What follows belongs to an exercise in optimizing a design on an open flow for small area and a short achievable clock period; a production flow would make more cautious choices. RTL that was checked went through simulation tests only; none was proved equivalent to the original. Some runs may be left out. An edit can pass the tests and still lose a function that they never use. For runs 2, 3, 6 and 7, only the layout was checked, not whether the RTL still works. Power figures rest on the tool's default switching activity, not on a simulated workload.

==> design/flow/design.v <==
`timescale 1ns / 1ps
module PC(
    input clk,
    input RST,
    input [31:0]newpc,
    output reg [31:0]pc
    );
    always@(posedge clk or negedge RST) begin
        if (RST == 0) pc <= 0;
        else pc <= newpc;
    end
endmodule
module PCHelper(
    input [31:0] pc,
    input [15:0] immd16,
    input [25:0] immd26,
    input [1:0] sel,
    output reg [31:0] newpc
    );
    wire [31:0]exd_immd16 = { {16{immd16[15]}}, immd16};
    always@(*) begin
        case (sel)
            2'b00 : newpc = pc + 4;
            2'b01 : newpc = (pc + 4 + (exd_immd16 << 2));
            2'b10 : newpc = {pc[31:28], immd26, 2'b00};
            2'b11 : newpc = pc;
        endcase
    end
endmodule
`timescale 1ns / 1ps
module Decoder(
    input [31:0] ins,
    output [5:0] op,
    output [5:0] func,
    output [4:0] sftamt,
    output [4:0] rs,
    output [4:0] rt,
    output [4:0] rd,
    output [15:0] immd16,
    output [25:0] immd26
    );
    assign op = ins[31:26];
    assign func = ins[5:0];
    assign sftamt = ins[10:6];
    assign rs = ins[25:21];
    assign rt = ins[20:16];
    assign rd = ins[15:11];
    assign immd16 = ins[15:0];
    assign immd26 = ins[25:0];
endmodule
`timescale 1ns / 1ps
module CU (
    input [5:0]Op,
    input [5:0]Func,
    input ZERO,
    input SIGN,
    output ALUScrA,
    output reg ALUScrB,
    output DB,
    output reg RegWr,
    output nRD,
    output nWR,
    output RegDst,
    output ExtSel,
    output reg [1:0]PCSel,
    output reg [2:0]ALUop
    );
    assign ALUScrA = (Op == 6'b000000 && Func == 6'b000000) ? 1'b1 : 1'b0;
    always@(*) begin
        case (Op)
            6'b001000, 6'b001101, 6'b101011, 6'b100011 : ALUScrB = 1'b1;
            default : ALUScrB = 1'b0;
        endcase
    end
    assign DB = (Op == 6'b100011) ? 1'b1 : 1'b0;
    always@(*) begin
        case (Op)
            6'b101011, 6'b000100, 6'b000101, 6'b000111, 6'b000010, 6'b111111 : RegWr = 0;
            default : RegWr = 1;
        endcase
    end
    assign nRD = (Op == 6'b100011) ? 0 : 1;
    assign nWR = (Op == 6'b101011) ? 0: 1;
    assign RegDst = (Op == 6'b100011 || Op ==6'b001000 || Op == 6'b001101) ? 1'b0 : 1'b1;
    assign ExtSel = (Op == 6'b001101) ? 1'b0 : 1'b1;
    always@(*) begin
        case (Op) 
            6'b000100 : PCSel = ZERO == 1 ? 2'b01 : 2'b00;
            6'b000101 : PCSel = ZERO == 0 ? 2'b01 : 2'b00;
            6'b000111 : PCSel = (SIGN == 0 && ZERO == 0) ? 2'b01 : 2'b00;
            6'b000010 : PCSel = 2'b10;
            6'b111111 : PCSel = 2'b11;
            default : PCSel =  2'b00;
        endcase
    end
    always@(*) begin
        case (Op)
            6'b000000 : begin
                case(Func)
                    6'b100000 : ALUop = 3'b000;
                    6'b100011 : ALUop = 3'b001;
                    6'b100100 : ALUop = 3'b010;
                    6'b100101 : ALUop = 3'b011;
                    6'b000000 : ALUop = 3'b110;
                    6'b101010 : ALUop = 3'b101;
                    default : ALUop = 3'b000;  
                endcase
            end
            6'b001101 : ALUop = 3'b011;
            6'b000100, 6'b000101, 6'b000111 : ALUop = 3'b001;
            default : ALUop = 3'b000;
        endcase
    end
endmodule
`timescale 1ns / 1ps
module RegFile(
    input CLK,
    input RST,
    input RegWre,
    input [4:0] ReadReg1,
    input [4:0] ReadReg2,
    input [4:0] WriteReg,
    input [31:0] WriteData,
    output [31:0] ReadData1,
    output [31:0] ReadData2
    );
    reg [31:0] regFile[1:31];
    genvar i;
    generate
        for (i = 1; i < 32; i = i + 1) begin : r
            always @ (posedge CLK or negedge RST) begin
                if (RST==0)
                    regFile[i] <= 0;
                else if(RegWre == 1 && WriteReg == i)
                    regFile[i] <= WriteData;
            end
        end
    endgenerate
    assign ReadData1 = (ReadReg1 == 0) ? 0 : regFile[ReadReg1];
    assign ReadData2 = (ReadReg2 == 0) ? 0 : regFile[ReadReg2];
endmodule
`timescale 1ns/ 1ps
module Extend(
    input [15:0] immd16,
    input extSel,
    output [31:0] exd_immd
    );
    wire e;
    assign e = extSel & immd16[15];
    assign exd_immd = {{16{e}}, immd16};
endmodule
`timescale 1ns / 1ps
module ALU32(
    input [2:0] ALUopcode,
    input [31:0] rega,
    input [31:0] regb,
    output reg [31:0] result,
    output zero,
    output sign
    );
    assign zero = (result==0)?1:0;
    assign sign = result[31];
    always @(*) begin
        case (ALUopcode)
            3'b000 : result = rega + regb;
            3'b001 : result = rega - regb;
            3'b010 : result = rega & regb;
            3'b011 : result = rega | regb;
            3'b100 : result = (rega < regb)?1:0; 
            3'b101 : begin 
                if (rega<regb &&(( rega[31] == 0 && regb[31]==0) ||
                    (rega[31] == 1 && regb[31]==1))) result = 1;
                else if (rega[31] == 0 && regb[31]==1) result = 0;
                else if ( rega[31] == 1 && regb[31]==0) result = 1;
                else result = 0;
            end
            3'b110 : result = regb << rega;
            default : begin
                result = 32'h00000000;
            end
        endcase
    end
endmodule
`timescale 1ns / 1ps
module CPU (
    input clk,
    input RST,
    output [31:0] imem_addr,
    input  [31:0] imem_data,
    output [31:0] dmem_addr,
    output [31:0] dmem_wdata,
    output dmem_we,
    input  [31:0] dmem_rdata
    );
    wire [31:0] pc;
    wire [31:0] newpc;
    wire [15:0] immd16;
    wire [25:0] immd26;
    wire [1:0]PCSel;
    PC pcinstance(
        .clk(clk),
        .RST(RST),
        .newpc(newpc),
        .pc(pc)
    );
    PCHelper pchelper(
        .pc(pc),
        .immd16(immd16),
        .immd26(immd26),
        .sel(PCSel),
        .newpc(newpc)
    );
    wire [31:0]ins;
    assign imem_addr = pc;
    assign ins = imem_data;
    wire [5:0] op;
    wire [5:0] func;
    wire [4:0] rs;
    wire [4:0] rt;
    wire [4:0] rd;
    wire [4:0] sftamt;
    Decoder decoder(
        .ins(ins),
        .op(op),
        .func(func),
        .rs(rs),
        .rt(rt),
        .rd(rd),
        .immd16(immd16),
        .immd26(immd26),
        .sftamt(sftamt)
    );
    wire ZERO;
    wire SIGN;
    wire ALUScrA;
    wire ALUScrB;
    wire DB;
    wire RegWr;
    wire nRD;
    wire nWR;
    wire RegDst;
    wire ExtSel;
    wire [2:0]ALUop;
    CU cu(
        .Op(op),
        .Func(func),
        .ZERO(ZERO),
        .SIGN(SIGN),
        .ALUScrA(ALUScrA),
        .ALUScrB(ALUScrB),
        .DB(DB),
        .RegWr(RegWr),
        .nRD(nRD),
        .nWR(nWR),
        .RegDst(RegDst),
        .ExtSel(ExtSel),
        .PCSel(PCSel),
        .ALUop(ALUop)
    );
    wire [31:0] ReadData1;
    wire [31:0] ReadData2;
    wire [4:0] WriteReg;
    assign WriteReg = RegDst == 1'b0 ? rt : rd;
    wire [31:0] RegWriteData;
    wire [31:0] ALUResult;
    wire [31:0] RAMOut;
    assign RegWriteData = DB == 1'b0 ? ALUResult : RAMOut;
    RegFile regfile(
        .CLK(clk),
        .RST(RST),
        .RegWre(RegWr),
        .ReadReg1(rs),
        .ReadReg2(rt),
        .WriteReg(WriteReg),
        .WriteData(RegWriteData),
        .ReadData1(ReadData1),
        .ReadData2(ReadData2)
    );
    wire [31:0] exd_immd;
    Extend extend(
        .immd16(immd16),
        .extSel(ExtSel),
        .exd_immd(exd_immd)
    );
    wire [31:0] ALUa;
    wire [31:0] zexd_sftamt;
    assign zexd_sftamt = {{27{1'b0}}, sftamt};
    assign ALUa = ALUScrA == 1'b0 ? ReadData1 : zexd_sftamt;
    wire [31:0] ALUb;
    assign ALUb = ALUScrB == 1'b0 ? ReadData2 : exd_immd;
    ALU32 alu32(
        .ALUopcode(ALUop),
        .rega(ALUa),
        .regb(ALUb),
        .result(ALUResult),
        .zero(ZERO),
        .sign(SIGN)
    );
    assign dmem_addr = ALUResult;
    assign dmem_wdata = ReadData2;
    assign dmem_we = (nWR == 0);
    assign RAMOut = dmem_rdata;
endmodule
==> design/flow/run.sh <==
#!/bin/bash
# synth_recipe.tcl (not shown) runs the flow's synth.tcl, then flattens the netlist and writes it again
# the make line also repeats each setting of config.mk as NAME=value (left out here)
make -C /OpenROAD-flow-scripts/flow DESIGN_CONFIG=/design/flow/config.mk WORK_HOME=/design/flow/orfs CLKGATE_MAP_FILE= SYNTH_SCRIPT=/design/flow/synth_recipe.tcl finish
==> design/flow/config.mk <==
export PLATFORM = sky130hd
export DESIGN_NAME = CPU
export DESIGN_NICKNAME = CPU
export VERILOG_FILES = /design/flow/design.v
export SDC_FILE = /design/flow/constraint.sdc
export NUM_CORES = 4
export LEC_CHECK = 0
export CAP_MARGIN = 20
export CELL_PAD_IN_SITES_DETAIL_PLACEMENT = 1
export CORE_MARGIN = 2
export CORE_UTILIZATION = 30
export PLACE_DENSITY = 0.38
export SETUP_SLACK_MARGIN = 0.5
export SLEW_MARGIN = 20
==> design/flow/constraint.sdc <==
create_clock -name core_clock -period 12.0 [get_ports {clk}]
set_input_delay 2.4000 -clock core_clock [delete_from_list [all_inputs] [get_ports {clk}]]
set_output_delay 2.4000 -clock core_clock [all_outputs]
set_load 0.01 [all_outputs]
### Track usage over the die, run 1

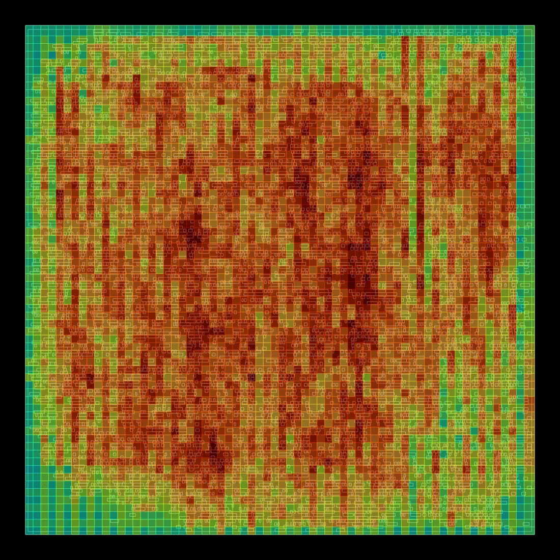
met3 usage: 0.0870
GR peak layer: met2

### Placement by cell class, run 1

Scale: 1 px per µm.
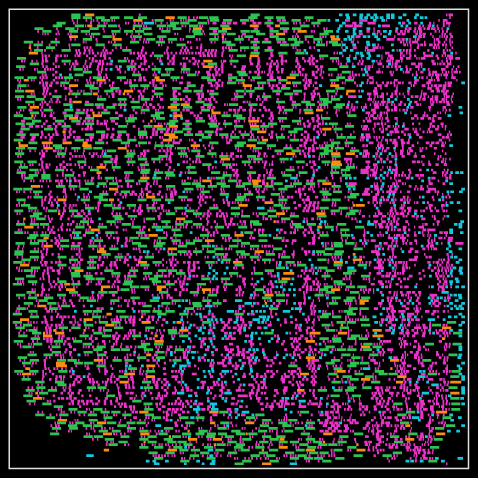
[cyan] remaining buffers and delay cells | cells: 695 | share of their area: 8.6%
[magenta] remaining logic cells | cells: 5607 | share of their area: 49%
[green] sequential cells | cells: 1022 | share of their area: 36%
[orange] clock drivers and dummy loads | cells: 225 | share of their area: 6.2%
core area: 0.205 mm²
Rows: 166
sequential cell area share: 0.344
Finished Core Util: 0.363
final instance area: 0.0743 mm²

### Signal wires by layer, run 1

Scale: 1 px per µm.
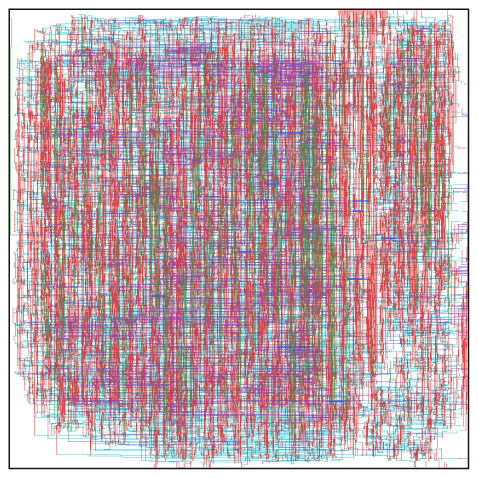
[blue] M5 | wire length: 153 µm
[cyan] M1 | wire length: 173 mm
[purple] M3 | wire length: 36.9 mm
[red] M2 | wire length: 188 mm
[green] M4 | wire length: 28.1 mm

==> summary.txt, run 1 <==
Final period util: 0.947
Fill cells: 23500
post-route ant nets: 0
Final Worst Setup Slack: 640 ps
max-cap violations: 0
Critical R2R Capture: pcinstance.pc[24]
Seq/Total Area, Yosys: 0.414
worst slew pin tran: 1260 ps
Die ar.: 0.210 mm²
placed cells: 9987
clk sinks: 1022
outcome: complete, no violations
Slew HR: 0.159
Worst-path clk slew: 60 ps
TritonCTS clock tree: done
nets: 7657
Syn. warnings: 38
IO Port Bufs: 160
Overall Global Routing Usage: 0.396
reg-to-reg setup timing slack: 3330 ps
FF+latch count, synth: 1022
GRT Residual Overflow: 0
vias in the first global route: 64600
clk_skew: 58.7 ps
Min-Delay Endpoint: regfile.regFile[2][1]
first-pass GRT wire length: 576 mm
commonest non-fill, non-tap cell in the layout: nand2_1
Root Buffer: clkbuf_16
Final HPWL DP: 289 mm
setup violators final: 0
drt first-iter violations: 8495
Max Fclk: 88.0 MHz
Setup crit start kind: primary input
die width: 458 µm
CP required: 9600 ps
Pleak: 0.0340 µW
hold depth: 2
max-slew violation count: 0
final hold vios: 0
RSZ-0062 raised after global routing: yes
Max clock buf depth: 3
via count: 66600
type of the worst setup path: in -> out
TritonRoute pass-1 iters: 6
most frequent cells in the layout: nand2_1 (1111), o21ai_0 (1066), dfrtp_1 (1022)
fin cells: 10300
routed vias/inst: 6.48
Avg Inst Size Synth: 8.44 µm²
Worst-Skew Late Latency: 830 ps
synthesized instance count: 7324
min Tclk post-route: 11360 ps
worst r2r path cells: 36
Layout area overhead: 20.3%
initial antenna violation count: 47
pre-CTS setup slack: -679 ps
Mapped Area: 0.0618 mm²
Reg-to-Reg Start: regfile.regFile[9][0]
EDFF count, synth: 0
maximum fanout along the worst path: 22
WL final: 426 mm
worst hold start: regfile.regFile[2][1]
hold crit path type: reg -> reg
clock buffer count from CTS: 131
Routability Congestion: 0.978
Initial Utilization: 0.302
I/O pins: 163
Die Height: 458 µm
VDD IR max: 0.000206 V
power per cell area: 254 mW/mm²
DRC viols: 0
crit path DAT: 8960 ps
DR WL/cell: 41.5 µm
Setup crit end kind: primary output
largest net degree at the start of global routing: 148
H-tree depth: 4
share of layout cells above drive strength 1: 0.148
asr flop ratio synth: 1.00
Main synth FF type: dfrtp_1
post-synth cell types: 99
[run 1: sequential cells by signal, indices dropped and copies added (netlist names)]
signal           count
pcinstance.pc       30
regfile.regFile    992
[run 1: what timing repair did]
action                                  4_1_cts  5_1_grt
pin swaps                                     6        8
hold buffers                                  0        0
gates resized for setup                      46       62
buffers inserted                             11       13
endpoints found under the setup margin       22       16
[run 1: kinds of logic after synthesis]
kind of cell	after synthesis	synth area share
other cells	1	0.0000607
xor+xnor	73	0.0103
compound gates	2222	0.232
simple gates	2813	0.225
fa+ha+maj	134	0.0275
flops	1022	0.414
mux	214	0.0379
buf+inv	845	0.0537
[run 1: per-stage QoR]
stage | TNS, ps | cell area [µm²] | power, µW | hold slack [ps]
finish | 0 | 74300 | 18900 | 485
global route | 0 | 74200 | 19700 | 521
CTS | 0 | 73900 | 18700 | 488
detailed placement | -10140 | 69200 | 14500 | 474
global placement | -7420 | 69200 | 14400 | 465
floorplan | 0 | 61800 | 9890 | 450
[run 1: critical path, stage by stage]
cell and delay (ps):
buf_6 220, or3b_2 340, nor2_4 120, buf_4 220, buf_4 330, a2111oi_0 800, nand4_1 350, o21ai_1 210
buf_4 250, nand2_1 120, ha_1 330, buf_4 170, inv_1 80, a21oi_1 70, o41a_1 140, a211o_1 300
a2111oi_4 360, buf_4 210, o211a_1 200, o21a_2 220, a21o_1 140, a21oi_1 70, o21ai_2 160, xor2_2 250
buf_4 150, a21o_1 120, clkdlybuf4s50_1 540
[run 1: cells in the mapped netlist, types with 67 or more instances]
cell type / count / share of area
a2111oi_0: 184 / 0.026
a21oi_1: 167 / 0.014
a221oi_1: 104 / 0.015
a22oi_1: 256 / 0.031
and3_1: 618 / 0.063
clkbuf_1: 617 / 0.037
dfrtp_1: 1022 / 0.41
ha_1: 131 / 0.027
inv_1: 143 / 0.0087
mux2_2: 111 / 0.020
mux2i_1: 97 / 0.016
nand2_1: 1142 / 0.069
nand3_1: 272 / 0.022
nand4_1: 164 / 0.017
nor2_1: 267 / 0.016
nor3_1: 67 / 0.0054
o21ai_0: 1083 / 0.088
[run 1: cell type report]
| class | count | area (µm²) | share of cell area |
|---|---|---|---|
| Antenna cell | 28 | 70.1 | 0.000943 |
| Clock buffer | 186 | 3780 | 0.0508 |
| Clock inverter | 39 | 597 | 0.00803 |
| Inverter | 149 | 559 | 0.00753 |
| Multi-Input combinational cell | 5458 | 34300 | 0.461 |
| Sequential cell | 1022 | 25600 | 0.344 |
| Tap cell | 2688 | 3360 | 0.0453 |
| Timing Repair Buffer | 695 | 6100 | 0.0821 |
[run 1: layer usage]
metal	up-vias	global-route usage	share of wire
li1	27200	-	-
met5	-	0	0.00036
met1	34300	0.511	0.41
met4	24	0.219	0.066
met3	1115	0.0870	0.087
met2	3875	0.612	0.44
[run 1: power breakdown]
group          total [µW]  switching (µW)  internal [µW]
clock                4140            1740           2400
sequential           6670            1720           4950
combinational        8100            5350           2750
[run 1: worst max-delay path by stage]
| stage | start | to | slack, ps | cells past startpoint |
|---|---|---|---|---|
| 5_1_grt | imem_data[24] | dmem_addr[27] | 440 | 25 |
| 2_1_floorplan | imem_data[22] | dmem_addr[0] | 1450 | 25 |
| 6_report | imem_data[18] | dmem_addr[26] | 640 | 27 |
| 4_1_cts | imem_data[20] | dmem_addr[26] | 470 | 28 |
| 3_3_place_gp | imem_data[20] | dmem_addr[26] | -670 | 28 |
| 3_5_place_dp | imem_data[20] | dmem_addr[26] | -680 | 28 |
==> inputs of run 2 (changes only) <==
==> design/flow/design.v (replaced) <==
`timescale 1ns / 1ps
module CPU (
    input clk,
    input RST,
    output [31:0] imem_addr,
    input  [31:0] imem_data,
    output [31:0] dmem_addr,
    output [31:0] dmem_wdata,
    output dmem_we,
    input  [31:0] dmem_rdata
    );
    wire [31:0] ins = imem_data;
    wire [5:0]  op  = ins[31:26];
    wire [4:0]  rs  = ins[25:21];
    wire [4:0]  rt  = ins[20:16];
    wire [4:0]  rd  = ins[15:11];
    wire [4:0]  sa  = ins[10:6];
    wire [5:0]  fn  = ins[5:0];
    wire [15:0] imm = ins[15:0];
    wire op_r    = (op == 6'h00);
    wire op_addi = (op == 6'h08);
    wire op_ori  = (op == 6'h0d);
    wire op_lw   = (op == 6'h23);
    wire op_sw   = (op == 6'h2b);
    wire op_beq  = (op == 6'h04);
    wire op_bne  = (op == 6'h05);
    wire op_bgtz = (op == 6'h07);
    wire op_j    = (op == 6'h02);
    wire op_halt = (op == 6'h3f);
    wire f_sub = op_r & (fn == 6'h23);
    wire f_and = op_r & (fn == 6'h24);
    wire f_or  = op_r & (fn == 6'h25);
    wire f_sll = op_r & (fn == 6'h00);
    wire f_slt = op_r & (fn == 6'h2a);
    wire no_wr = op_sw | op_beq | op_bne | op_bgtz | op_j | op_halt;
    wire wr_rt = op_lw | op_addi | op_ori;
    wire is_branch = op_beq | op_bne | op_bgtz;
    wire sel_add = ~(wr_rt | f_sub | f_and | f_or | f_sll | f_slt);
    reg [31:0] rf [1:31];   
    reg [31:1] valid;
    wire [31:0] wdata;
    wire [4:0]  wa = wr_rt ? rt : rd;
    wire        we = ~no_wr;
    genvar i;
    generate
        for (i = 1; i < 32; i = i + 1) begin : r
            wire wen = we & (wa == i);
            always @(posedge clk)
                rf[i] <= ({32{wen}} & wdata) | ({32{~wen}} & rf[i]);
        end
    endgenerate
    always @(posedge clk or negedge RST) begin
        if (!RST) valid <= 31'd0;
        else if (we && wa != 5'd0) valid[wa] <= 1'b1;
    end
    wire [31:0] s1, s2;
    assign s1[0] = 1'b0;
    assign s2[0] = 1'b0;
    generate
        for (i = 1; i < 32; i = i + 1) begin : sel
            assign s1[i] = valid[i] & (rs == i);
            assign s2[i] = valid[i] & (rt == i);
        end
    endgenerate
    reg [31:0] a, b;
    integer k;
    always @(*) begin
        a = 32'd0;
        b = 32'd0;
        for (k = 1; k < 32; k = k + 1) begin
            a = a | ({32{s1[k]}} & rf[k]);
            b = b | ({32{s2[k]}} & rf[k]);
        end
    end
    wire [31:0] simm = {{16{imm[15]}}, imm};
    wire [31:0] asum = a + simm;
    wire        sub  = f_sub | f_slt | is_branch;
    wire [32:0] dsum = {1'b0, a} + {1'b0, b ^ {32{sub}}} + {32'd0, sub};
    wire [31:0] d    = dsum[31:0];
    wire        lt   = (a[31] ^ b[31]) ? a[31] : d[31];
    wire [31:0] ob   = op_ori ? {16'd0, imm} : b;
    wire [31:0] shl  = b << sa;
    wire [31:0] alu =
        ({32{op_addi}}          & asum) |
        ({32{sel_add | f_sub}}  & d) |
        ({32{f_and}}            & (a & b)) |
        ({32{f_or | op_ori}}    & (a | ob)) |
        ({32{f_sll}}            & shl) |
        ({32{f_slt}}            & {31'd0, lt});
    assign wdata = op_lw ? dmem_rdata : alu;
    assign dmem_addr  = asum;
    assign dmem_wdata = b;
    assign dmem_we    = op_sw;
    reg [31:2] pc;
    assign imem_addr = {pc, 2'b00};
    wire [31:2] pc4  = pc + 30'd1;
    wire [31:2] pcbr = pc4 + {{14{imm[15]}}, imm};
    wire eq   = (a == b);
    wire taken = (op_beq & eq) | (op_bne & ~eq) | (op_bgtz & ~eq & ~d[31]);
    wire [31:2] npc = op_halt ? pc :
                      op_j    ? {pc[31:28], ins[25:0]} :
                      taken   ? pcbr : pc4;
    always @(posedge clk or negedge RST) begin
        if (!RST) pc <= 30'd0;
        else pc <= npc;
    end
endmodule
### Signal wires by layer, run 2

Scale: 1.5 px per µm.
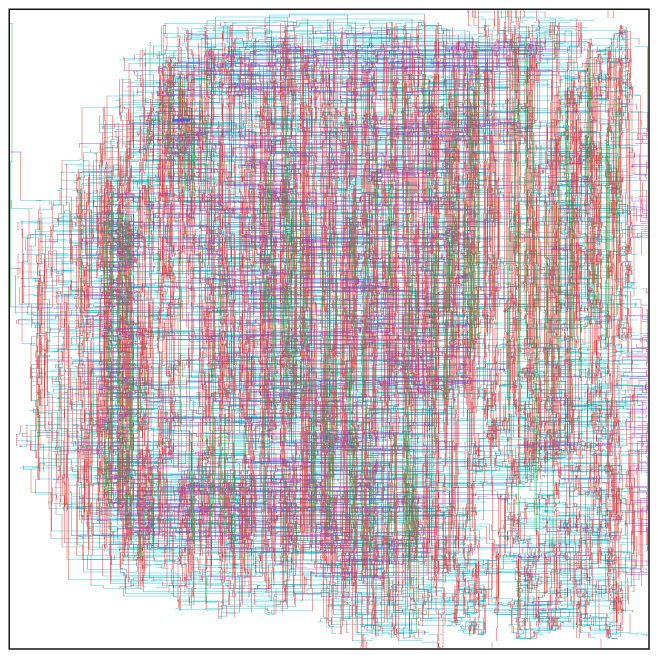
[purple] M3 | wire length: 33.8 mm
[red] M2 | wire length: 144 mm
[blue] M5 | wire length: 10.1 µm
[cyan] M1 | wire length: 130 mm
[green] M4 | wire length: 22.2 mm
DR WL/cell: 46.2 µm
Overall Global Routing Usage: 0.355
WL final: 330 mm

### Track usage over the die, run 2

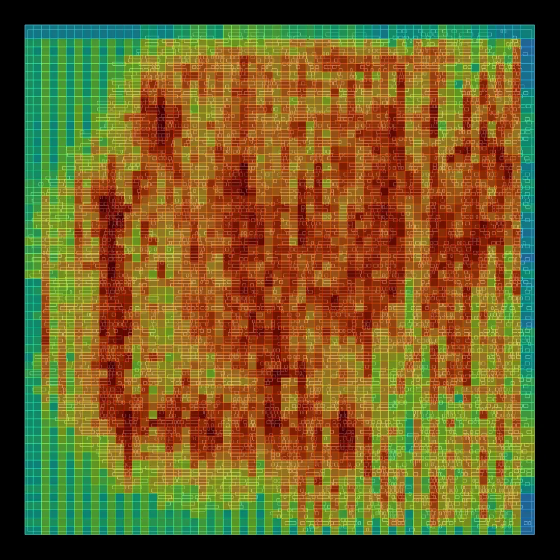
Finished Core Util: 0.363
GR Util met1: 0.467
met3 usage: 0.0735
met2 Use GR: 0.544

### PDN straps and rails, run 2

Scale: 1 px per µm. Pins as bars on the die edge.
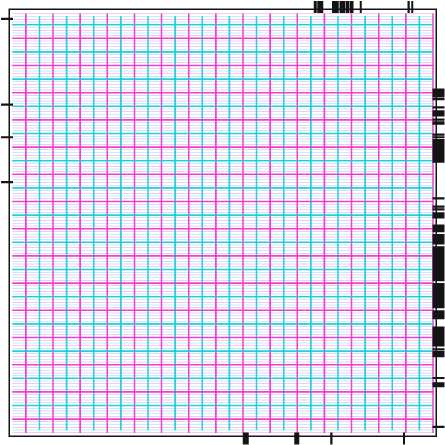
[magenta] VSS
[cyan] VDD
signal pins: 163
rows: 154

==> summary.txt, run 2 <==
Post-DP Area: 0.0597 mm²
fin cells: 7145
Initial Utilization: 0.302
min Tclk post-route: 11250 ps
I/O pins: 163
die width: 425 µm
Die Height: 425 µm
FF+latch count, synth: 1053
share of layout cells above drive strength 1: 0.144
via count: 48400
Fin Setup TNS: 0 ps
clk_skew: 70.2 ps
final hold vios: 0
TritonCTS clock tree: done
type of the worst setup path: in -> out
Synth area leaders: edfxtp_1 (56%), a22oi_1 (9.7%), ha_1 (3.2%), dfrtp_1 (2.9%), nand2_1 (2.3%)
Avg Inst Size Synth: 12.2 µm²
commonest non-fill, non-tap cell in the layout: edfxtp_1
nets: 4894
clk sinks: 1053
Rows: 154
Mapped Area: 0.0533 mm²
vias in the first global route: 47300
first-pass GRT wire length: 437 mm
clock buffer count from CTS: 121
setup violators final: 0
Synth top area share: 0.559
Main synth FF type: edfxtp_1
Pleak: 0.0224 µW
Worst-path clk slew: 70 ps
max-slew violation count: 0
Layout area overhead: 20.2%
final instance area: 0.0640 mm²
routed vias/inst: 6.78
placed cells: 6905
CP required: 9600 ps
Max Fclk: 88.9 MHz
DRC viols: 0
Slew HR: 0.170
Final Worst Setup Slack: 746 ps
GRT Residual Overflow: 0
maximum fanout along the worst path: 17
synthesized instance count: 4364
initial antenna violation count: 10
Setup crit end kind: primary output
TritonRoute pass-1 iters: 9
IO Port Bufs: 160
Final HPWL DP: 216 mm
Seq/Total Area, Yosys: 0.588
RSZ-0062 raised after global routing: yes
Setup crit start kind: primary input
drt first-iter violations: 8045
post-route ant nets: 0
H-tree depth: 3
post-cts hold buffer count: 0
post-synth cell types: 88
Max clock buf depth: 3
Die ar.: 0.181 mm²
EDFF count, synth: 992
core area: 0.176 mm²
Final period util: 0.938
most frequent cells in the layout: edfxtp_1 (992), a22oi_1 (688), nand2_1 (323)
outcome: complete, no violations
top cells by count, synth: edfxtp_1 (992), a22oi_1 (688), nand2_1 (323)
pre-CTS setup slack: -714 ps
worst-case hold slack: 576 ps
Root Buffer: clkbuf_16
Syn. warnings: 2
VDD IR max: 0.000143 V
power per cell area: 218 mW/mm²
Worst-Skew Late Latency: 810 ps
crit path DAT: 8850 ps
most frequent cell after synthesis: edfxtp_1
Yosys top cell by area: edfxtp_1
hold crit path type: reg -> reg
max-cap violations: 0
worst slew pin tran: 1250 ps
Post-CTS Setup Inserts: 0
largest net degree at the start of global routing: 62
Routability Congestion: 0.975
asr flop ratio synth: 0.0579
==> run 2: cell types whose count changed after synthesis, sizes merged, moves of 100 or more <==
| cell | previous run | this run |
|---|---|---|
| dfrtp | 1022 | 61 |
| and3 | 618 | 82 |
| edfxtp | 0 | 992 |
| clkbuf | 618 | 207 |
| o21ai | 1090 | 96 |
| a22oi | 256 | 688 |
| nand2 | 1144 | 323 |
| inv | 147 | 46 |
| mux2 | 112 | 12 |
| nor2 | 268 | 164 |
| a2111oi | 185 | 6 |
| nand3 | 272 | 157 |
==> run 2: cells by family (layout without fill, tap and decap cells) <==
kind of cell               count (synthesis)  count (layout)  share of synthesized area
AOI/OAI and AO/OA                       1480            1480                      0.206
xor gates and xnor gates                 145             145                     0.0241
adders and majority gates                139             139                     0.0331
buffers and inverters                    328             759                     0.0241
DFF                                     1053            1053                      0.588
muxes                                    108             108                     0.0206
other                                      1              11                  0.0000704
and+or+nand+nor                         1110            1110                      0.104
==> run 2: path summary, 6_finish.rpt <==
path,startpoint,end,slack [ps],cells past startpoint
max,imem_data[24],dmem_addr[30],750,23
min,pc[5],pc[5],580,2
max reg2reg,valid[28],flop,4060,23
min reg2reg,pc[5],pc[5],580,2
max in group asynchronous,RST,valid[18],9570,2
min in group asynchronous,RST,pc[26],1820,2
==> run 2: layout make-up <==
cell class / instances / area, µm²
Tap cell: 2340 / 2930
Clock buffer: 140 / 3120
Sequential cell: 1053 / 31300
Timing Repair Buffer: 482 / 4120
Inverter: 47 / 176
Antenna cell: 9 / 22.5
Fill cell: 18700 / 112000
Multi-Input combinational cell: 2984 / 21300
Clock inverter: 90 / 1100
==> run 2: per-stage QoR <==
stage / util / power [µW]
after floorplan: - / 7540
after global placement: 0.338 / 9940
after detailed placement: 0.339 / 9940
after CTS: 0.363 / 13900
after global routing: 0.363 / 14400
final: 0.363 / 13900
==> run 2: what timing repair did <==
action | CTS | global route
hold endpoints to repair | 0 | 0
endpoints found under the setup margin | 7 | 4
gates resized for setup | 17 | 16
==> run 2: critical path, cell delays in order <==
cell	delay [ps]
clkdlybuf4s15_2	350
and3b_1	300
and3_2	510
a32oi_1	320
nand4_1	190
nor4_4	500
inv_2	110
ha_1	260
fa_1	440
a21o_1	200
a21oi_1	250
o21bai_1	100
a21oi_1	270
o21bai_1	160
a21oi_2	250
buf_4	190
a311oi_1	160
o2111ai_1	340
a31oi_1	240
a211o_1	330
a21oi_1	200
xnor2_1	190
clkdlybuf4s50_1	580
==> run 2: power breakdown <==
group	total [µW]	switching, µW	internal [µW]
clock	3970	1680	2290
sequential	5460	340	5120
combinational	4510	3090	1430
==> run 2: per-layer routing <==
metal / up-vias / global-route usage / wire [µm]
li1: 18500 / - / -
met5: - / 0 / 10
met4: 2 / 0.201 / 22200
met2: 3786 / 0.544 / 144000
met1: 25100 / 0.467 / 130000
met3: 970 / 0.0735 / 33800
### Placement by cell class, run 2

Scale: 1 px per µm.
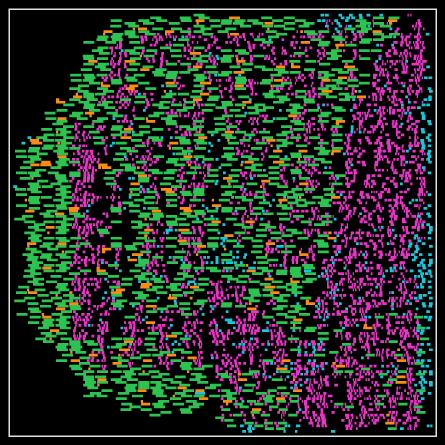

==> inputs of run 3 (changes only) <==
--- a/design/flow/config.mk
+++ b/design/flow/config.mk
@@ -8,7 +8,9 @@
 export CAP_MARGIN = 20
 export CELL_PAD_IN_SITES_DETAIL_PLACEMENT = 1
 export CORE_MARGIN = 2
-export CORE_UTILIZATION = 30
-export PLACE_DENSITY = 0.38
-export SETUP_SLACK_MARGIN = 0.5
+export CORE_UTILIZATION = 40
+export CTS_BUF_LIST = sky130_fd_sc_hd__clkbuf_8
+export CTS_CLUSTER_SIZE = 20
+export PLACE_DENSITY = 0.5
+export SETUP_SLACK_MARGIN = 4.5
 export SLEW_MARGIN = 20
### Placement by cell class, run 3

Scale: 1 px per µm.
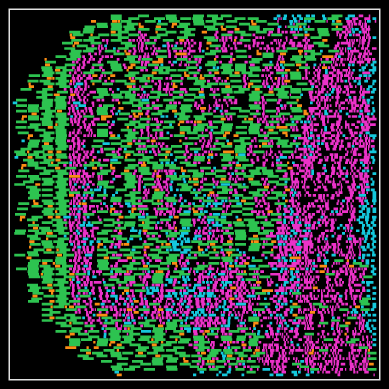
[orange] clock drivers and dummy loads | cells: 329 | share of their area: 5.4%
[magenta] remaining logic cells | cells: 3039 | share of their area: 37%
[green] sequential cells | cells: 1053 | share of their area: 48%
[cyan] remaining buffers and delay cells | cells: 701 | share of their area: 10%

### Signal wires by layer, run 3

Scale: 1.5 px per µm.
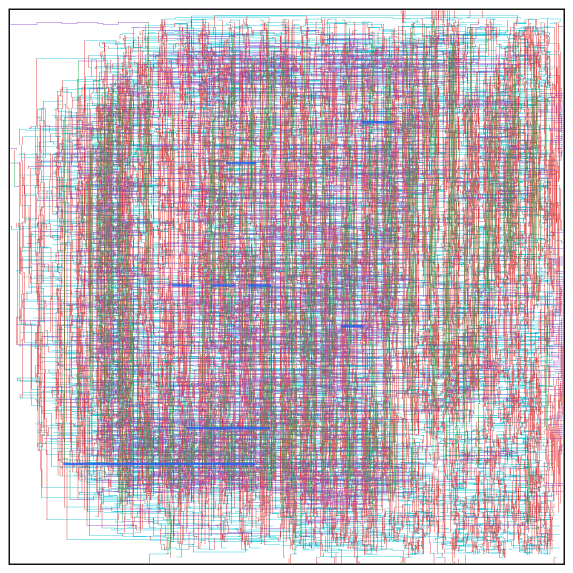
[cyan] M1 | wire length: 108 mm
[green] M4 | wire length: 28.0 mm
[blue] M5 | wire length: 271 µm
[red] M2 | wire length: 130 mm
[purple] M3 | wire length: 45.0 mm
Overall Global Routing Usage: 0.445
WL final: 311 mm
via count: 51100
DR WL/cell: 45.1 µm

==> summary.txt, run 3 <==
setup violators final: 0
DRC viols: 0
clock buffer count from CTS: 182
most frequent cell after synthesis: edfxtp_1
clk_skew: 98.8 ps
Compound-Gate Fraction of Synth Area: 0.206
drt first-iter violations: 10300
min Tclk post-route: 9800 ps
maximum fanout along the worst path: 11
Worst-Skew Late Latency: 960 ps
Die ar.: 0.136 mm²
Synth top area share: 0.559
logic gate share of total power: 0.372
routed vias/inst: 7.42
Die Height: 369 µm
Avg Inst Size Synth: 12.2 µm²
Max clock buf depth: 3
Final HPWL DP: 191 mm
final instance area: 0.0677 mm²
post-synth cell types: 88
Synth Area in Adders: 0.0331
Initial Utilization: 0.404
top cells by count, synth: edfxtp_1 (992), a22oi_1 (688), nand2_1 (323)
IO Port Bufs: 160
Max Fclk: 102 MHz
crit path DAT: 7400 ps
VDD IR max: 0.000113 V
share of layout cells above drive strength 1: 0.252
Synth area leaders: edfxtp_1 (56%), a22oi_1 (9.7%), ha_1 (3.2%), dfrtp_1 (2.9%), nand2_1 (2.3%)
mux cell area share after synthesis: 0.0206
outcome: complete, no violations
power share of the clock group: 0.237
most frequent cells in the layout: edfxtp_1 (992), a22oi_1 (669), buf_4 (405)
Fin Setup TNS: 0 ps
switching pwr: 5310 µW
max-slew violation count: 0
die width: 369 µm
Mapped Area: 0.0533 mm²
asr flop ratio synth: 0.0579
Main synth FF type: edfxtp_1
CP required: 9600 ps
clk sinks: 1053
Synth Area in XOR/XNOR: 0.0241
synthesized instance count: 4364
power per cell area: 206 mW/mm²
worst slew pin tran: 1170 ps
Post-DP Area: 0.0589 mm²
Yosys top cell by area: edfxtp_1
Cell Int Power: 8670 µW
EDFF count, synth: 992
Worst-path clk slew: 60 ps
post-route ant nets: 0
vias in the first global route: 49600
largest net degree at the start of global routing: 62
TritonCTS clock tree: done
Rows: 133
Seq pwr share: 0.391
final hold vios: 0
Setup crit start kind: primary input
Syn. warnings: 2
Finished Core Util: 0.514
GRT Residual Overflow: 0
initial antenna violation count: 14
worst-case hold slack: 546 ps
power after layout: 14000 µW
Seq/Total Area, Yosys: 0.588
H-tree depth: 4
Final period util: 0.817
hold crit path type: reg -> reg
Root Buffer: clkbuf_8
I/O pins: 163
Setup crit end kind: primary output
first-pass GRT wire length: 417 mm
Layout area overhead: 27.1%
Pleak: 0.0246 µW
TritonRoute pass-1 iters: 10
FF+latch count, synth: 1053
Slew HR: 0.221
nets: 5182
largest family of logic cells by synthesized area: compound AO/OA/AOI/OAI gates
Sw Share: 0.380
Post-Synth Simple-Gate Area: 0.104
RSZ-0062 raised after global routing: yes
max-cap violations: 0
type of the worst setup path: in -> out
commonest non-fill, non-tap cell in the layout: edfxtp_1
core area: 0.132 mm²
Fill cells: 13400
Routability Congestion: 1.00
### PDN straps and rails, run 3

Scale: 1 px per µm. Pins as bars on the die edge.
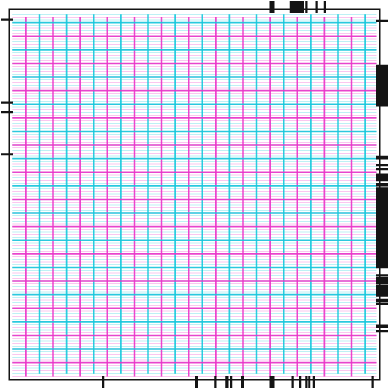
[cyan] VDD
[magenta] VSS
rows: 133
signal pins: 163
met5 straps: 26

## run 3: cell counts after synthesis
No cell type changed its count.
## run 3: routing by layer
layer  part of all wire  vias up  track usage
met1               0.35    25400        0.536
met2               0.42     4939        0.646
met5            0.00087        -      0.00677
met3               0.14     1573        0.175
li1                   -    19200            -
met4              0.090       16        0.317
## run 3: area by class of cell
class                           instances  area (µm²)  share of cell area
Multi-Input combinational cell       2992       23700               0.351
Inverter                               47         180             0.00266
Tap cell                             1755        2200              0.0324
Clock buffer                          186        2560              0.0378
Clock inverter                        143        1000              0.0148
Antenna cell                           12        30.0            0.000443
Sequential cell                      1053       31300               0.462
Timing Repair Buffer                  701        6690              0.0988
## run 3: worst max-delay path: stages
cell,delay [ps]
buf_12,130
buf_12,140
buf_4,140
nor4_4,640
buf_4,470
a221oi_4,130
nand4_1,140
nor4_2,60
nand3_2,90
buf_6,150
ha_4,210
a21o_1,160
a21o_1,170
a21oi_2,140
nor2_1,70
a21oi_2,190
a31oi_4,130
a221o_1,370
a311o_1,310
a211oi_2,280
o21ai_2,130
buf_4,160
nand3_2,40
or3b_4,380
buf_6,130
## run 3: cell families after synthesis
logic type	after synthesis
compound gates	1480
simple gates	1110
flops	1053
buf+inv	328
xor+xnor	145
fa+ha+maj	139
mux	108
other cells	1
## run 3: repair_timing
item	4_1_cts	5_1_grt
gates cloned	9	3
endpoints found under the hold margin	0	0
pin swaps	137	144
buffers inserted	184	87
endpoints found under the setup margin	941	409
hold buffers	0	0
gates resized for setup	557	213
## run 3: path summary, 6_finish.rpt
kind / start / to / slack, ps / depth (start not counted)
hold reg to reg: pc[20] / pc[20] / 550 / 2
hold / removal: pc[20] / pc[20] / 550 / 2
max in group asynchronous: RST / pc[29] / 9720 / 2
setup reg to reg: valid[22] / flop / 5710 / 25
setup / recovery: imem_data[22] / dmem_addr[31] / 2200 / 25
min in group asynchronous: RST / valid[30] / 1660 / 2
## run 3: through the flow
stage / std cells / setup WS (ps)
2_1_floorplan: 4365 / 2840
3_3_place_gp: 6263 / 350
3_5_place_dp: 6264 / 370
4_1_cts: 6786 / 2220
5_1_grt: 6880 / 2090
6_report: 6889 / 2200
## run 3: power groups by stage
| stage | Combinational (µW) | Clock [µW] | Sequential, µW |
|---|---|---|---|
| 2_1_floorplan | 2250 | 0 | 5360 |
| 3_3_place_gp | 4180 | 0 | 5490 |
| 3_5_place_dp | 4220 | 0 | 5490 |
| 4_1_cts | 4720 | 3320 | 5430 |
| 5_1_grt | 5420 | 3470 | 5460 |
| 6_report | 5200 | 3320 | 5460 |
### Track usage over the die, run 3

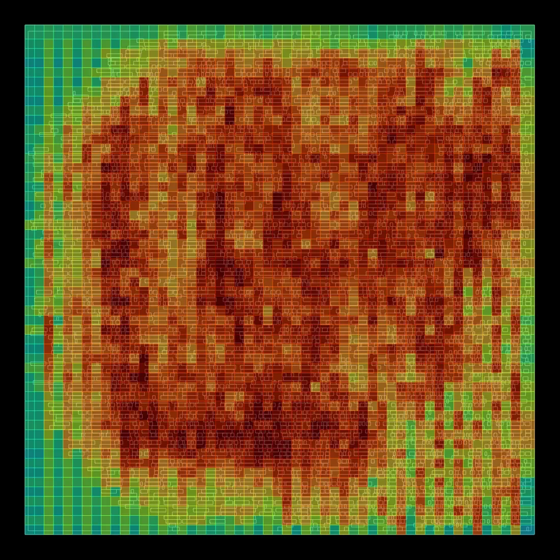

==> inputs of run 4 (changes only) <==
--- a/design/flow/design.v
+++ b/design/flow/design.v
@@ -1,4 +1,15 @@
 `timescale 1ns / 1ps
+module ReadPort (input [32*31-1:0] regs, input [31:1] sel, output reg [31:0] d);
+    integer k;
+    always @(*) begin
+        d = 32'd0;
+        for (k = 1; k < 32; k = k + 1)
+            d = d | ({32{sel[k]}} & regs[32*(k-1) +: 32]);
+    end
+endmodule
+module AddrAdd (input [31:0] a, input [15:0] imm, output [31:0] s);
+    assign s = a + {{16{imm[15]}}, imm};
+endmodule
 module CPU (
     input clk,
     input RST,
@@ -36,44 +47,33 @@
     wire wr_rt = op_lw | op_addi | op_ori;
     wire is_branch = op_beq | op_bne | op_bgtz;
     wire sel_add = ~(wr_rt | f_sub | f_and | f_or | f_sll | f_slt);
-    reg [31:0] rf [1:31];   
     reg [31:1] valid;
     wire [31:0] wdata;
     wire [4:0]  wa = wr_rt ? rt : rd;
     wire        we = ~no_wr;
-    genvar i;
-    generate
-        for (i = 1; i < 32; i = i + 1) begin : r
-            wire wen = we & (wa == i);
-            always @(posedge clk)
-                rf[i] <= ({32{wen}} & wdata) | ({32{~wen}} & rf[i]);
-        end
-    endgenerate
     always @(posedge clk or negedge RST) begin
         if (!RST) valid <= 31'd0;
         else if (we && wa != 5'd0) valid[wa] <= 1'b1;
     end
-    wire [31:0] s1, s2;
-    assign s1[0] = 1'b0;
-    assign s2[0] = 1'b0;
+    wire [32*31-1:0] regs;
+    wire [31:1] s1, s2;
+    genvar i;
     generate
-        for (i = 1; i < 32; i = i + 1) begin : sel
+        for (i = 1; i < 32; i = i + 1) begin : r
+            reg [31:0] q;
+            always @(posedge clk)
+                if (we && wa == i) q <= wdata;
             assign s1[i] = valid[i] & (rs == i);
             assign s2[i] = valid[i] & (rt == i);
+            assign regs[32*(i-1) +: 32] = q;
         end
     endgenerate
-    reg [31:0] a, b;
-    integer k;
-    always @(*) begin
-        a = 32'd0;
-        b = 32'd0;
-        for (k = 1; k < 32; k = k + 1) begin
-            a = a | ({32{s1[k]}} & rf[k]);
-            b = b | ({32{s2[k]}} & rf[k]);
-        end
-    end
+    wire [31:0] a, b;
+    ReadPort u_rp1 (.regs(regs), .sel(s1), .d(a));
+    ReadPort u_rp2 (.regs(regs), .sel(s2), .d(b));
     wire [31:0] simm = {{16{imm[15]}}, imm};
-    wire [31:0] asum = a + simm;
+    wire [31:0] asum;
+    AddrAdd u_aadd (.a(a), .imm(imm), .s(asum));
     wire        sub  = f_sub | f_slt | is_branch;
     wire [32:0] dsum = {1'b0, a} + {1'b0, b ^ {32{sub}}} + {32'd0, sub};
     wire [31:0] d    = dsum[31:0];
@@ -94,7 +94,7 @@
     reg [31:2] pc;
     assign imem_addr = {pc, 2'b00};
     wire [31:2] pc4  = pc + 30'd1;
-    wire [31:2] pcbr = pc4 + {{14{imm[15]}}, imm};
+    wire [31:2] pcbr = pc + {{14{imm[15]}}, imm} + 30'd1;
     wire eq   = (a == b);
     wire taken = (op_beq & eq) | (op_bne & ~eq) | (op_bgtz & ~eq & ~d[31]);
     wire [31:2] npc = op_halt ? pc :
==> design/flow/config.mk (replaced) <==
export PLATFORM = sky130hd
export DESIGN_NAME = CPU
export DESIGN_NICKNAME = CPU
export VERILOG_FILES = /design/flow/design.v
export SDC_FILE = /design/flow/constraint.sdc
export NUM_CORES = 4
export LEC_CHECK = 0
export CAP_MARGIN = 10
export CELL_PAD_IN_SITES_DETAIL_PLACEMENT = 1
export CORE_MARGIN = 2
export CORE_UTILIZATION = 45
export CTS_BUF_LIST = sky130_fd_sc_hd__clkbuf_16
export CTS_CLUSTER_DIAMETER = 60
export CTS_CLUSTER_SIZE = 24
export PLACE_DENSITY = 0.55
export SETUP_SLACK_MARGIN = 4.0
export SLEW_MARGIN = 10
export SYNTH_HIERARCHICAL = 1
export SYNTH_MINIMUM_KEEP_SIZE = 0
export TNS_END_PERCENT = 5
### Track usage over the die, run 4

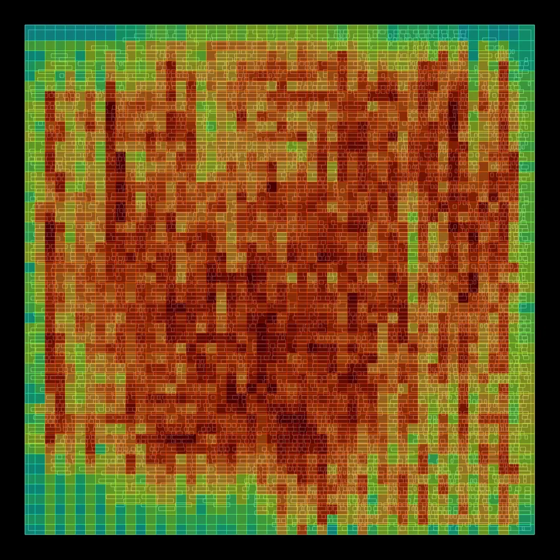
GR Util met1: 0.491
met3 usage: 0.139
Overall Global Routing Usage: 0.414
Finished Core Util: 0.548
DR WL/cell: 41.7 µm

### Sequential cells grouped by signal name, run 4

Scale: 1.5 px per µm. Other cells in gray.
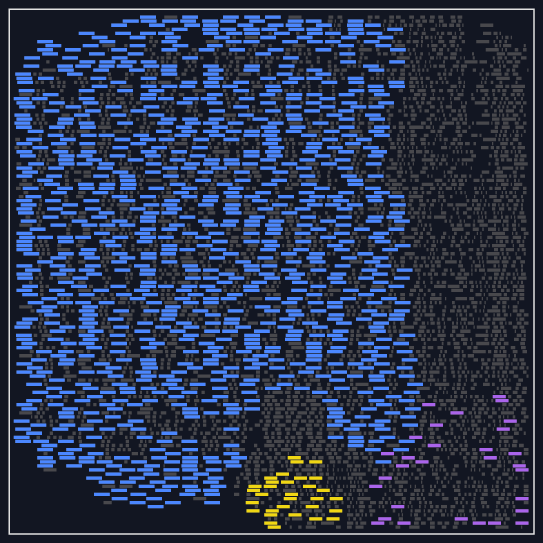
[yellow] `valid` | flops: 31 | where: south
[purple] `pc` | flops: 30 | where: south-east
[blue] `r.q` | flops: 992
sequential cell area share: 0.484
Reg area: 0.0313 mm²
Seq. pwr: 5380 µW

==> summary.txt, run 4 <==
outcome: complete, no violations
nets: 4806
final hold vios: 0
Routability Congestion: 0.948
Fin Setup TNS: 0 ps
Slew HR: 0.0509
Max Fclk: 110 MHz
Worst-Skew Late Latency: 710 ps
commonest non-fill, non-tap cell in the layout: edfxtp_1
EDFF count, synth: 992
core area: 0.118 mm²
asr flop ratio synth: 0.0579
Reg-to-Reg Start: valid[1]
Rows: 126
post-route ant nets: 0
Pleak: 0.0226 µW
reg-to-reg setup timing slack: 5370 ps
most frequent cells in the layout: edfxtp_1 (992), a22oi_1 (766), buf_4 (259)
hold crit path type: reg -> reg
Final period util: 0.755
Avg Inst Size Synth: 12.6 µm²
mux cell area share after synthesis: 0.0211
Seq pwr share: 0.412
vias in the first global route: 46000
max-cap violations: 0
maximum fanout along the worst path: 16
DRC viols: 0
largest net degree at the start of global routing: 62
routed vias/inst: 7.48
Synth Area in Adders: 0.0320
largest family of logic cells by synthesized area: compound AO/OA/AOI/OAI gates
RSZ-0062 raised after global routing: yes
top flop regs: r.q x992, valid x31, pc x30
H-tree depth: 3
max reg flops: 992
worst slew pin tran: 1420 ps
GRT Residual Overflow: 0
Worst-path clk slew: 70 ps
VDD IR max: 0.000138 V
final instance area: 0.0647 mm²
clk sinks: 1053
switching pwr: 4830 µW
Post-DP Area: 0.0576 mm²
min Tclk post-route: 9060 ps
most frequent cell after synthesis: edfxtp_1
fin cells: 6222
max-slew violation count: 0
synthesized instance count: 4251
FF+latch count, synth: 1053
first-pass GRT wire length: 353 mm
type of the worst setup path: in -> out
Mapped Area: 0.0535 mm²
WL final: 259 mm
I/O pins: 163
register with the most flip-flops: r.q
clock buffer count from CTS: 96
placed cells: 5804
Syn. warnings: 8
Synth area leaders: edfxtp_1 (56%), a22oi_1 (11%), ha_1 (3.1%), dfrtp_1 (2.9%), nand4_1 (1.8%)
power share of the clock group: 0.251
crit path DAT: 6660 ps
post-synth cell types: 94
Die ar.: 0.122 mm²
via count: 46500
initial antenna violation count: 7
Critical R2R Capture: r[8].q[15]
worst setup path startpoint: imem_data[24]
Worst Setup EP: dmem_addr[29]
Initial Utilization: 0.454
IO Port Bufs: 160
Setup crit start kind: primary input
Main synth FF type: edfxtp_1
worst r2r path cells: 14
logic gate share of total power: 0.336
clk_skew: 36.3 ps
top cells by count, synth: edfxtp_1 (992), a22oi_1 (773), clkbuf_1 (225)
Synth top area share: 0.557
TritonCTS clock tree: done
Setup crit end kind: primary output
Sw Share: 0.370
drt first-iter violations: 7132
GR peak layer: met2
CP required: 9600 ps
Yosys top cell by area: edfxtp_1
Synth Area in XOR/XNOR: 0.0203
Die Height: 349 µm
Post-Synth Simple-Gate Area: 0.100
Compound-Gate Fraction of Synth Area: 0.215
share of layout cells above drive strength 1: 0.220
setup violators final: 0
Cell Int Power: 8220 µW
Final HPWL DP: 151 mm
Seq/Total Area, Yosys: 0.585
met2 Use GR: 0.636
TritonRoute pass-1 iters: 6
Max clock buf depth: 3
die width: 349 µm
power per cell area: 202 mW/mm²
Root Buffer: clkbuf_16
Layout area overhead: 20.9%
### Signal wires by layer, run 4

Scale: 1.5 px per µm.
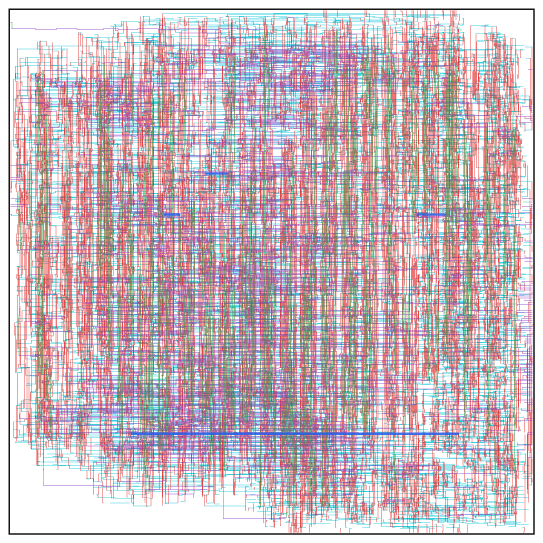
[cyan] M1 | wire length: 89.7 mm
[blue] M5 | wire length: 258 µm
[purple] M3 | wire length: 33.4 mm
[red] M2 | wire length: 114 mm
[green] M4 | wire length: 21.7 mm

## run 4: routing by layer
layer	vias to the layer above	wire, µm
met2	3542	114000
li1	18400	-
met3	1076	33400
met1	23500	89700
met5	-	257
met4	8	21700
## run 4: critical path, cell delays in order
cell and delay, ps:
buf_12 120, nor3b_4 610, and3_2 740, a22oi_1 220
nand3_1 140, or4_4 230, ha_4 230, o21a_1 200
o211ai_1 210, o21bai_4 210, buf_6 130, buf_6 80
buf_6 90, o211ai_1 90, buf_4 170, a2111o_1 370
nand2_2 100, xnor2_2 120, buf_2 160
## run 4: power groups by stage
stage	sequential [µW]	clock, µW	combinational, µW
after global placement	5350	0	3700
after global routing	5380	3420	4610
after floorplan	5300	0	2060
after CTS	5350	3290	4130
final	5380	3280	4390
after detailed placement	5360	0	3770
## run 4: worst min-delay path by stage
| stage | from | end | cells after the start |
|---|---|---|---|
| 2_1_floorplan | valid[10] | valid[10] | 1 |
| 3_3_place_gp | pc[31] | pc[31] | 1 |
| 3_5_place_dp | pc[31] | pc[31] | 1 |
| 4_1_cts | pc[31] | pc[31] | 1 |
| 5_1_grt | pc[31] | pc[31] | 1 |
| 6_report | pc[31] | pc[31] | 1 |
## run 4: cells by family (layout without fill, tap and decap cells)
kind of cell	Yosys count	in the layout
xor gates and xnor gates	122	122
and+or+nand+nor	1019	1044
muxes	93	93
buffers and inverters	318	722
other	1	4
adders and majority gates	135	135
DFF	1053	1053
AOI/OAI and AO/OA	1510	1513
## run 4: what timing repair did
| item | CTS | global route |
|---|---|---|
| endpoints found under the setup margin | 869 | 581 |
| pin swaps | 117 | 48 |
| resized for setup | 409 | 85 |
| cloned | 32 | 3 |
| hold buffers | 0 | 0 |
| buffers inserted | 161 | 41 |
## run 4: through the flow
stage / hold slack, ps / setup slack (ps) / power [µW]
after floorplan: 433 / 3870 / 7350
after global placement: 454 / 1570 / 9050
after detailed placement: 470 / 1470 / 9140
after CTS: 481 / 3040 / 12800
after global routing: 518 / 2950 / 13400
final: 478 / 2940 / 13100
## run 4: area by class of cell
cell class / instances / area [µm²]
inverter: 39 / 146
clock buffer: 98 / 2450
multi-input combinational: 2909 / 23000
clock inverter: 79 / 867
sequential: 1053 / 31300
timing repair buffer: 506 / 4930
antenna: 2 / 5.00
tap: 1536 / 1920
fill: 11600 / 53200
## run 4: modules after synthesis, one instance, submodules excluded
| module | cells | times used | flip-flops and latches |
|---|---|---|---|
| AddrAdd | 241 | 1 | 0 |
| CPU | 2544 | 1 | 1053 |
| ReadPort | 733 | 2 | 0 |
### Placement by cell class, run 4

Scale: 1 px per µm.
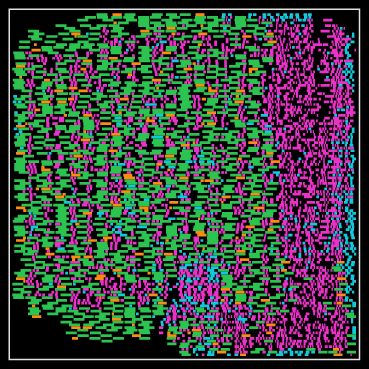

==> inputs of run 5 (changes only) <==
==> design/flow/flow/run.sh (new file) <==
#!/bin/bash
# The standard ORFS layout, except that the port buffers are plain buf_2 cells
# (the resizer would otherwise pick a larger delay buffer for every port).
# The make output of the whole flow goes to flow_make.log in the work folder;
# ORFS keeps each tool's own log under orfs/logs/.
set -euo pipefail
bash standard.sh "BUFFER_PORTS_ARGS=-inputs -outputs -buffer_cell sky130_fd_sc_hd__buf_2" finish > flow_make.log 2>&1
==> design/flow/standard.sh (new file) <==
#!/bin/bash
# synth_recipe.tcl (not shown) runs the flow's synth.tcl, then flattens the netlist and writes it again
# the make line also repeats each setting of config.mk as NAME=value (left out here)
make -C /OpenROAD-flow-scripts/flow DESIGN_CONFIG=/design/flow/config.mk WORK_HOME=/design/flow/orfs CLKGATE_MAP_FILE= SYNTH_SCRIPT=/design/flow/synth_recipe.tcl "${@:-finish}"
removed: design/flow/run.sh
### Placement by cell class, run 5

Scale: 1 px per µm.
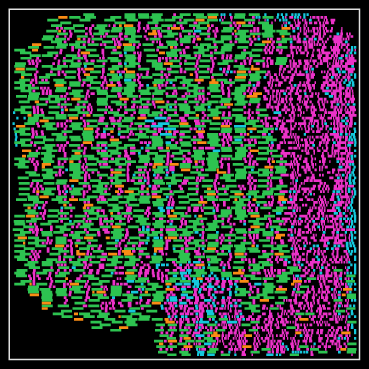
[cyan] remaining buffers and delay cells | cells: 455 | share of their area: 6.1%
[orange] clock drivers and dummy loads | cells: 181 | share of their area: 5.5%
[magenta] remaining logic cells | cells: 2936 | share of their area: 37%
[green] sequential cells | cells: 1053 | share of their area: 51%

### Track usage over the die, run 5

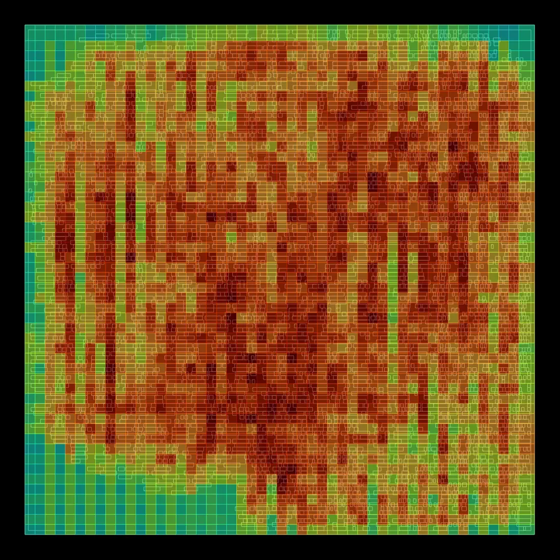
DR WL/cell: 40.6 µm
Finished Core Util: 0.537
Overall Global Routing Usage: 0.401
met2 Use GR: 0.626
met3 usage: 0.119

### Drive-strength map, run 5

Scale: 1.5 px per µm.
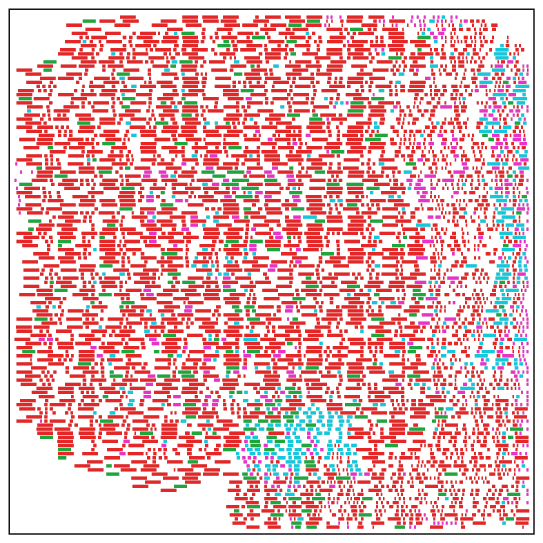
[cyan] x3 and x4 | cells: 430 | share: 9.3%
[magenta] x2 | cells: 416 | share: 9.0%
[red] x1 and smaller | cells: 3553 | share: 77%
[green] x6 and larger | cells: 226 | share: 4.9%

==> summary.txt, run 5 <==
first-pass GRT wire length: 343 mm
Synth area leaders: edfxtp_1 (56%), a22oi_1 (11%), ha_1 (3.1%), dfrtp_1 (2.9%), nand4_1 (1.8%)
routed vias/inst: 7.39
Slew HR: 0.112
crit path DAT: 6630 ps
Mapped Area: 0.0535 mm²
VDD IR max: 0.000143 V
vias in the first global route: 45000
most frequent cells in the layout: edfxtp_1 (992), a22oi_1 (752), buf_4 (233)
type of the worst setup path: in -> out
synthesized instance count: 4251
min Tclk post-route: 9030 ps
Syn. warnings: 8
Setup crit start kind: primary input
nets: 4743
Sw Share: 0.372
clk_skew: 74.5 ps
Fin Setup TNS: 0 ps
area of the multi-input gates: 0.0228 mm²
Main synth FF type: edfxtp_1
max-cap violations: 0
Cell Int Power: 8040 µW
outcome: complete, no violations
I/O pins: 163
switching pwr: 4760 µW
max-slew violation count: 0
initial antenna violation count: 13
DRC viols: 0
most frequent cell after synthesis: edfxtp_1
Worst-Skew Late Latency: 750 ps
GRT Residual Overflow: 0
top flop regs: r.q x992, valid x31, pc x30
TritonCTS clock tree: done
top cells by count, synth: edfxtp_1 (992), a22oi_1 (773), clkbuf_1 (225)
Die ar.: 0.122 mm²
maximum fanout along the worst path: 16
power share of the clock group: 0.258
worst-case hold slack: 478 ps
Max Fclk: 111 MHz
Max clock buf depth: 3
Yosys top cell by area: edfxtp_1
post-cts hold buffer count: 0
via count: 45600
Routability Congestion: 0.915
CP required: 9600 ps
Die Height: 349 µm
final hold vios: 0
Final HPWL DP: 147 mm
commonest non-fill, non-tap cell in the layout: edfxtp_1
clk sinks: 1053
drt first-iter violations: 6858
register with the most flip-flops: r.q
logic gate share of total power: 0.325
Initial Utilization: 0.454
Synth top area share: 0.557
power per cell area: 202 mW/mm²
Seq pwr share: 0.417
Reg area: 0.0313 mm²
share of layout cells above drive strength 1: 0.232
hold crit path type: reg -> reg
WL final: 250 mm
post-synth cell types: 94
IO Port Bufs: 160
max reg flops: 992
H-tree depth: 3
==> run 5: cell types whose count changed in the layout (fill, tap and decap cells not counted), sizes merged, moves of 2 or more <==
| cell | previous run | this run |
|---|---|---|
| and3 | 106 | 96 |
| a21oi | 178 | 176 |
| clkbuf | 104 | 99 |
| buf | 380 | 447 |
| diode | 2 | 7 |
| clkdlybuf4s50 | 118 | 0 |
| clkinvlp | 9 | 7 |
| inv | 82 | 90 |
| bufbuf | 2 | 6 |
==> run 5: timing repair <==
item | in CTS | in global routing
setup buffers | 122 | 30
resized for setup | 233 | 58
cloned | 23 | 3
endpoints found under the setup margin | 669 | 409
pin swaps | 110 | 43
==> run 5: worst max-delay path, stage by stage <==
cell,delay (ps)
clkbuf_16,130
and3b_2,230
and3_4,260
buf_12,210
a22oi_2,180
nand4_1,410
or4_4,630
ha_4,300
o21a_1,140
o211ai_1,110
o21bai_4,210
a22oi_4,300
a311oi_4,180
o311a_1,390
or3_4,400
buf_6,140
==> run 5: final timing paths <==
kind	slack, ps	start	cells after the start	end
setup reg to reg	5000	valid[25]	19	r[21].q[30]
min in group asynchronous	1910	RST	2	pc[25]
hold / removal	480	pc[31]	1	pc[31]
setup / recovery	2970	imem_data[25]	16	dmem_addr[31]
hold reg to reg	480	pc[31]	1	pc[31]
max in group asynchronous	9520	RST	2	valid[29]
==> run 5: power groups by stage <==
| stage | clock, µW | combinational (µW) | sequential [µW] |
|---|---|---|---|
| 2_1_floorplan | 0 | 2060 | 5300 |
| 3_3_place_gp | 0 | 3530 | 5350 |
| 3_5_place_dp | 0 | 3600 | 5350 |
| 4_1_cts | 3320 | 3900 | 5320 |
| 5_1_grt | 3450 | 4380 | 5350 |
| 6_report | 3300 | 4160 | 5340 |
==> run 5: metrics by stage <==
step | worst slack (ps) | instance area [µm²] | cells
4_1_cts | 3160 | 62600 | 6127
6_report | 2970 | 63300 | 6168
2_1_floorplan | 3870 | 53900 | 4252
3_3_place_gp | 2400 | 56700 | 5801
3_5_place_dp | 2360 | 56700 | 5801
5_1_grt | 2980 | 63300 | 6163
==> run 5: final cells by class <==
class                           instances  share of cell area
Sequential cell                      1053               0.495
Multi-Input combinational cell       2897               0.360
Timing Repair Buffer                  455              0.0593
Clock buffer                           97              0.0384
Tap cell                             1536              0.0304
Clock inverter                         84              0.0150
Inverter                               39             0.00231
Antenna cell                            7            0.000277
==> run 5: cells by family after synthesis <==
logic type / synth area share
other: 0.0000701
AOI/OAI and AO/OA: 0.215
buffers and inverters: 0.0260
adders and majority gates: 0.0320
DFF: 0.585
xor gates and xnor gates: 0.0203
and+or+nand+nor: 0.100
muxes: 0.0211
==> run 5: routing by layer <==
| metal | routed length [µm] | vias up | part of all wire | global-route usage |
|---|---|---|---|---|
| met5 | 49 | - | 0.00020 | 0.00560 |
| met4 | 19100 | 2 | 0.076 | 0.258 |
| met3 | 28900 | 899 | 0.12 | 0.119 |
| met2 | 112000 | 3214 | 0.45 | 0.626 |
| met1 | 90300 | 23200 | 0.36 | 0.483 |
| li1 | - | 18300 | - | - |
==> run 5: per-module statistics from Yosys (local to each module, per instance) <==
module    times used  flops+latches
AddrAdd            1              0
CPU                1           1053
ReadPort           2              0
### Signal wires by layer, run 5

Scale: 1.5 px per µm.
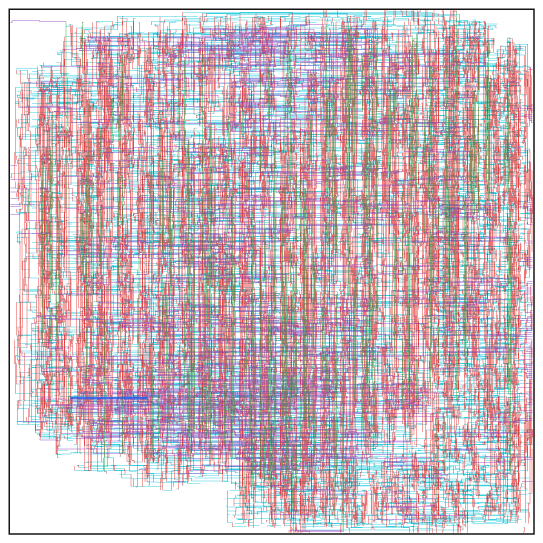

==> inputs of run 6 (changes only) <==
--- a/design/flow/design.v
+++ b/design/flow/design.v
@@ -1,14 +1,22 @@
 `timescale 1ns / 1ps
-module ReadPort (input [32*31-1:0] regs, input [31:1] sel, output reg [31:0] d);
+module RegDec (input [4:0] r, input [31:1] valid, output [31:1] sel);
+    genvar i;
+    generate
+        for (i = 1; i < 32; i = i + 1) begin : d
+            assign sel[i] = valid[i] & (r == i);
+        end
+    endgenerate
+endmodule
+module ReadPortN (input [32*31-1:0] regs, input [31:1] sel, output reg [31:0] dn);
     integer k;
     always @(*) begin
-        d = 32'd0;
+        dn = 32'hffffffff;
         for (k = 1; k < 32; k = k + 1)
-            d = d | ({32{sel[k]}} & regs[32*(k-1) +: 32]);
+            dn = dn & ~({32{sel[k]}} & regs[32*(k-1) +: 32]);
     end
 endmodule
-module AddrAdd (input [31:0] a, input [15:0] imm, output [31:0] s);
-    assign s = a + {{16{imm[15]}}, imm};
+module AddrAdd (input [31:0] an, input [15:0] imm, output [31:0] s);
+    assign s = ~(an - {{16{imm[15]}}, imm});
 endmodule
 module CPU (
     input clk,
@@ -63,17 +71,19 @@
             reg [31:0] q;
             always @(posedge clk)
                 if (we && wa == i) q <= wdata;
-            assign s1[i] = valid[i] & (rs == i);
-            assign s2[i] = valid[i] & (rt == i);
             assign regs[32*(i-1) +: 32] = q;
         end
     endgenerate
-    wire [31:0] a, b;
-    ReadPort u_rp1 (.regs(regs), .sel(s1), .d(a));
-    ReadPort u_rp2 (.regs(regs), .sel(s2), .d(b));
+    RegDec u_dec1 (.r(rs), .valid(valid), .sel(s1));
+    RegDec u_dec2 (.r(rt), .valid(valid), .sel(s2));
+    wire [31:0] an, bn;
+    ReadPortN u_rp1 (.regs(regs), .sel(s1), .dn(an));
+    ReadPortN u_rp2 (.regs(regs), .sel(s2), .dn(bn));
+    wire [31:0] a = ~an;
+    wire [31:0] b = ~bn;
     wire [31:0] simm = {{16{imm[15]}}, imm};
     wire [31:0] asum;
-    AddrAdd u_aadd (.a(a), .imm(imm), .s(asum));
+    AddrAdd u_aadd (.an(an), .imm(imm), .s(asum));
     wire        sub  = f_sub | f_slt | is_branch;
     wire [32:0] dsum = {1'b0, a} + {1'b0, b ^ {32{sub}}} + {32'd0, sub};
     wire [31:0] d    = dsum[31:0];
### Signal wires by layer, run 6

Scale: 1.5 px per µm.
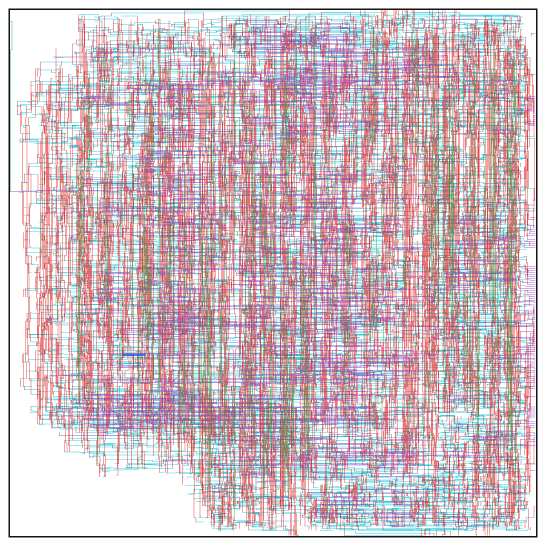
[blue] M5 | wire length: 13.8 µm
[purple] M3 | wire length: 25.5 mm
[red] M2 | wire length: 107 mm
[cyan] M1 | wire length: 89.2 mm
[green] M4 | wire length: 13400 µm

### Sequential cells grouped by signal name, run 6

Scale: 1.5 px per µm. Other cells in gray.
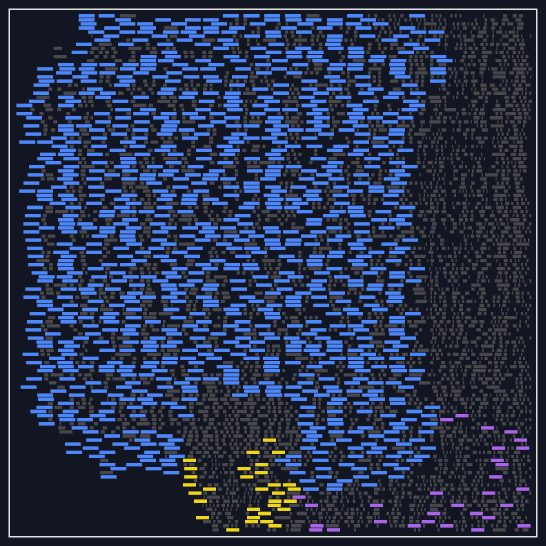
[yellow] `valid` | flops: 31 | where: south
[blue] `r.q` | flops: 992 | where: widely spread
[purple] `pc` | flops: 30 | where: south-east
Seq. pwr: 5280 µW
Finished Core Util: 0.531
sequential cell area share: 0.494

### Drive-strength map, run 6

Scale: 1.5 px per µm.
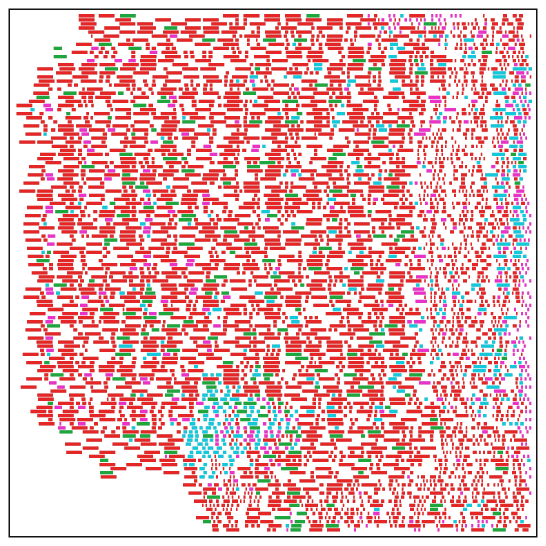
[green] x6 and larger | cells: 209 | share: 4.5%
[red] x1 and smaller | cells: 3584 | share: 78%
[magenta] x2 | cells: 415 | share: 9.0%
[cyan] x3 and x4 | cells: 396 | share: 8.6%

==> summary.txt, run 6 <==
Setup crit start kind: primary input
Final HPWL DP: 139 mm
power share of the clock group: 0.257
most frequent cells in the layout: edfxtp_1 (992), a22oi_1 (518), buf_4 (222)
DR WL/cell: 37.9 µm
Seq pwr share: 0.415
Reg-to-Reg Start: valid[29]
post-cts hold buffer count: 0
most frequent cell after synthesis: edfxtp_1
share of layout cells above drive strength 1: 0.222
reg-to-reg setup timing slack: 4970 ps
Syn. warnings: 8
I/O pins: 163
Die ar.: 0.123 mm²
Seq/Total Area, Yosys: 0.579
crit path DAT: 6440 ps
Synth top area share: 0.551
Cell Int Power: 8090 µW
Sw Share: 0.365
Worst-path clk slew: 80 ps
nets: 4727
CP required: 9600 ps
core area: 0.119 mm²
top cells by count, synth: edfxtp_1 (992), a22oi_1 (518), nand4_1 (218)
power per cell area: 201 mW/mm²
Overall Global Routing Usage: 0.372
post-route ant nets: 0
FF+latch count, synth: 1053
Metal-1 WL: 89.2 mm
Main synth FF type: edfxtp_1
setup violators final: 0
Max Fclk: 113 MHz
Routability Congestion: 0.953
Die Height: 351 µm
commonest non-fill, non-tap cell in the layout: edfxtp_1
metal2 WL: 107 mm
Layout area overhead: 17.3%
met3 wire len: 25.5 mm
RSZ-0062 raised after global routing: yes
hold crit path type: reg -> reg
worst hold start: valid[8]
worst slew pin tran: 1350 ps
register with the most flip-flops: r.q
VDD IR max: 0.000114 V
Fill cells: 11900
Yosys top cell by area: edfxtp_1
clk sinks: 1053
Initial Utilization: 0.452
type of the worst setup path: in -> out
maximum fanout along the worst path: 7
routed vias/inst: 7.25
Pleak: 0.0223 µW
top flop regs: r.q x992, valid x31, pc x30
Synth area leaders: edfxtp_1 (55%), a22oi_1 (7.2%), a22o_1 (3.1%), ha_1 (3.1%), dfrtp_1 (2.8%)
Max clock buf depth: 3
vias in the first global route: 45000
first-pass GRT wire length: 326 mm
initial antenna violation count: 3
TritonRoute pass-1 iters: 7
die width: 351 µm
Rows: 127
clk_skew: 28.1 ps
GRT Residual Overflow: 0
EDFF count, synth: 992
synthesized instance count: 4246
WL final: 235 mm
Fin Setup TNS: 0 ps
DRC viols: 0
Setup crit end kind: primary output
switching pwr: 4640 µW
logic gate share of total power: 0.328
worst r2r path cells: 21
Slew HR: 0.0994
hold depth: 1
min Tclk post-route: 8840 ps
clock buffer count from CTS: 93
H-tree depth: 3
drt first-iter violations: 6328
max-slew violation count: 0
asr flop ratio synth: 0.0579
Mapped Area: 0.0541 mm²
IO Port Bufs: 160
Min-Delay Endpoint: valid[8]
max-cap violations: 0
TritonCTS clock tree: done
Worst-Skew Late Latency: 720 ps
Critical R2R Capture: r[14].q[26]
final hold vios: 0
Final period util: 0.736
largest net degree at the start of global routing: 62
max reg flops: 992
Top Metal Used: met5
outcome: complete, no violations
Avg Inst Size Synth: 12.7 µm²
Root Buffer: clkbuf_16
via count: 45100
post-synth cell types: 98
run 6: cell count changes after synthesis, sizes merged, moves of 67 or more:
| cell | change |
|---|---|
| a22oi | -256 |
| nand4 | +67 |
| nand3 | -126 |
| a221oi | +145 |
| inv | +77 |
| a22o | +127 |
run 6: power groups by stage:
| stage | Sequential [µW] | Clock [µW] | Combinational, µW |
|---|---|---|---|
| after CTS | 5270 | 3290 | 3930 |
| final | 5280 | 3270 | 4180 |
| after floorplan | 5260 | 0 | 2050 |
| after global routing | 5290 | 3420 | 4430 |
| after global placement | 5320 | 0 | 3540 |
| after detailed placement | 5330 | 0 | 3600 |
run 6: final cells by class:
| type | instances | area [µm²] | area share |
|---|---|---|---|
| Antenna cell | 4 | 10.0 | 0.000158 |
| Clock buffer | 93 | 2330 | 0.0367 |
| Clock inverter | 81 | 968 | 0.0153 |
| Timing Repair Buffer | 445 | 3570 | 0.0563 |
| Sequential cell | 1053 | 31300 | 0.494 |
| Tap cell | 1612 | 2020 | 0.0318 |
| Multi-Input combinational cell | 2815 | 22800 | 0.359 |
| Inverter | 117 | 439 | 0.00692 |
run 6: modules after synthesis, one instance, submodules excluded:
module | cell area, µm² | flip-flops and latches | cells inside | copies in the design
ReadPortN | 5500 | 0 | 701 | 2
CPU | 40700 | 1053 | 2493 | 1
RegDec | 318 | 0 | 47 | 2
AddrAdd | 1730 | 0 | 257 | 1
run 6: per-stage QoR:
step	instances	hold slack, ps	cell area, µm²	worst slack, ps	total power, µW
final	6220	531	63400	3160	12700
after global routing	6216	553	63400	3140	13100
after CTS	6186	533	62800	3400	12500
after detailed placement	5896	511	57100	1970	8930
after global placement	5896	503	57100	2020	8850
after floorplan	4247	433	54100	4140	7310
run 6: cells by family (layout without fill, tap and decap cells):
| family | Yosys count | after routing | share of synthesized area |
|---|---|---|---|
| other cells | 1 | 6 | 0.0000694 |
| buf+inv | 387 | 736 | 0.0334 |
| compound gates | 1530 | 1531 | 0.222 |
| xor+xnor | 133 | 133 | 0.0215 |
| mux | 69 | 69 | 0.0162 |
| flops | 1053 | 1053 | 0.579 |
| simple gates | 937 | 944 | 0.0961 |
| fa+ha+maj | 136 | 136 | 0.0319 |
run 6: worst max-delay path: stages:
cell and delay (ps):
buf_12 120, and2_4 210, and3_4 260, buf_6 160, a22o_1 190, a221oi_2 210, nand4_1 550, nor3_4 340
buf_6 170, ha_4 240, a21oi_4 190, nand2b_4 90, o21ai_4 200, o311ai_4 150, a31o_4 320, or3b_1 390
nand3_2 110, buf_6 110
run 6: worst max-delay path by stage:
stage                        startpoint            end  slack, ps  cells after the start
after CTS                 imem_data[25]  dmem_addr[29]       3400                     18
after detailed placement  imem_data[22]  dmem_addr[30]       1970                     18
after global placement    imem_data[22]  dmem_addr[26]       2020                     18
after floorplan           imem_data[25]  dmem_addr[26]       4140                     17
final                     imem_data[24]  dmem_addr[29]       3160                     18
after global routing      imem_data[24]  dmem_addr[31]       3140                     19
run 6: routing by layer:
layer,GRT usage,up-vias
met3,0.0787,693
met5,0,-
li1,-,18200
met4,0.202,2
met2,0.589,3012
met1,0.477,23200
run 6: repair_timing:
| item | 4_1_cts | 5_1_grt |
|---|---|---|
| buffers inserted | 106 | 25 |
| gates resized for setup | 257 | 62 |
| gates cloned | 10 | 5 |
| pin swaps | 116 | 60 |
| endpoints found under the setup margin | 371 | 548 |
### Placement by cell class, run 6

Scale: 1 px per µm.
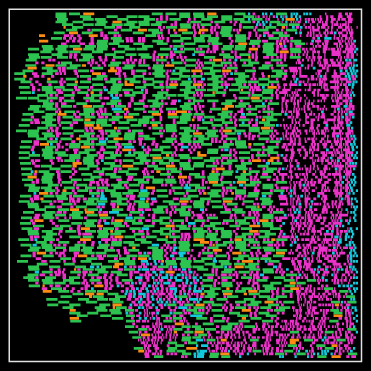

==> inputs of run 7 (changes only) <==
--- a/design/flow/config.mk
+++ b/design/flow/config.mk
@@ -8,11 +8,11 @@
 export CAP_MARGIN = 10
 export CELL_PAD_IN_SITES_DETAIL_PLACEMENT = 1
 export CORE_MARGIN = 2
-export CORE_UTILIZATION = 45
+export CORE_UTILIZATION = 50
 export CTS_BUF_LIST = sky130_fd_sc_hd__clkbuf_16
-export CTS_CLUSTER_DIAMETER = 60
-export CTS_CLUSTER_SIZE = 24
-export PLACE_DENSITY = 0.55
+export CTS_CLUSTER_DIAMETER = 80
+export CTS_CLUSTER_SIZE = 30
+export PLACE_DENSITY = 0.6
 export SETUP_SLACK_MARGIN = 4.0
 export SLEW_MARGIN = 10
 export SYNTH_HIERARCHICAL = 1
### Placement by cell class, run 7

Scale: 1 px per µm.
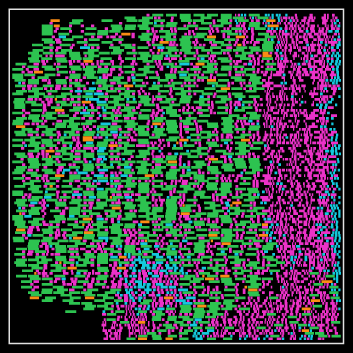
[green] sequential cells | cells: 1053 | share of their area: 51%
[magenta] remaining logic cells | cells: 2939 | share of their area: 39%
[orange] clock drivers and dummy loads | cells: 76 | share of their area: 2.5%
[cyan] remaining buffers and delay cells | cells: 509 | share of their area: 7.6%

### Sequential cells grouped by signal name, run 7

Scale: 1.5 px per µm. Other cells in gray.
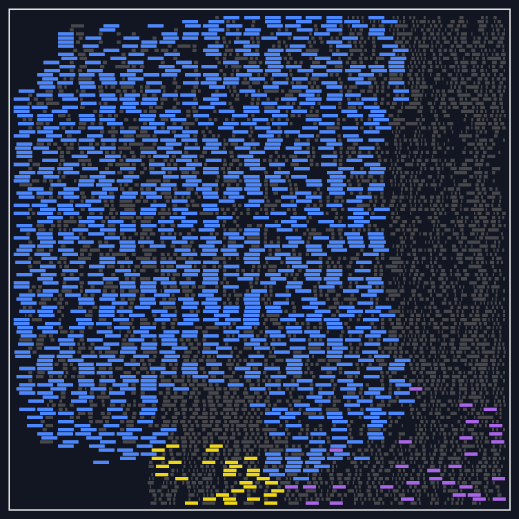
[blue] `r.q` | flops: 992 | where: widely spread
[purple] `pc` | flops: 30 | where: south-east
[yellow] `valid` | flops: 31 | where: south

### Drive-strength map, run 7

Scale: 1.5 px per µm.
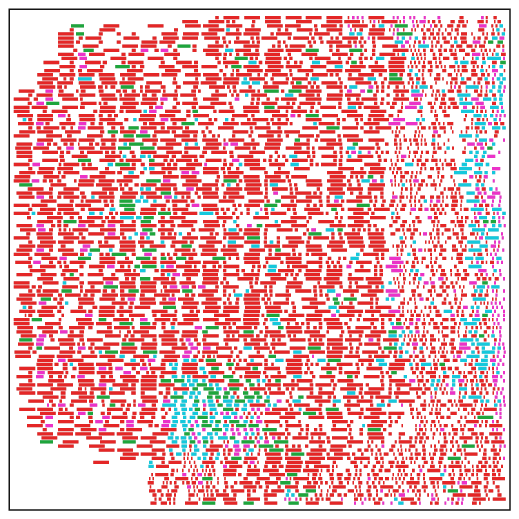
[cyan] x3 and x4 | cells: 415 | share: 9.1%
[green] x6 and larger | cells: 187 | share: 4.1%
[red] x1 and smaller | cells: 3565 | share: 78%
[magenta] x2 | cells: 410 | share: 9.0%

==> summary.txt, run 7 <==
pre-CTS setup slack: 2080 ps
Mapped Area: 0.0541 mm²
largest net degree at the start of global routing: 62
clock buffer count from CTS: 47
final hold vios: 0
Die ar.: 0.111 mm²
DR WL/cell: 39.9 µm
Slew HR: 0.0860
Synth Area in XOR/XNOR: 0.0215
Avg Inst Size Synth: 12.7 µm²
initial antenna violation count: 4
final instance area: 0.0627 mm²
max reg flops: 992
Die Height: 333 µm
Pleak: 0.0221 µW
Routability Congestion: 0.993
TritonCTS clock tree: done
clk sinks: 1053
power per cell area: 186 mW/mm²
crit path DAT: 6430 ps
routed vias/inst: 7.71
Post-DP Area: 0.0567 mm²
Syn. warnings: 8
commonest non-fill, non-tap cell in the layout: edfxtp_1
core area: 0.107 mm²
IO Port Bufs: 160
register with the most flip-flops: r.q
Max clock buf depth: 3
Seq pwr share: 0.454
WL final: 239 mm
share of layout cells above drive strength 1: 0.221
worst slew pin tran: 1370 ps
Seq/Total Area, Yosys: 0.579
max-slew violation count: 0
logic gate share of total power: 0.369
post-route ant nets: 0
Worst-Skew Late Latency: 720 ps
Fill cells: 10500
Cell Int Power: 7270 µW
Root Buffer: clkbuf_16
synthesized instance count: 4246
Synth top area share: 0.551
Synth Area in Adders: 0.0319
GRT Residual Overflow: 0
Final Worst Setup Slack: 3170 ps
Initial Utilization: 0.504
Fin Setup TNS: 0 ps
CP required: 9600 ps
maximum fanout along the worst path: 7
Final period util: 0.736
via count: 46100
die width: 333 µm
I/O pins: 163
largest family of logic cells by synthesized area: compound AO/OA/AOI/OAI gates
nets: 4752
post-synth cell types: 98
switching pwr: 4390 µW
EDFF count, synth: 992
asr flop ratio synth: 0.0579
drt first-iter violations: 6758
Finished Core Util: 0.585
first-pass GRT wire length: 335 mm
Main synth FF type: edfxtp_1
clk_skew: 54.5 ps
setup violators final: 0
min Tclk post-route: 8830 ps
Sw Share: 0.376
most frequent cells in the layout: edfxtp_1 (992), a22oi_1 (518), buf_4 (230)
Setup crit end kind: primary output
Final HPWL DP: 136 mm
Setup crit start kind: primary input
TritonRoute pass-1 iters: 7
Worst-path clk slew: 100 ps
RSZ-0062 raised after global routing: yes
Post-Synth Simple-Gate Area: 0.0961
power share of the clock group: 0.177
Yosys top cell by area: edfxtp_1
mux cell area share after synthesis: 0.0162
power after layout: 11700 µW
FF+latch count, synth: 1053
type of the worst setup path: in -> out
Synth area leaders: edfxtp_1 (55%), a22oi_1 (7.2%), a22o_1 (3.1%), ha_1 (3.1%), dfrtp_1 (2.8%)
outcome: complete, no violations
VDD IR max: 0.000165 V
Compound-Gate Fraction of Synth Area: 0.222
H-tree depth: 2
Rows: 120
most frequent cell after synthesis: edfxtp_1
vias in the first global route: 46600
Overall Global Routing Usage: 0.420
Layout area overhead: 16.0%
hold crit path type: reg -> reg
top flop regs: r.q x992, valid x31, pc x30
Max Fclk: 113 MHz
DRC viols: 0
max-cap violations: 0
top cells by count, synth: edfxtp_1 (992), a22oi_1 (518), nand4_1 (218)
[run 7: changes by cell type in the layout (fill, tap and decap cells not counted), moves of 8 or more]
cell        delta
buf_12        +19
inv_8         -10
buf_16        +14
clkinvlp_4    -10
buf_6         +28
buf_4          +8
clkinv_4       -9
clkbuf_16     -47
and3_4         +8
inv_6         -11
bufinv_16      -8
clkinv_8       -8
[run 7: modules after synthesis, one instance, submodules excluded]
module / flops+latches / copies in the design / cells / area, µm²
AddrAdd: 0 / 1 / 257 / 1730
CPU: 1053 / 1 / 2493 / 40700
ReadPortN: 0 / 2 / 701 / 5500
RegDec: 0 / 2 / 47 / 318
[run 7: repair_timing]
item	in CTS	in global routing
setup endpoints to repair	364	594
pin swaps	154	89
buffers inserted	160	34
cloned	29	2
hold endpoints to repair	0	0
resized for setup	350	79
hold buffers	0	0
[run 7: final timing paths]
check,from,end,slack (ps),depth (start not counted)
hold reg to reg,valid[20],valid[20],520,1
setup / recovery,imem_data[21],dmem_addr[16],3170,19
hold / removal,valid[20],valid[20],520,1
max in group asynchronous,RST,pc[17],9530,2
setup reg to reg,valid[16],r[14].q[26],4920,34
min in group asynchronous,RST,valid[23],1890,2
[run 7: cell families (layout without fill, tap and decap cells)]
group	after synthesis	after routing
and+or+nand+nor	937	952
AOI/OAI and AO/OA	1530	1530
DFF	1053	1053
adders and majority gates	136	136
xor gates and xnor gates	133	133
muxes	69	69
buffers and inverters	387	702
other	1	6
[run 7: worst max-delay path, stage by stage]
cell and delay (ps):
buf_12 110, and3b_4 260, and3_4 230, buf_12 170
buf_6 120, a221oi_2 250, nand4_1 510, nor3_4 350
buf_6 180, ha_4 230, and4_1 220, o211ai_1 90
nand4_1 120, buf_6 160, a21o_4 250, a21oi_4 190
buf_6 130, xor2_1 240, buf_2 180
[run 7: final cells by class]
| class | count | area, µm² | area share |
|---|---|---|---|
| sequential | 1053 | 31300 | 0.499 |
| inverter | 117 | 439 | 0.00700 |
| clock inverter | 27 | 304 | 0.00485 |
| antenna | 4 | 10.0 | 0.000160 |
| multi-input combinational | 2822 | 23100 | 0.368 |
| timing repair buffer | 509 | 4600 | 0.0734 |
| tap | 1403 | 1760 | 0.0280 |
| clock buffer | 49 | 1230 | 0.0196 |
[run 7: power by group through the flow]
stage	clock [µW]	combinational, µW	sequential, µW
floorplan	0	2050	5260
global placement	0	3470	5300
detailed placement	0	3560	5310
CTS	2050	3970	5270
global route	2170	4520	5300
finish	2070	4300	5290
[run 7: per-stage QoR]
| stage | std cells | hold slack, ps |
|---|---|---|
| after global routing | 5981 | 540 |
| after CTS | 5943 | 513 |
| after floorplan | 4247 | 433 |
| final | 5984 | 524 |
| after global placement | 5678 | 483 |
| after detailed placement | 5678 | 493 |
[run 7: per-layer routing]
metal,vias up,wire (µm),global-route usage
li1,18200,-,-
met1,23300,83700,0.521
met2,3605,106000,0.649
met3,913,31000,0.117
met4,6,17900,0.269
met5,-,39,0
### Track usage over the die, run 7

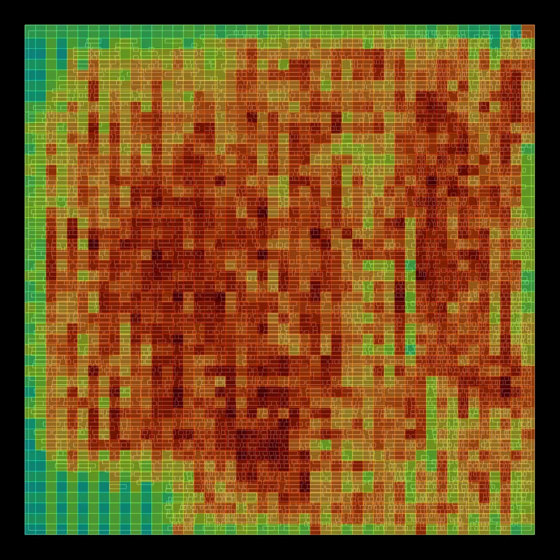

==> inputs of run 8 (changes only) <==
--- a/design/flow/design.v
+++ b/design/flow/design.v
@@ -103,8 +103,15 @@
     assign dmem_we    = op_sw;
     reg [31:2] pc;
     assign imem_addr = {pc, 2'b00};
-    wire [31:2] pc4  = pc + 30'd1;
-    wire [31:2] pcbr = pc + {{14{imm[15]}}, imm} + 30'd1;
+    wire [17:2] pc_lo = pc[17:2];
+    wire [31:18] pc_hi = pc[31:18];
+    wire [16:0] lo4  = {1'b0, pc_lo} + 17'd1;
+    wire [16:0] lobr = {1'b0, pc_lo} + {1'b0, imm} + 17'd1;
+    wire [31:18] hi_inc = pc_hi + 14'd1;
+    wire [31:18] hi_dec = pc_hi - 14'd1;
+    wire [31:2] pc4  = {lo4[16] ? hi_inc : pc_hi, lo4[15:0]};
+    wire [31:18] hibr = lobr[16] ? (imm[15] ? pc_hi : hi_inc) : (imm[15] ? hi_dec : pc_hi);
+    wire [31:2] pcbr = {hibr, lobr[15:0]};
     wire eq   = (a == b);
     wire taken = (op_beq & eq) | (op_bne & ~eq) | (op_bgtz & ~eq & ~d[31]);
     wire [31:2] npc = op_halt ? pc :
--- a/design/flow/config.mk
+++ b/design/flow/config.mk
@@ -10,8 +10,8 @@
 export CORE_MARGIN = 2
 export CORE_UTILIZATION = 50
 export CTS_BUF_LIST = sky130_fd_sc_hd__clkbuf_16
-export CTS_CLUSTER_DIAMETER = 80
-export CTS_CLUSTER_SIZE = 30
+export CTS_CLUSTER_DIAMETER = 70
+export CTS_CLUSTER_SIZE = 26
 export PLACE_DENSITY = 0.6
 export SETUP_SLACK_MARGIN = 4.0
 export SLEW_MARGIN = 10
### Track usage over the die, run 8

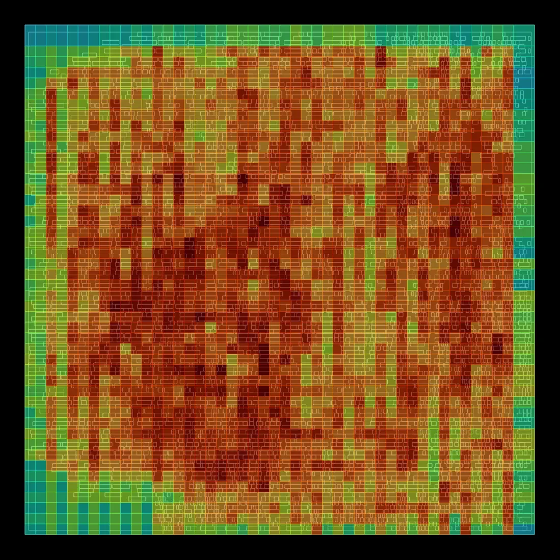
met3 usage: 0.0993
GR Util met1: 0.524
met2 Use GR: 0.649
DR WL/cell: 40.0 µm
Finished Core Util: 0.586

### Sequential cells grouped by signal name, run 8

Scale: 1.5 px per µm. Other cells in gray.
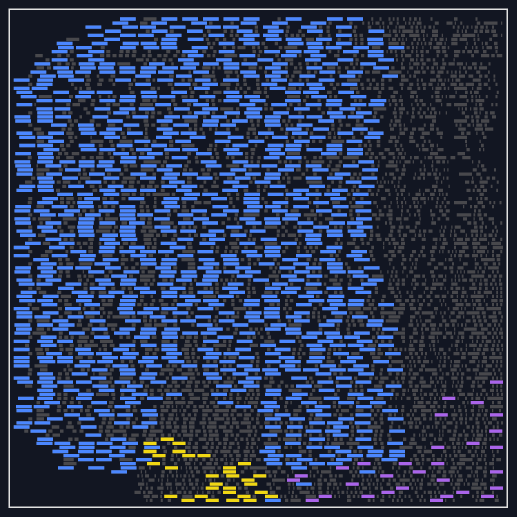
[blue] `r.q` | flops: 992 | where: widely spread
[yellow] `valid` | flops: 31 | where: south
[purple] `pc` | flops: 30 | where: south-east
Seq. pwr: 5300 µW
sequential cell area share: 0.506

==> summary.txt, run 8 <==
Max Fclk: 113 MHz
synthesized instance count: 4157
most frequent cells in the layout: edfxtp_1 (992), a22oi_1 (513), buf_4 (223)
Root Buffer: clkbuf_16
top cells by count, synth: edfxtp_1 (992), a22oi_1 (513), nand4_1 (215)
Initial Utilization: 0.506
crit path DAT: 6470 ps
die width: 331 µm
Worst-Skew Late Latency: 700 ps
core area: 0.106 mm²
RSZ-0062 raised after global routing: yes
Setup crit start kind: primary input
clk_skew: 68.2 ps
Rows: 119
register with the most flip-flops: r.q
Syn. warnings: 8
Die Height: 331 µm
share of layout cells above drive strength 1: 0.222
H-tree depth: 3
outcome: failed layout checks
type of the worst setup path: in -> out
final hold vios: 0
maximum fanout along the worst path: 6
IO Port Bufs: 160
Slew HR: -0.0377
FF+latch count, synth: 1053
clock buffer count from CTS: 67
clk sinks: 1053
metal2 WL: 106 mm
largest net degree at the start of global routing: 62
first-pass GRT wire length: 325 mm
post-route ant nets: 0
nets: 4615
asr flop ratio synth: 0.0579
met3 wire len: 27.8 mm
most frequent cell after synthesis: edfxtp_1
Mapped Area: 0.0535 mm²
Metal-1 WL: 84.3 mm
CP most frequent cell: buf_6
Yosys top cell by area: edfxtp_1
Fill cells: 10300
WP buf/inv: 7
power per cell area: 193 mW/mm²
VDD IR max: 0.000120 V
Fin Setup TNS: 0 ps
setup violators final: 0
Failing Checks: capacitance limit, slew limit
max reg flops: 992
Worst-path clk slew: 90 ps
DRC viols: 0
GRT Residual Overflow: 0
min Tclk post-route: 8870 ps
CP required: 9600 ps
Top Metal Used: met5
max-cap violations: 1
vias in the first global route: 44700
Final period util: 0.740
hold crit path type: reg -> reg
top flop regs: r.q x992, valid x31, pc x30
Main synth FF type: edfxtp_1
Max clock buf depth: 3
Setup crit end kind: primary output
power after layout: 12000 µW
routed vias/inst: 7.66
crit path cell chain: buf_12 -> nor3_4 -> buf_12 -> and3_4 -> buf_6 -> a22o_1 -> a221oi_4 -> nand4_1 -> nor3_4 -> buf_6 -> ha_4 -> buf_6 -> o211ai_1 -> a21oi_2 -> o21ai_4 -> o311ai_4 -> buf_12 -> a31o_4 -> or3b_1 -> nand3_2 -> buf_6
I/O pins: 163
Synth top area share: 0.557
Final HPWL DP: 137 mm
final instance area: 0.0619 mm²
Routability Congestion: 0.969
Post-DP Area: 0.0561 mm²
Synth area leaders: edfxtp_1 (56%), a22oi_1 (7.2%), a22o_1 (3.1%), dfrtp_1 (2.9%), ha_1 (2.9%)
commonest non-fill, non-tap cell in the layout: edfxtp_1
EDFF count, synth: 992
Layout area overhead: 15.8%
largest stage delay on the critical path: 570 ps
cell family with most CP delay: simple AND/OR/NAND/NOR gates
TritonRoute pass-1 iters: 10
TritonCTS clock tree: done
initial antenna violation count: 5
Avg Inst Size Synth: 12.9 µm²
max-slew violation count: 3
Seq/Total Area, Yosys: 0.586
Pleak: 0.0218 µW
drt first-iter violations: 7212
worst slew pin tran: 1540 ps
post-synth cell types: 97
Slowest-stage cell, CP: nand4_1
Die ar.: 0.110 mm²
### Signal wires by layer, run 8

Scale: 1.5 px per µm.
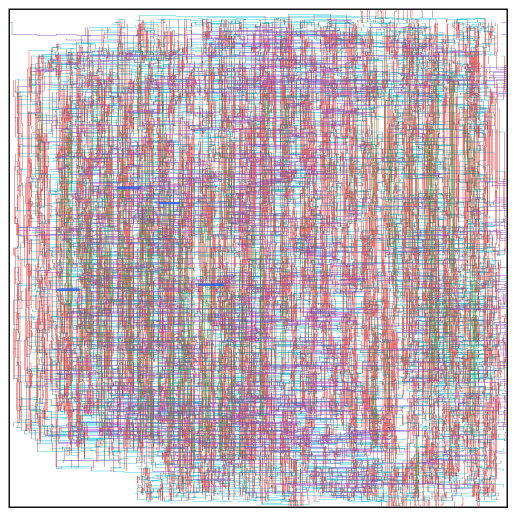
[red] M2 | wire length: 106 mm
[cyan] M1 | wire length: 84.3 mm
[green] M4 | wire length: 17000 µm
[blue] M5 | wire length: 56.1 µm
[purple] M3 | wire length: 27.8 mm
via count: 44900
Overall Global Routing Usage: 0.417
WL final: 235 mm

run 8: cell count changes in the layout (fill, tap and decap cells not counted), moves of 15 or more:
cell | previous run | this run
a221oi_2 | 90 | 75
a221oi_1 | 126 | 144
clkbuf_16 | 49 | 71
nand2_1 | 191 | 168
buf_6 | 60 | 29
run 8: worst paths after layout:
path,start,to,slack (ps),cells past startpoint
min in group asynchronous,RST,pc[26],1920,2
worst min-delay path,pc[31],pc[31],470,1
worst max-delay path,imem_data[24],dmem_addr[29],3130,21
worst min register to register,pc[31],pc[31],470,1
max in group asynchronous,RST,pc[7],9500,2
worst max register to register,valid[2],pc[30],4690,20
run 8: final cells by class:
class                           count  area [µm²]  area share
Tap cell                         1391        1740      0.0281
Multi-Input combinational cell   2733       22300       0.360
Clock inverter                     51         648      0.0105
Clock buffer                       68        1700      0.0275
Antenna cell                        3        7.51    0.000121
Inverter                          117         439     0.00709
Timing Repair Buffer              452        3780      0.0611
Sequential cell                  1053       31300       0.506
run 8: modules after synthesis (local to each module, per instance):
module | flip-flops and latches | area (µm²) | cells inside
ReadPortN | 0 | 5500 | 701
RegDec | 0 | 318 | 47
AddrAdd | 0 | 1730 | 257
CPU | 1053 | 40100 | 2404
run 8: what timing repair did:
item	CTS	global route
buffers inserted	128	17
hold buffers	0	0
pin swaps	131	46
gates resized for setup	296	38
gates cloned	25	4
setup endpoints to repair	596	579
run 8: kinds of logic (layout without fill, tap and decap cells):
logic type | Yosys count | count (layout) | share of synthesized area
multiplexers | 84 | 84 | 0.0187
AO/OA/AOI/OAI | 1489 | 1491 | 0.218
other | 1 | 5 | 0.0000701
buffers and inverters | 391 | 688 | 0.0340
adder cells (fa/ha/maj) | 125 | 125 | 0.0297
AND/OR/NAND/NOR | 885 | 902 | 0.0927
XOR/XNOR | 129 | 129 | 0.0213
flip-flops | 1053 | 1053 | 0.586
run 8: report_power, final:
part           total [µW]  switching [µW]  internal (µW)
Sequential           5300             262           5040
Clock                2610            1450           1150
Combinational        4050            2750           1290
run 8: layer usage:
metal  global-route usage  up-vias
li1                     -    17800
met1                0.524    22800
met2                0.649     3487
met3               0.0993      828
met4                0.268        8
met5                    0        -
run 8: metrics by stage:
step,utilization,hold WS (ps),setup slack (ps),instances
floorplan,-,433,4040,4158
global placement,0.531,454,2140,5572
detailed placement,0.531,465,2020,5572
CTS,0.582,477,3340,5844
global route,0.586,488,3120,5866
finish,0.586,474,3130,5868
### Drive-strength map, run 8

Scale: 1.5 px per µm.
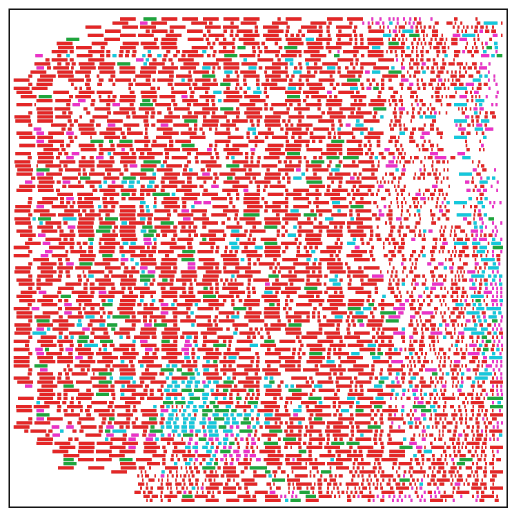

==> inputs of run 9 (changes only) <==
--- a/design/flow/config.mk
+++ b/design/flow/config.mk
@@ -5,7 +5,7 @@
 export SDC_FILE = /design/flow/constraint.sdc
 export NUM_CORES = 4
 export LEC_CHECK = 0
-export CAP_MARGIN = 10
+export CAP_MARGIN = 20
 export CELL_PAD_IN_SITES_DETAIL_PLACEMENT = 1
 export CORE_MARGIN = 2
 export CORE_UTILIZATION = 50
@@ -14,7 +14,7 @@
 export CTS_CLUSTER_SIZE = 26
 export PLACE_DENSITY = 0.6
 export SETUP_SLACK_MARGIN = 4.0
-export SLEW_MARGIN = 10
+export SLEW_MARGIN = 20
 export SYNTH_HIERARCHICAL = 1
 export SYNTH_MINIMUM_KEEP_SIZE = 0
 export TNS_END_PERCENT = 5
### Drive-strength map, run 9

Scale: 1.5 px per µm.
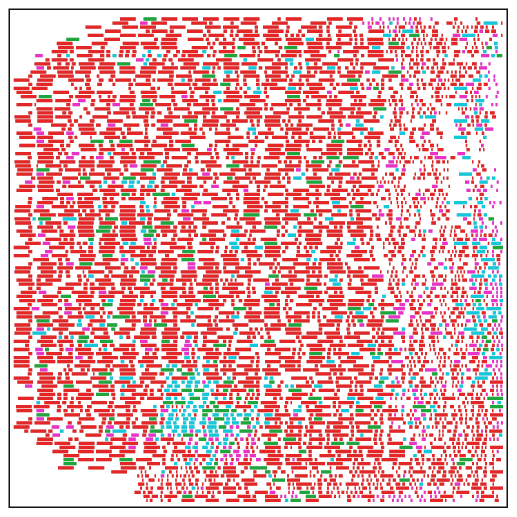
[green] x6 and larger | cells: 177 | share: 4.0%
[cyan] x3 and x4 | cells: 404 | share: 9.0%
[magenta] x2 | cells: 412 | share: 9.2%
[red] x1 and smaller | cells: 3480 | share: 78%
final instance area: 0.0619 mm²
Final Worst Setup Slack: 3090 ps
Layout area overhead: 15.8%

### Track usage over the die, run 9

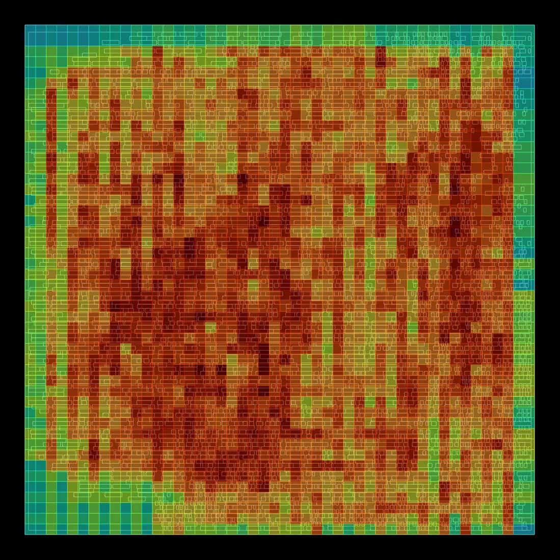
Finished Core Util: 0.586
DR WL/cell: 40.0 µm

==> summary.txt, run 9 <==
outcome: failed layout checks
Failing Checks: capacitance limit, slew limit
share of layout cells above drive strength 1: 0.222
Sw Share: 0.374
post-route ant nets: 0
die width: 331 µm
Syn. warnings: 8
largest stage delay on the critical path: 590 ps
switching pwr: 4470 µW
routed vias/inst: 7.66
Slew HR: -0.0299
type of the worst setup path: in -> out
Pleak: 0.0218 µW
Final HPWL DP: 137 mm
Synth area leaders: edfxtp_1 (56%), a22oi_1 (7.2%), a22o_1 (3.1%), dfrtp_1 (2.9%), ha_1 (2.9%)
Seq pwr share: 0.443
top cells by count, synth: edfxtp_1 (992), a22oi_1 (513), nand4_1 (215)
max-slew violation count: 3
Avg Inst Size Synth: 12.9 µm²
cell family with most CP delay: simple AND/OR/NAND/NOR gates
Rows: 119
logic gate share of total power: 0.338
Setup crit start kind: primary input
register with the most flip-flops: r.q
clk sinks: 1053
commonest non-fill, non-tap cell in the layout: edfxtp_1
clk_skew: 63.6 ps
Max Fclk: 112 MHz
Die ar.: 0.110 mm²
VDD IR max: 0.000119 V
GRT Residual Overflow: 0
clock buffer count from CTS: 67
asr flop ratio synth: 0.0579
worst slew pin tran: 1530 ps
synthesized instance count: 4157
pre-CTS setup slack: 2020 ps
FF+latch count, synth: 1053
Yosys top cell by area: edfxtp_1
CP required: 9600 ps
initial antenna violation count: 5
Fin Setup TNS: 0 ps
most frequent cell after synthesis: edfxtp_1
Root Buffer: clkbuf_16
max-cap violations: 1
Fill cells: 10300
hold crit path type: reg -> reg
CP most frequent cell: buf_6
Slowest-stage cell, CP: nand4_1
Routability Congestion: 0.969
Setup crit end kind: primary output
Max clock buf depth: 3
Cell Int Power: 7490 µW
crit path cell chain: buf_12 -> nor3_4 -> buf_12 -> and3_4 -> buf_6 -> a22o_1 -> a221oi_4 -> nand4_1 -> nor3_4 -> buf_6 -> ha_4 -> buf_6 -> o211ai_1 -> a21oi_2 -> o21ai_4 -> o311ai_4 -> buf_12 -> a31o_4 -> or3b_1 -> nand3_2 -> buf_6
Main synth FF type: edfxtp_1
Die Height: 331 µm
Worst-Skew Late Latency: 690 ps
Initial Utilization: 0.506
Worst-path clk slew: 90 ps
post-synth cell types: 97
H-tree depth: 3
max reg flops: 992
maximum fanout along the worst path: 6
IO Port Bufs: 160
most frequent cells in the layout: edfxtp_1 (992), a22oi_1 (513), buf_4 (222)
final hold vios: 0
min Tclk post-route: 8910 ps
first-pass GRT wire length: 325 mm
power share of the clock group: 0.219
TritonRoute pass-1 iters: 7
core area: 0.106 mm²
vias in the first global route: 44700
WP buf/inv: 7
nets: 4614
I/O pins: 163
power per cell area: 193 mW/mm²
Overall Global Routing Usage: 0.417
Seq/Total Area, Yosys: 0.586
setup violators final: 0
TritonCTS clock tree: done
Mapped Area: 0.0535 mm²
RSZ-0062 raised after global routing: yes
top flop regs: r.q x992, valid x31, pc x30
Final period util: 0.743
drt first-iter violations: 7120
largest net degree at the start of global routing: 62
post-cts hold buffer count: 0
Synth top area share: 0.557
crit path DAT: 6510 ps
EDFF count, synth: 992
DRC viols: 0
### Signal wires by layer, run 9

Scale: 1.5 px per µm.
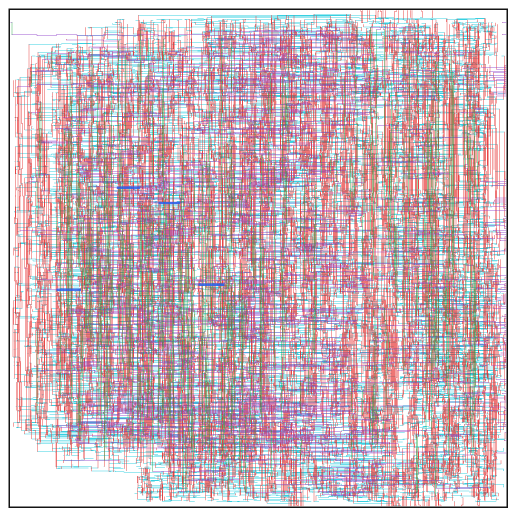
[red] M2 | wire length: 106 mm
[blue] M5 | wire length: 57.3 µm
[cyan] M1 | wire length: 83.3 mm
[green] M4 | wire length: 16900 µm
[purple] M3 | wire length: 28.4 mm
via count: 44900
WL final: 235 mm

-- run 9: cell types whose count changed in the layout (fill, tap and decap cells not counted), sizes merged --
| cell | previous run | this run |
|---|---|---|
| diode | 3 | 5 |
| buf | 445 | 444 |
-- run 9: power groups by stage --
stage	logic (µW)	registers, µW	clock network [µW]
finish	4040	5300	2610
global route	4240	5310	2720
CTS	3800	5280	2610
detailed placement	3440	5310	0
global placement	3350	5300	0
floorplan	1930	5260	0
-- run 9: final cells by class --
type	count	area [µm²]	area share
sequential	1053	31300	0.506
multi-input combinational	2733	22300	0.360
timing repair buffer	451	3770	0.0609
tap	1391	1740	0.0281
clock buffer	68	1700	0.0275
clock inverter	51	648	0.0105
inverter	117	439	0.00709
antenna	5	12.5	0.000202
-- run 9: per-layer routing --
layer / GRT usage / part of all wire
met5: 0 / 0.00024
met4: 0.268 / 0.072
met1: 0.524 / 0.36
met2: 0.649 / 0.45
met3: 0.0993 / 0.12
-- run 9: per-stage QoR --
stage / cells / instance area [µm²] / total power (µW) / hold slack, ps / utilization
6_report: 5869 / 61900 / 12000 / 473 / 0.586
5_1_grt: 5865 / 61900 / 12300 / 488 / 0.586
4_1_cts: 5844 / 61500 / 11700 / 477 / 0.582
3_5_place_dp: 5572 / 56100 / 8750 / 465 / 0.531
3_3_place_gp: 5572 / 56100 / 8650 / 454 / 0.531
2_1_floorplan: 4158 / 53500 / 7190 / 433 / -
-- run 9: kinds of logic (layout without fill, tap and decap cells) --
family | count (synthesis) | in the layout | share of synthesized area
xor+xnor | 129 | 129 | 0.0213
buf+inv | 391 | 687 | 0.0340
flops | 1053 | 1053 | 0.586
mux | 84 | 84 | 0.0187
compound gates | 1489 | 1491 | 0.218
other cells | 1 | 7 | 0.0000701
simple gates | 885 | 902 | 0.0927
fa+ha+maj | 125 | 125 | 0.0297
-- run 9: final timing paths --
check                               from       endpoint  slack, ps  cells past startpoint
max                        imem_data[23]  dmem_addr[29]       3090                     21
min                               pc[31]         pc[31]        470                      1
max reg2reg                    valid[28]         pc[30]       4670                     21
min reg2reg                       pc[31]         pc[31]        470                      1
max in group asynchronous            RST          pc[7]       9490                      2
min in group asynchronous            RST         pc[26]       1920                      2
-- run 9: modules after synthesis, one instance, submodules excluded --
module	times used	cells	flops+latches	area, µm²
RegDec	2	47	0	318
CPU	1	2404	1053	40100
AddrAdd	1	257	0	1730
ReadPortN	2	701	0	5500
-- run 9: timing repair --
item	CTS	global route
pin swaps	131	47
cloned	25	4
setup endpoints to repair	596	548
buffers inserted	128	16
gates resized for setup	296	37
### Sequential cells grouped by signal name, run 9

Scale: 1.5 px per µm. Other cells in gray.
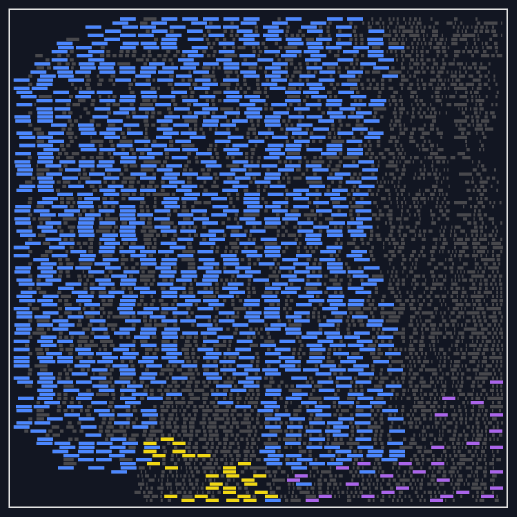

==> inputs of run 10 (changes only) <==
--- a/design/flow/config.mk
+++ b/design/flow/config.mk
@@ -13,8 +13,8 @@
 export CTS_CLUSTER_DIAMETER = 70
 export CTS_CLUSTER_SIZE = 26
 export PLACE_DENSITY = 0.6
-export SETUP_SLACK_MARGIN = 4.0
+export SETUP_SLACK_MARGIN = 4.5
 export SLEW_MARGIN = 20
 export SYNTH_HIERARCHICAL = 1
 export SYNTH_MINIMUM_KEEP_SIZE = 0
-export TNS_END_PERCENT = 5
+export TNS_END_PERCENT = 1
### Sequential cells grouped by signal name, run 10

Scale: 1.5 px per µm. Other cells in gray.
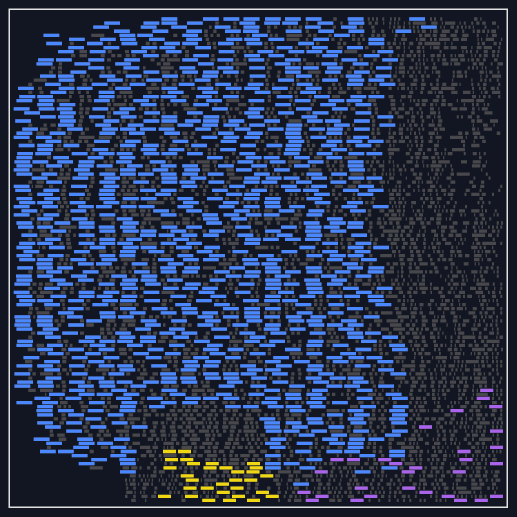
[purple] `pc` | flops: 30 | where: south-east
[yellow] `valid` | flops: 31 | where: south
[blue] `r.q` | flops: 992 | where: widely spread

### Track usage over the die, run 10

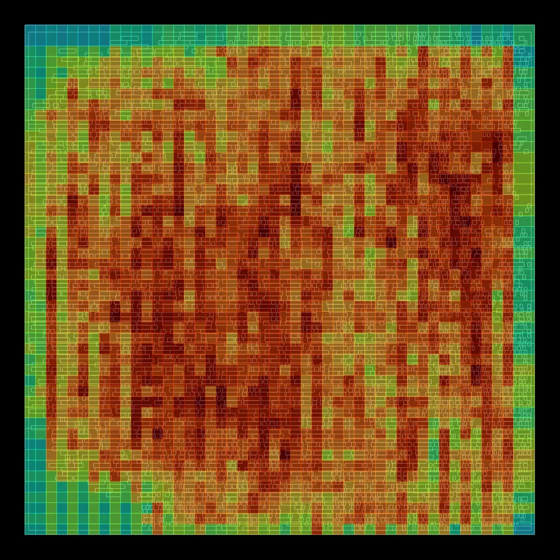
met3 usage: 0.0944
GR Util met1: 0.524
Finished Core Util: 0.578
DR WL/cell: 40.2 µm

### Signal wires by layer, run 10

Scale: 1.5 px per µm.
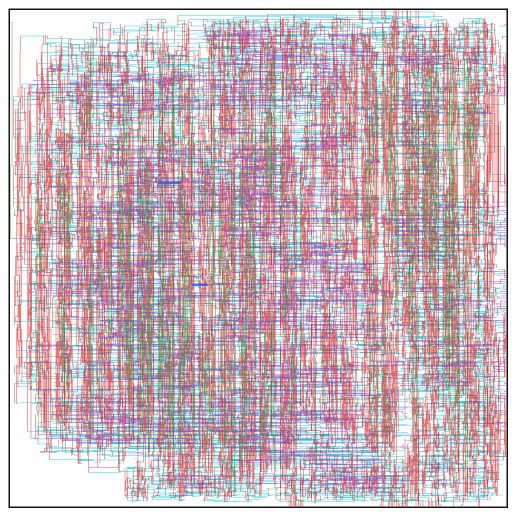
[purple] M3 | wire length: 28.4 mm
[green] M4 | wire length: 17100 µm
[red] M2 | wire length: 106 mm
[cyan] M1 | wire length: 82.9 mm
[blue] M5 | wire length: 22.1 µm
via count: 44700
WL final: 234 mm

==> summary.txt, run 10 <==
CP required: 9600 ps
Slowest-stage cell, CP: nand4_1
outcome: complete, no violations
mux cell area share after synthesis: 0.0187
most frequent cell after synthesis: edfxtp_1
Final period util: 0.748
die width: 331 µm
post-synth cell types: 97
worst slew pin tran: 1130 ps
Rows: 119
DRC viols: 0
final instance area: 0.0611 mm²
Max clock buf depth: 3
register with the most flip-flops: r.q
EDFF count, synth: 992
power after layout: 12000 µW
Fin Setup TNS: 0 ps
first-pass GRT wire length: 324 mm
Main synth FF type: edfxtp_1
H-tree depth: 3
post-route ant nets: 0
Setup crit end kind: primary output
Post-Synth Simple-Gate Area: 0.0927
largest stage delay on the critical path: 500 ps
IO Port Bufs: 160
Overall Global Routing Usage: 0.417
Seq/Total Area, Yosys: 0.586
top flop regs: r.q x992, valid x31, pc x30
Synth Area in XOR/XNOR: 0.0213
GRT Residual Overflow: 0
most frequent cells in the layout: edfxtp_1 (992), a22oi_1 (513), nand4_1 (215)
Compound-Gate Fraction of Synth Area: 0.218
Pleak: 0.0215 µW
max reg flops: 992
type of the worst setup path: in -> out
final hold vios: 0
Worst-Skew Late Latency: 720 ps
Layout area overhead: 14.2%
vias in the first global route: 44500
CP most frequent cell: nand4_1
max-slew violation count: 0
clock buffer count from CTS: 70
Worst-path clk slew: 90 ps
synthesized instance count: 4157
min Tclk post-route: 8970 ps
FF+latch count, synth: 1053
Die ar.: 0.110 mm²
crit path DAT: 6570 ps
top cells by count, synth: edfxtp_1 (992), a22oi_1 (513), nand4_1 (215)
Root Buffer: clkbuf_16
area of the multi-input gates: 0.0220 mm²
largest net degree at the start of global routing: 62
hold crit path type: reg -> reg
VDD IR max: 0.000140 V
Initial Utilization: 0.506
commonest non-fill, non-tap cell in the layout: edfxtp_1
Fill cells: 10400
drt first-iter violations: 6558
Routability Congestion: 0.994
RSZ-0062 raised after global routing: yes
Post-DP Area: 0.0563 mm²
routed vias/inst: 7.68
share of layout cells above drive strength 1: 0.206
Syn. warnings: 8
clk sinks: 1053
TritonCTS clock tree: done
Mapped Area: 0.0535 mm²
Max Fclk: 111 MHz
Synth top area share: 0.557
nets: 4567
power per cell area: 196 mW/mm²
Yosys top cell by area: edfxtp_1
core area: 0.106 mm²
Final HPWL DP: 140 mm
I/O pins: 163
worst-case hold slack: 506 ps
maximum fanout along the worst path: 16
setup violators final: 0
Avg Inst Size Synth: 12.9 µm²
Synth area leaders: edfxtp_1 (56%), a22oi_1 (7.2%), a22o_1 (3.1%), dfrtp_1 (2.9%), ha_1 (2.9%)
max-cap violations: 0
clk_skew: 58.2 ps
Synth Area in Adders: 0.0297
Die Height: 331 µm
TritonRoute pass-1 iters: 10
crit path cell chain: buf_8 -> nor2b_4 -> and3_4 -> bufbuf_16 -> a22o_1 -> a221oi_1 -> nand4_1 -> nor3_4 -> buf_4 -> ha_4 -> nand4_1 -> nor2_1 -> a211oi_1 -> o21ai_0 -> a21oi_2 -> o21ai_2 -> xnor2_1 -> buf_2
Slew HR: 0.248
asr flop ratio synth: 0.0579
initial antenna violation count: 5
Reg area: 0.0313 mm²
largest family of logic cells by synthesized area: compound AO/OA/AOI/OAI gates
Setup crit start kind: primary input
run 10: cell types whose count changed in the layout (fill, tap and decap cells not counted), moves of 6 or more:
| cell | delta |
|---|---|
| nor3_4 | -8 |
| ha_1 | +9 |
| buf_6 | -13 |
| a221oi_2 | -8 |
| buf_12 | -15 |
| buf_4 | -14 |
| a221oi_1 | +12 |
| nor2_2 | -6 |
| and3_2 | -8 |
| nor3_2 | +7 |
run 10: path summary, 6_finish.rpt:
check / endpoint / from / slack, ps / cells after the start
hold / removal: pc[31] / pc[31] / 510 / 1
hold reg to reg: pc[31] / pc[31] / 510 / 1
setup / recovery: dmem_addr[31] / imem_data[22] / 3030 / 18
min in group asynchronous: valid[23] / RST / 1890 / 2
max in group asynchronous: pc[4] / RST / 9540 / 2
setup reg to reg: pc[25] / valid[1] / 4740 / 20
run 10: power breakdown:
part	switching [µW]	internal, µW
Combinational	2730	1220
Clock	1480	1260
Sequential	247	5040
run 10: metal layers:
metal / wire length [µm] / up-vias / global-route usage
met2: 106000 / 3405 / 0.653
met1: 82900 / 22700 / 0.524
met3: 28400 / 891 / 0.0944
li1: - / 17700 / -
met5: 22 / - / 0
met4: 17100 / 4 / 0.263
run 10: layout make-up:
| class | instances | area share |
|---|---|---|
| Antenna cell | 5 | 0.000205 |
| Clock buffer | 72 | 0.0295 |
| Clock inverter | 53 | 0.0116 |
| Inverter | 117 | 0.00719 |
| Multi-Input combinational cell | 2728 | 0.359 |
| Sequential cell | 1053 | 0.513 |
| Tap cell | 1391 | 0.0285 |
| Timing Repair Buffer | 406 | 0.0511 |
run 10: per-module statistics from Yosys (local to each module, per instance):
module     cells inside  area [µm²]  copies in the design
CPU                2404       40100                     1
ReadPortN           701        5500                     2
AddrAdd             257        1730                     1
RegDec               47         318                     2
run 10: through the flow:
stage | worst slack, ps | cells
detailed placement | 2390 | 5579
global placement | 2460 | 5579
finish | 3030 | 5825
CTS | 3260 | 5788
floorplan | 4170 | 4158
global route | 2970 | 5820
run 10: kinds of logic after synthesis:
| group | count (synthesis) |
|---|---|
| XOR/XNOR | 129 |
| multiplexers | 84 |
| AND/OR/NAND/NOR | 885 |
| buffers and inverters | 391 |
| adder cells (fa/ha/maj) | 125 |
| flip-flops | 1053 |
| other | 1 |
| AO/OA/AOI/OAI | 1489 |
run 10: worst max-delay path, delay by kind of cell:
kind / cells / cell delay, ps
xor+xnor: 1 / 240
buf+inv: 4 / 850
simple gates: 6 / 1590
compound gates: 6 / 1210
fa+ha+maj: 1 / 250
run 10: timing repair:
item | 4_1_cts | 5_1_grt
pin swaps | 97 | 42
resized for setup | 181 | 60
buffers inserted | 67 | 29
cloned | 17 | 3
hold buffers | 0 | 0
endpoints found under the setup margin | 804 | 881

## re-timing with driven ports
The flow's constraints put no driver on any port. The routed layouts listed below were extracted and timed again, unchanged, in two steps. Step 1, drivers: a clkbuf_16 drives clk and a buf_2 each remaining input, both assumed. Step 2, shift: input delay + t, output delay - t, t = (earliest + latest rising clock arrival at the registers) / 2. This alone moves slack from input paths to output paths. Three values: ideal ports, drivers, drivers and shift; two values: the first two.
run	shift t [ns]	setup WS [ns]	worst data-port slew with drivers (ns)	pins driven straight from the clock port
run 1	0.887	0.640 / 0.597 / 0.597	0.10	1
run 2	0.862	0.746 / 0.727 / 0.677	0.09	1
run 3	0.994	2.200 / 2.141 / 2.141	0.08	1
run 4	0.774	2.943 / 2.808 / 2.808	0.19	1
run 5	0.788	2.966 / 2.795 / 2.548	0.18	1
run 6	0.781	3.162 / 3.040 / 2.703	0.15	1
run 7	0.764	3.172 / 2.995 / 2.695	0.18	1
run 8	0.744	3.125 / 2.969 / 2.515	0.17	1
run 9	0.740	3.088 / 2.938 / 2.540	0.17	1
run 10	0.766	3.029 / 2.979 / 2.522	0.07	1
The setup slack of run 8, which loses most, moves by -0.156 ns with the drivers and by -0.610 ns with both steps.
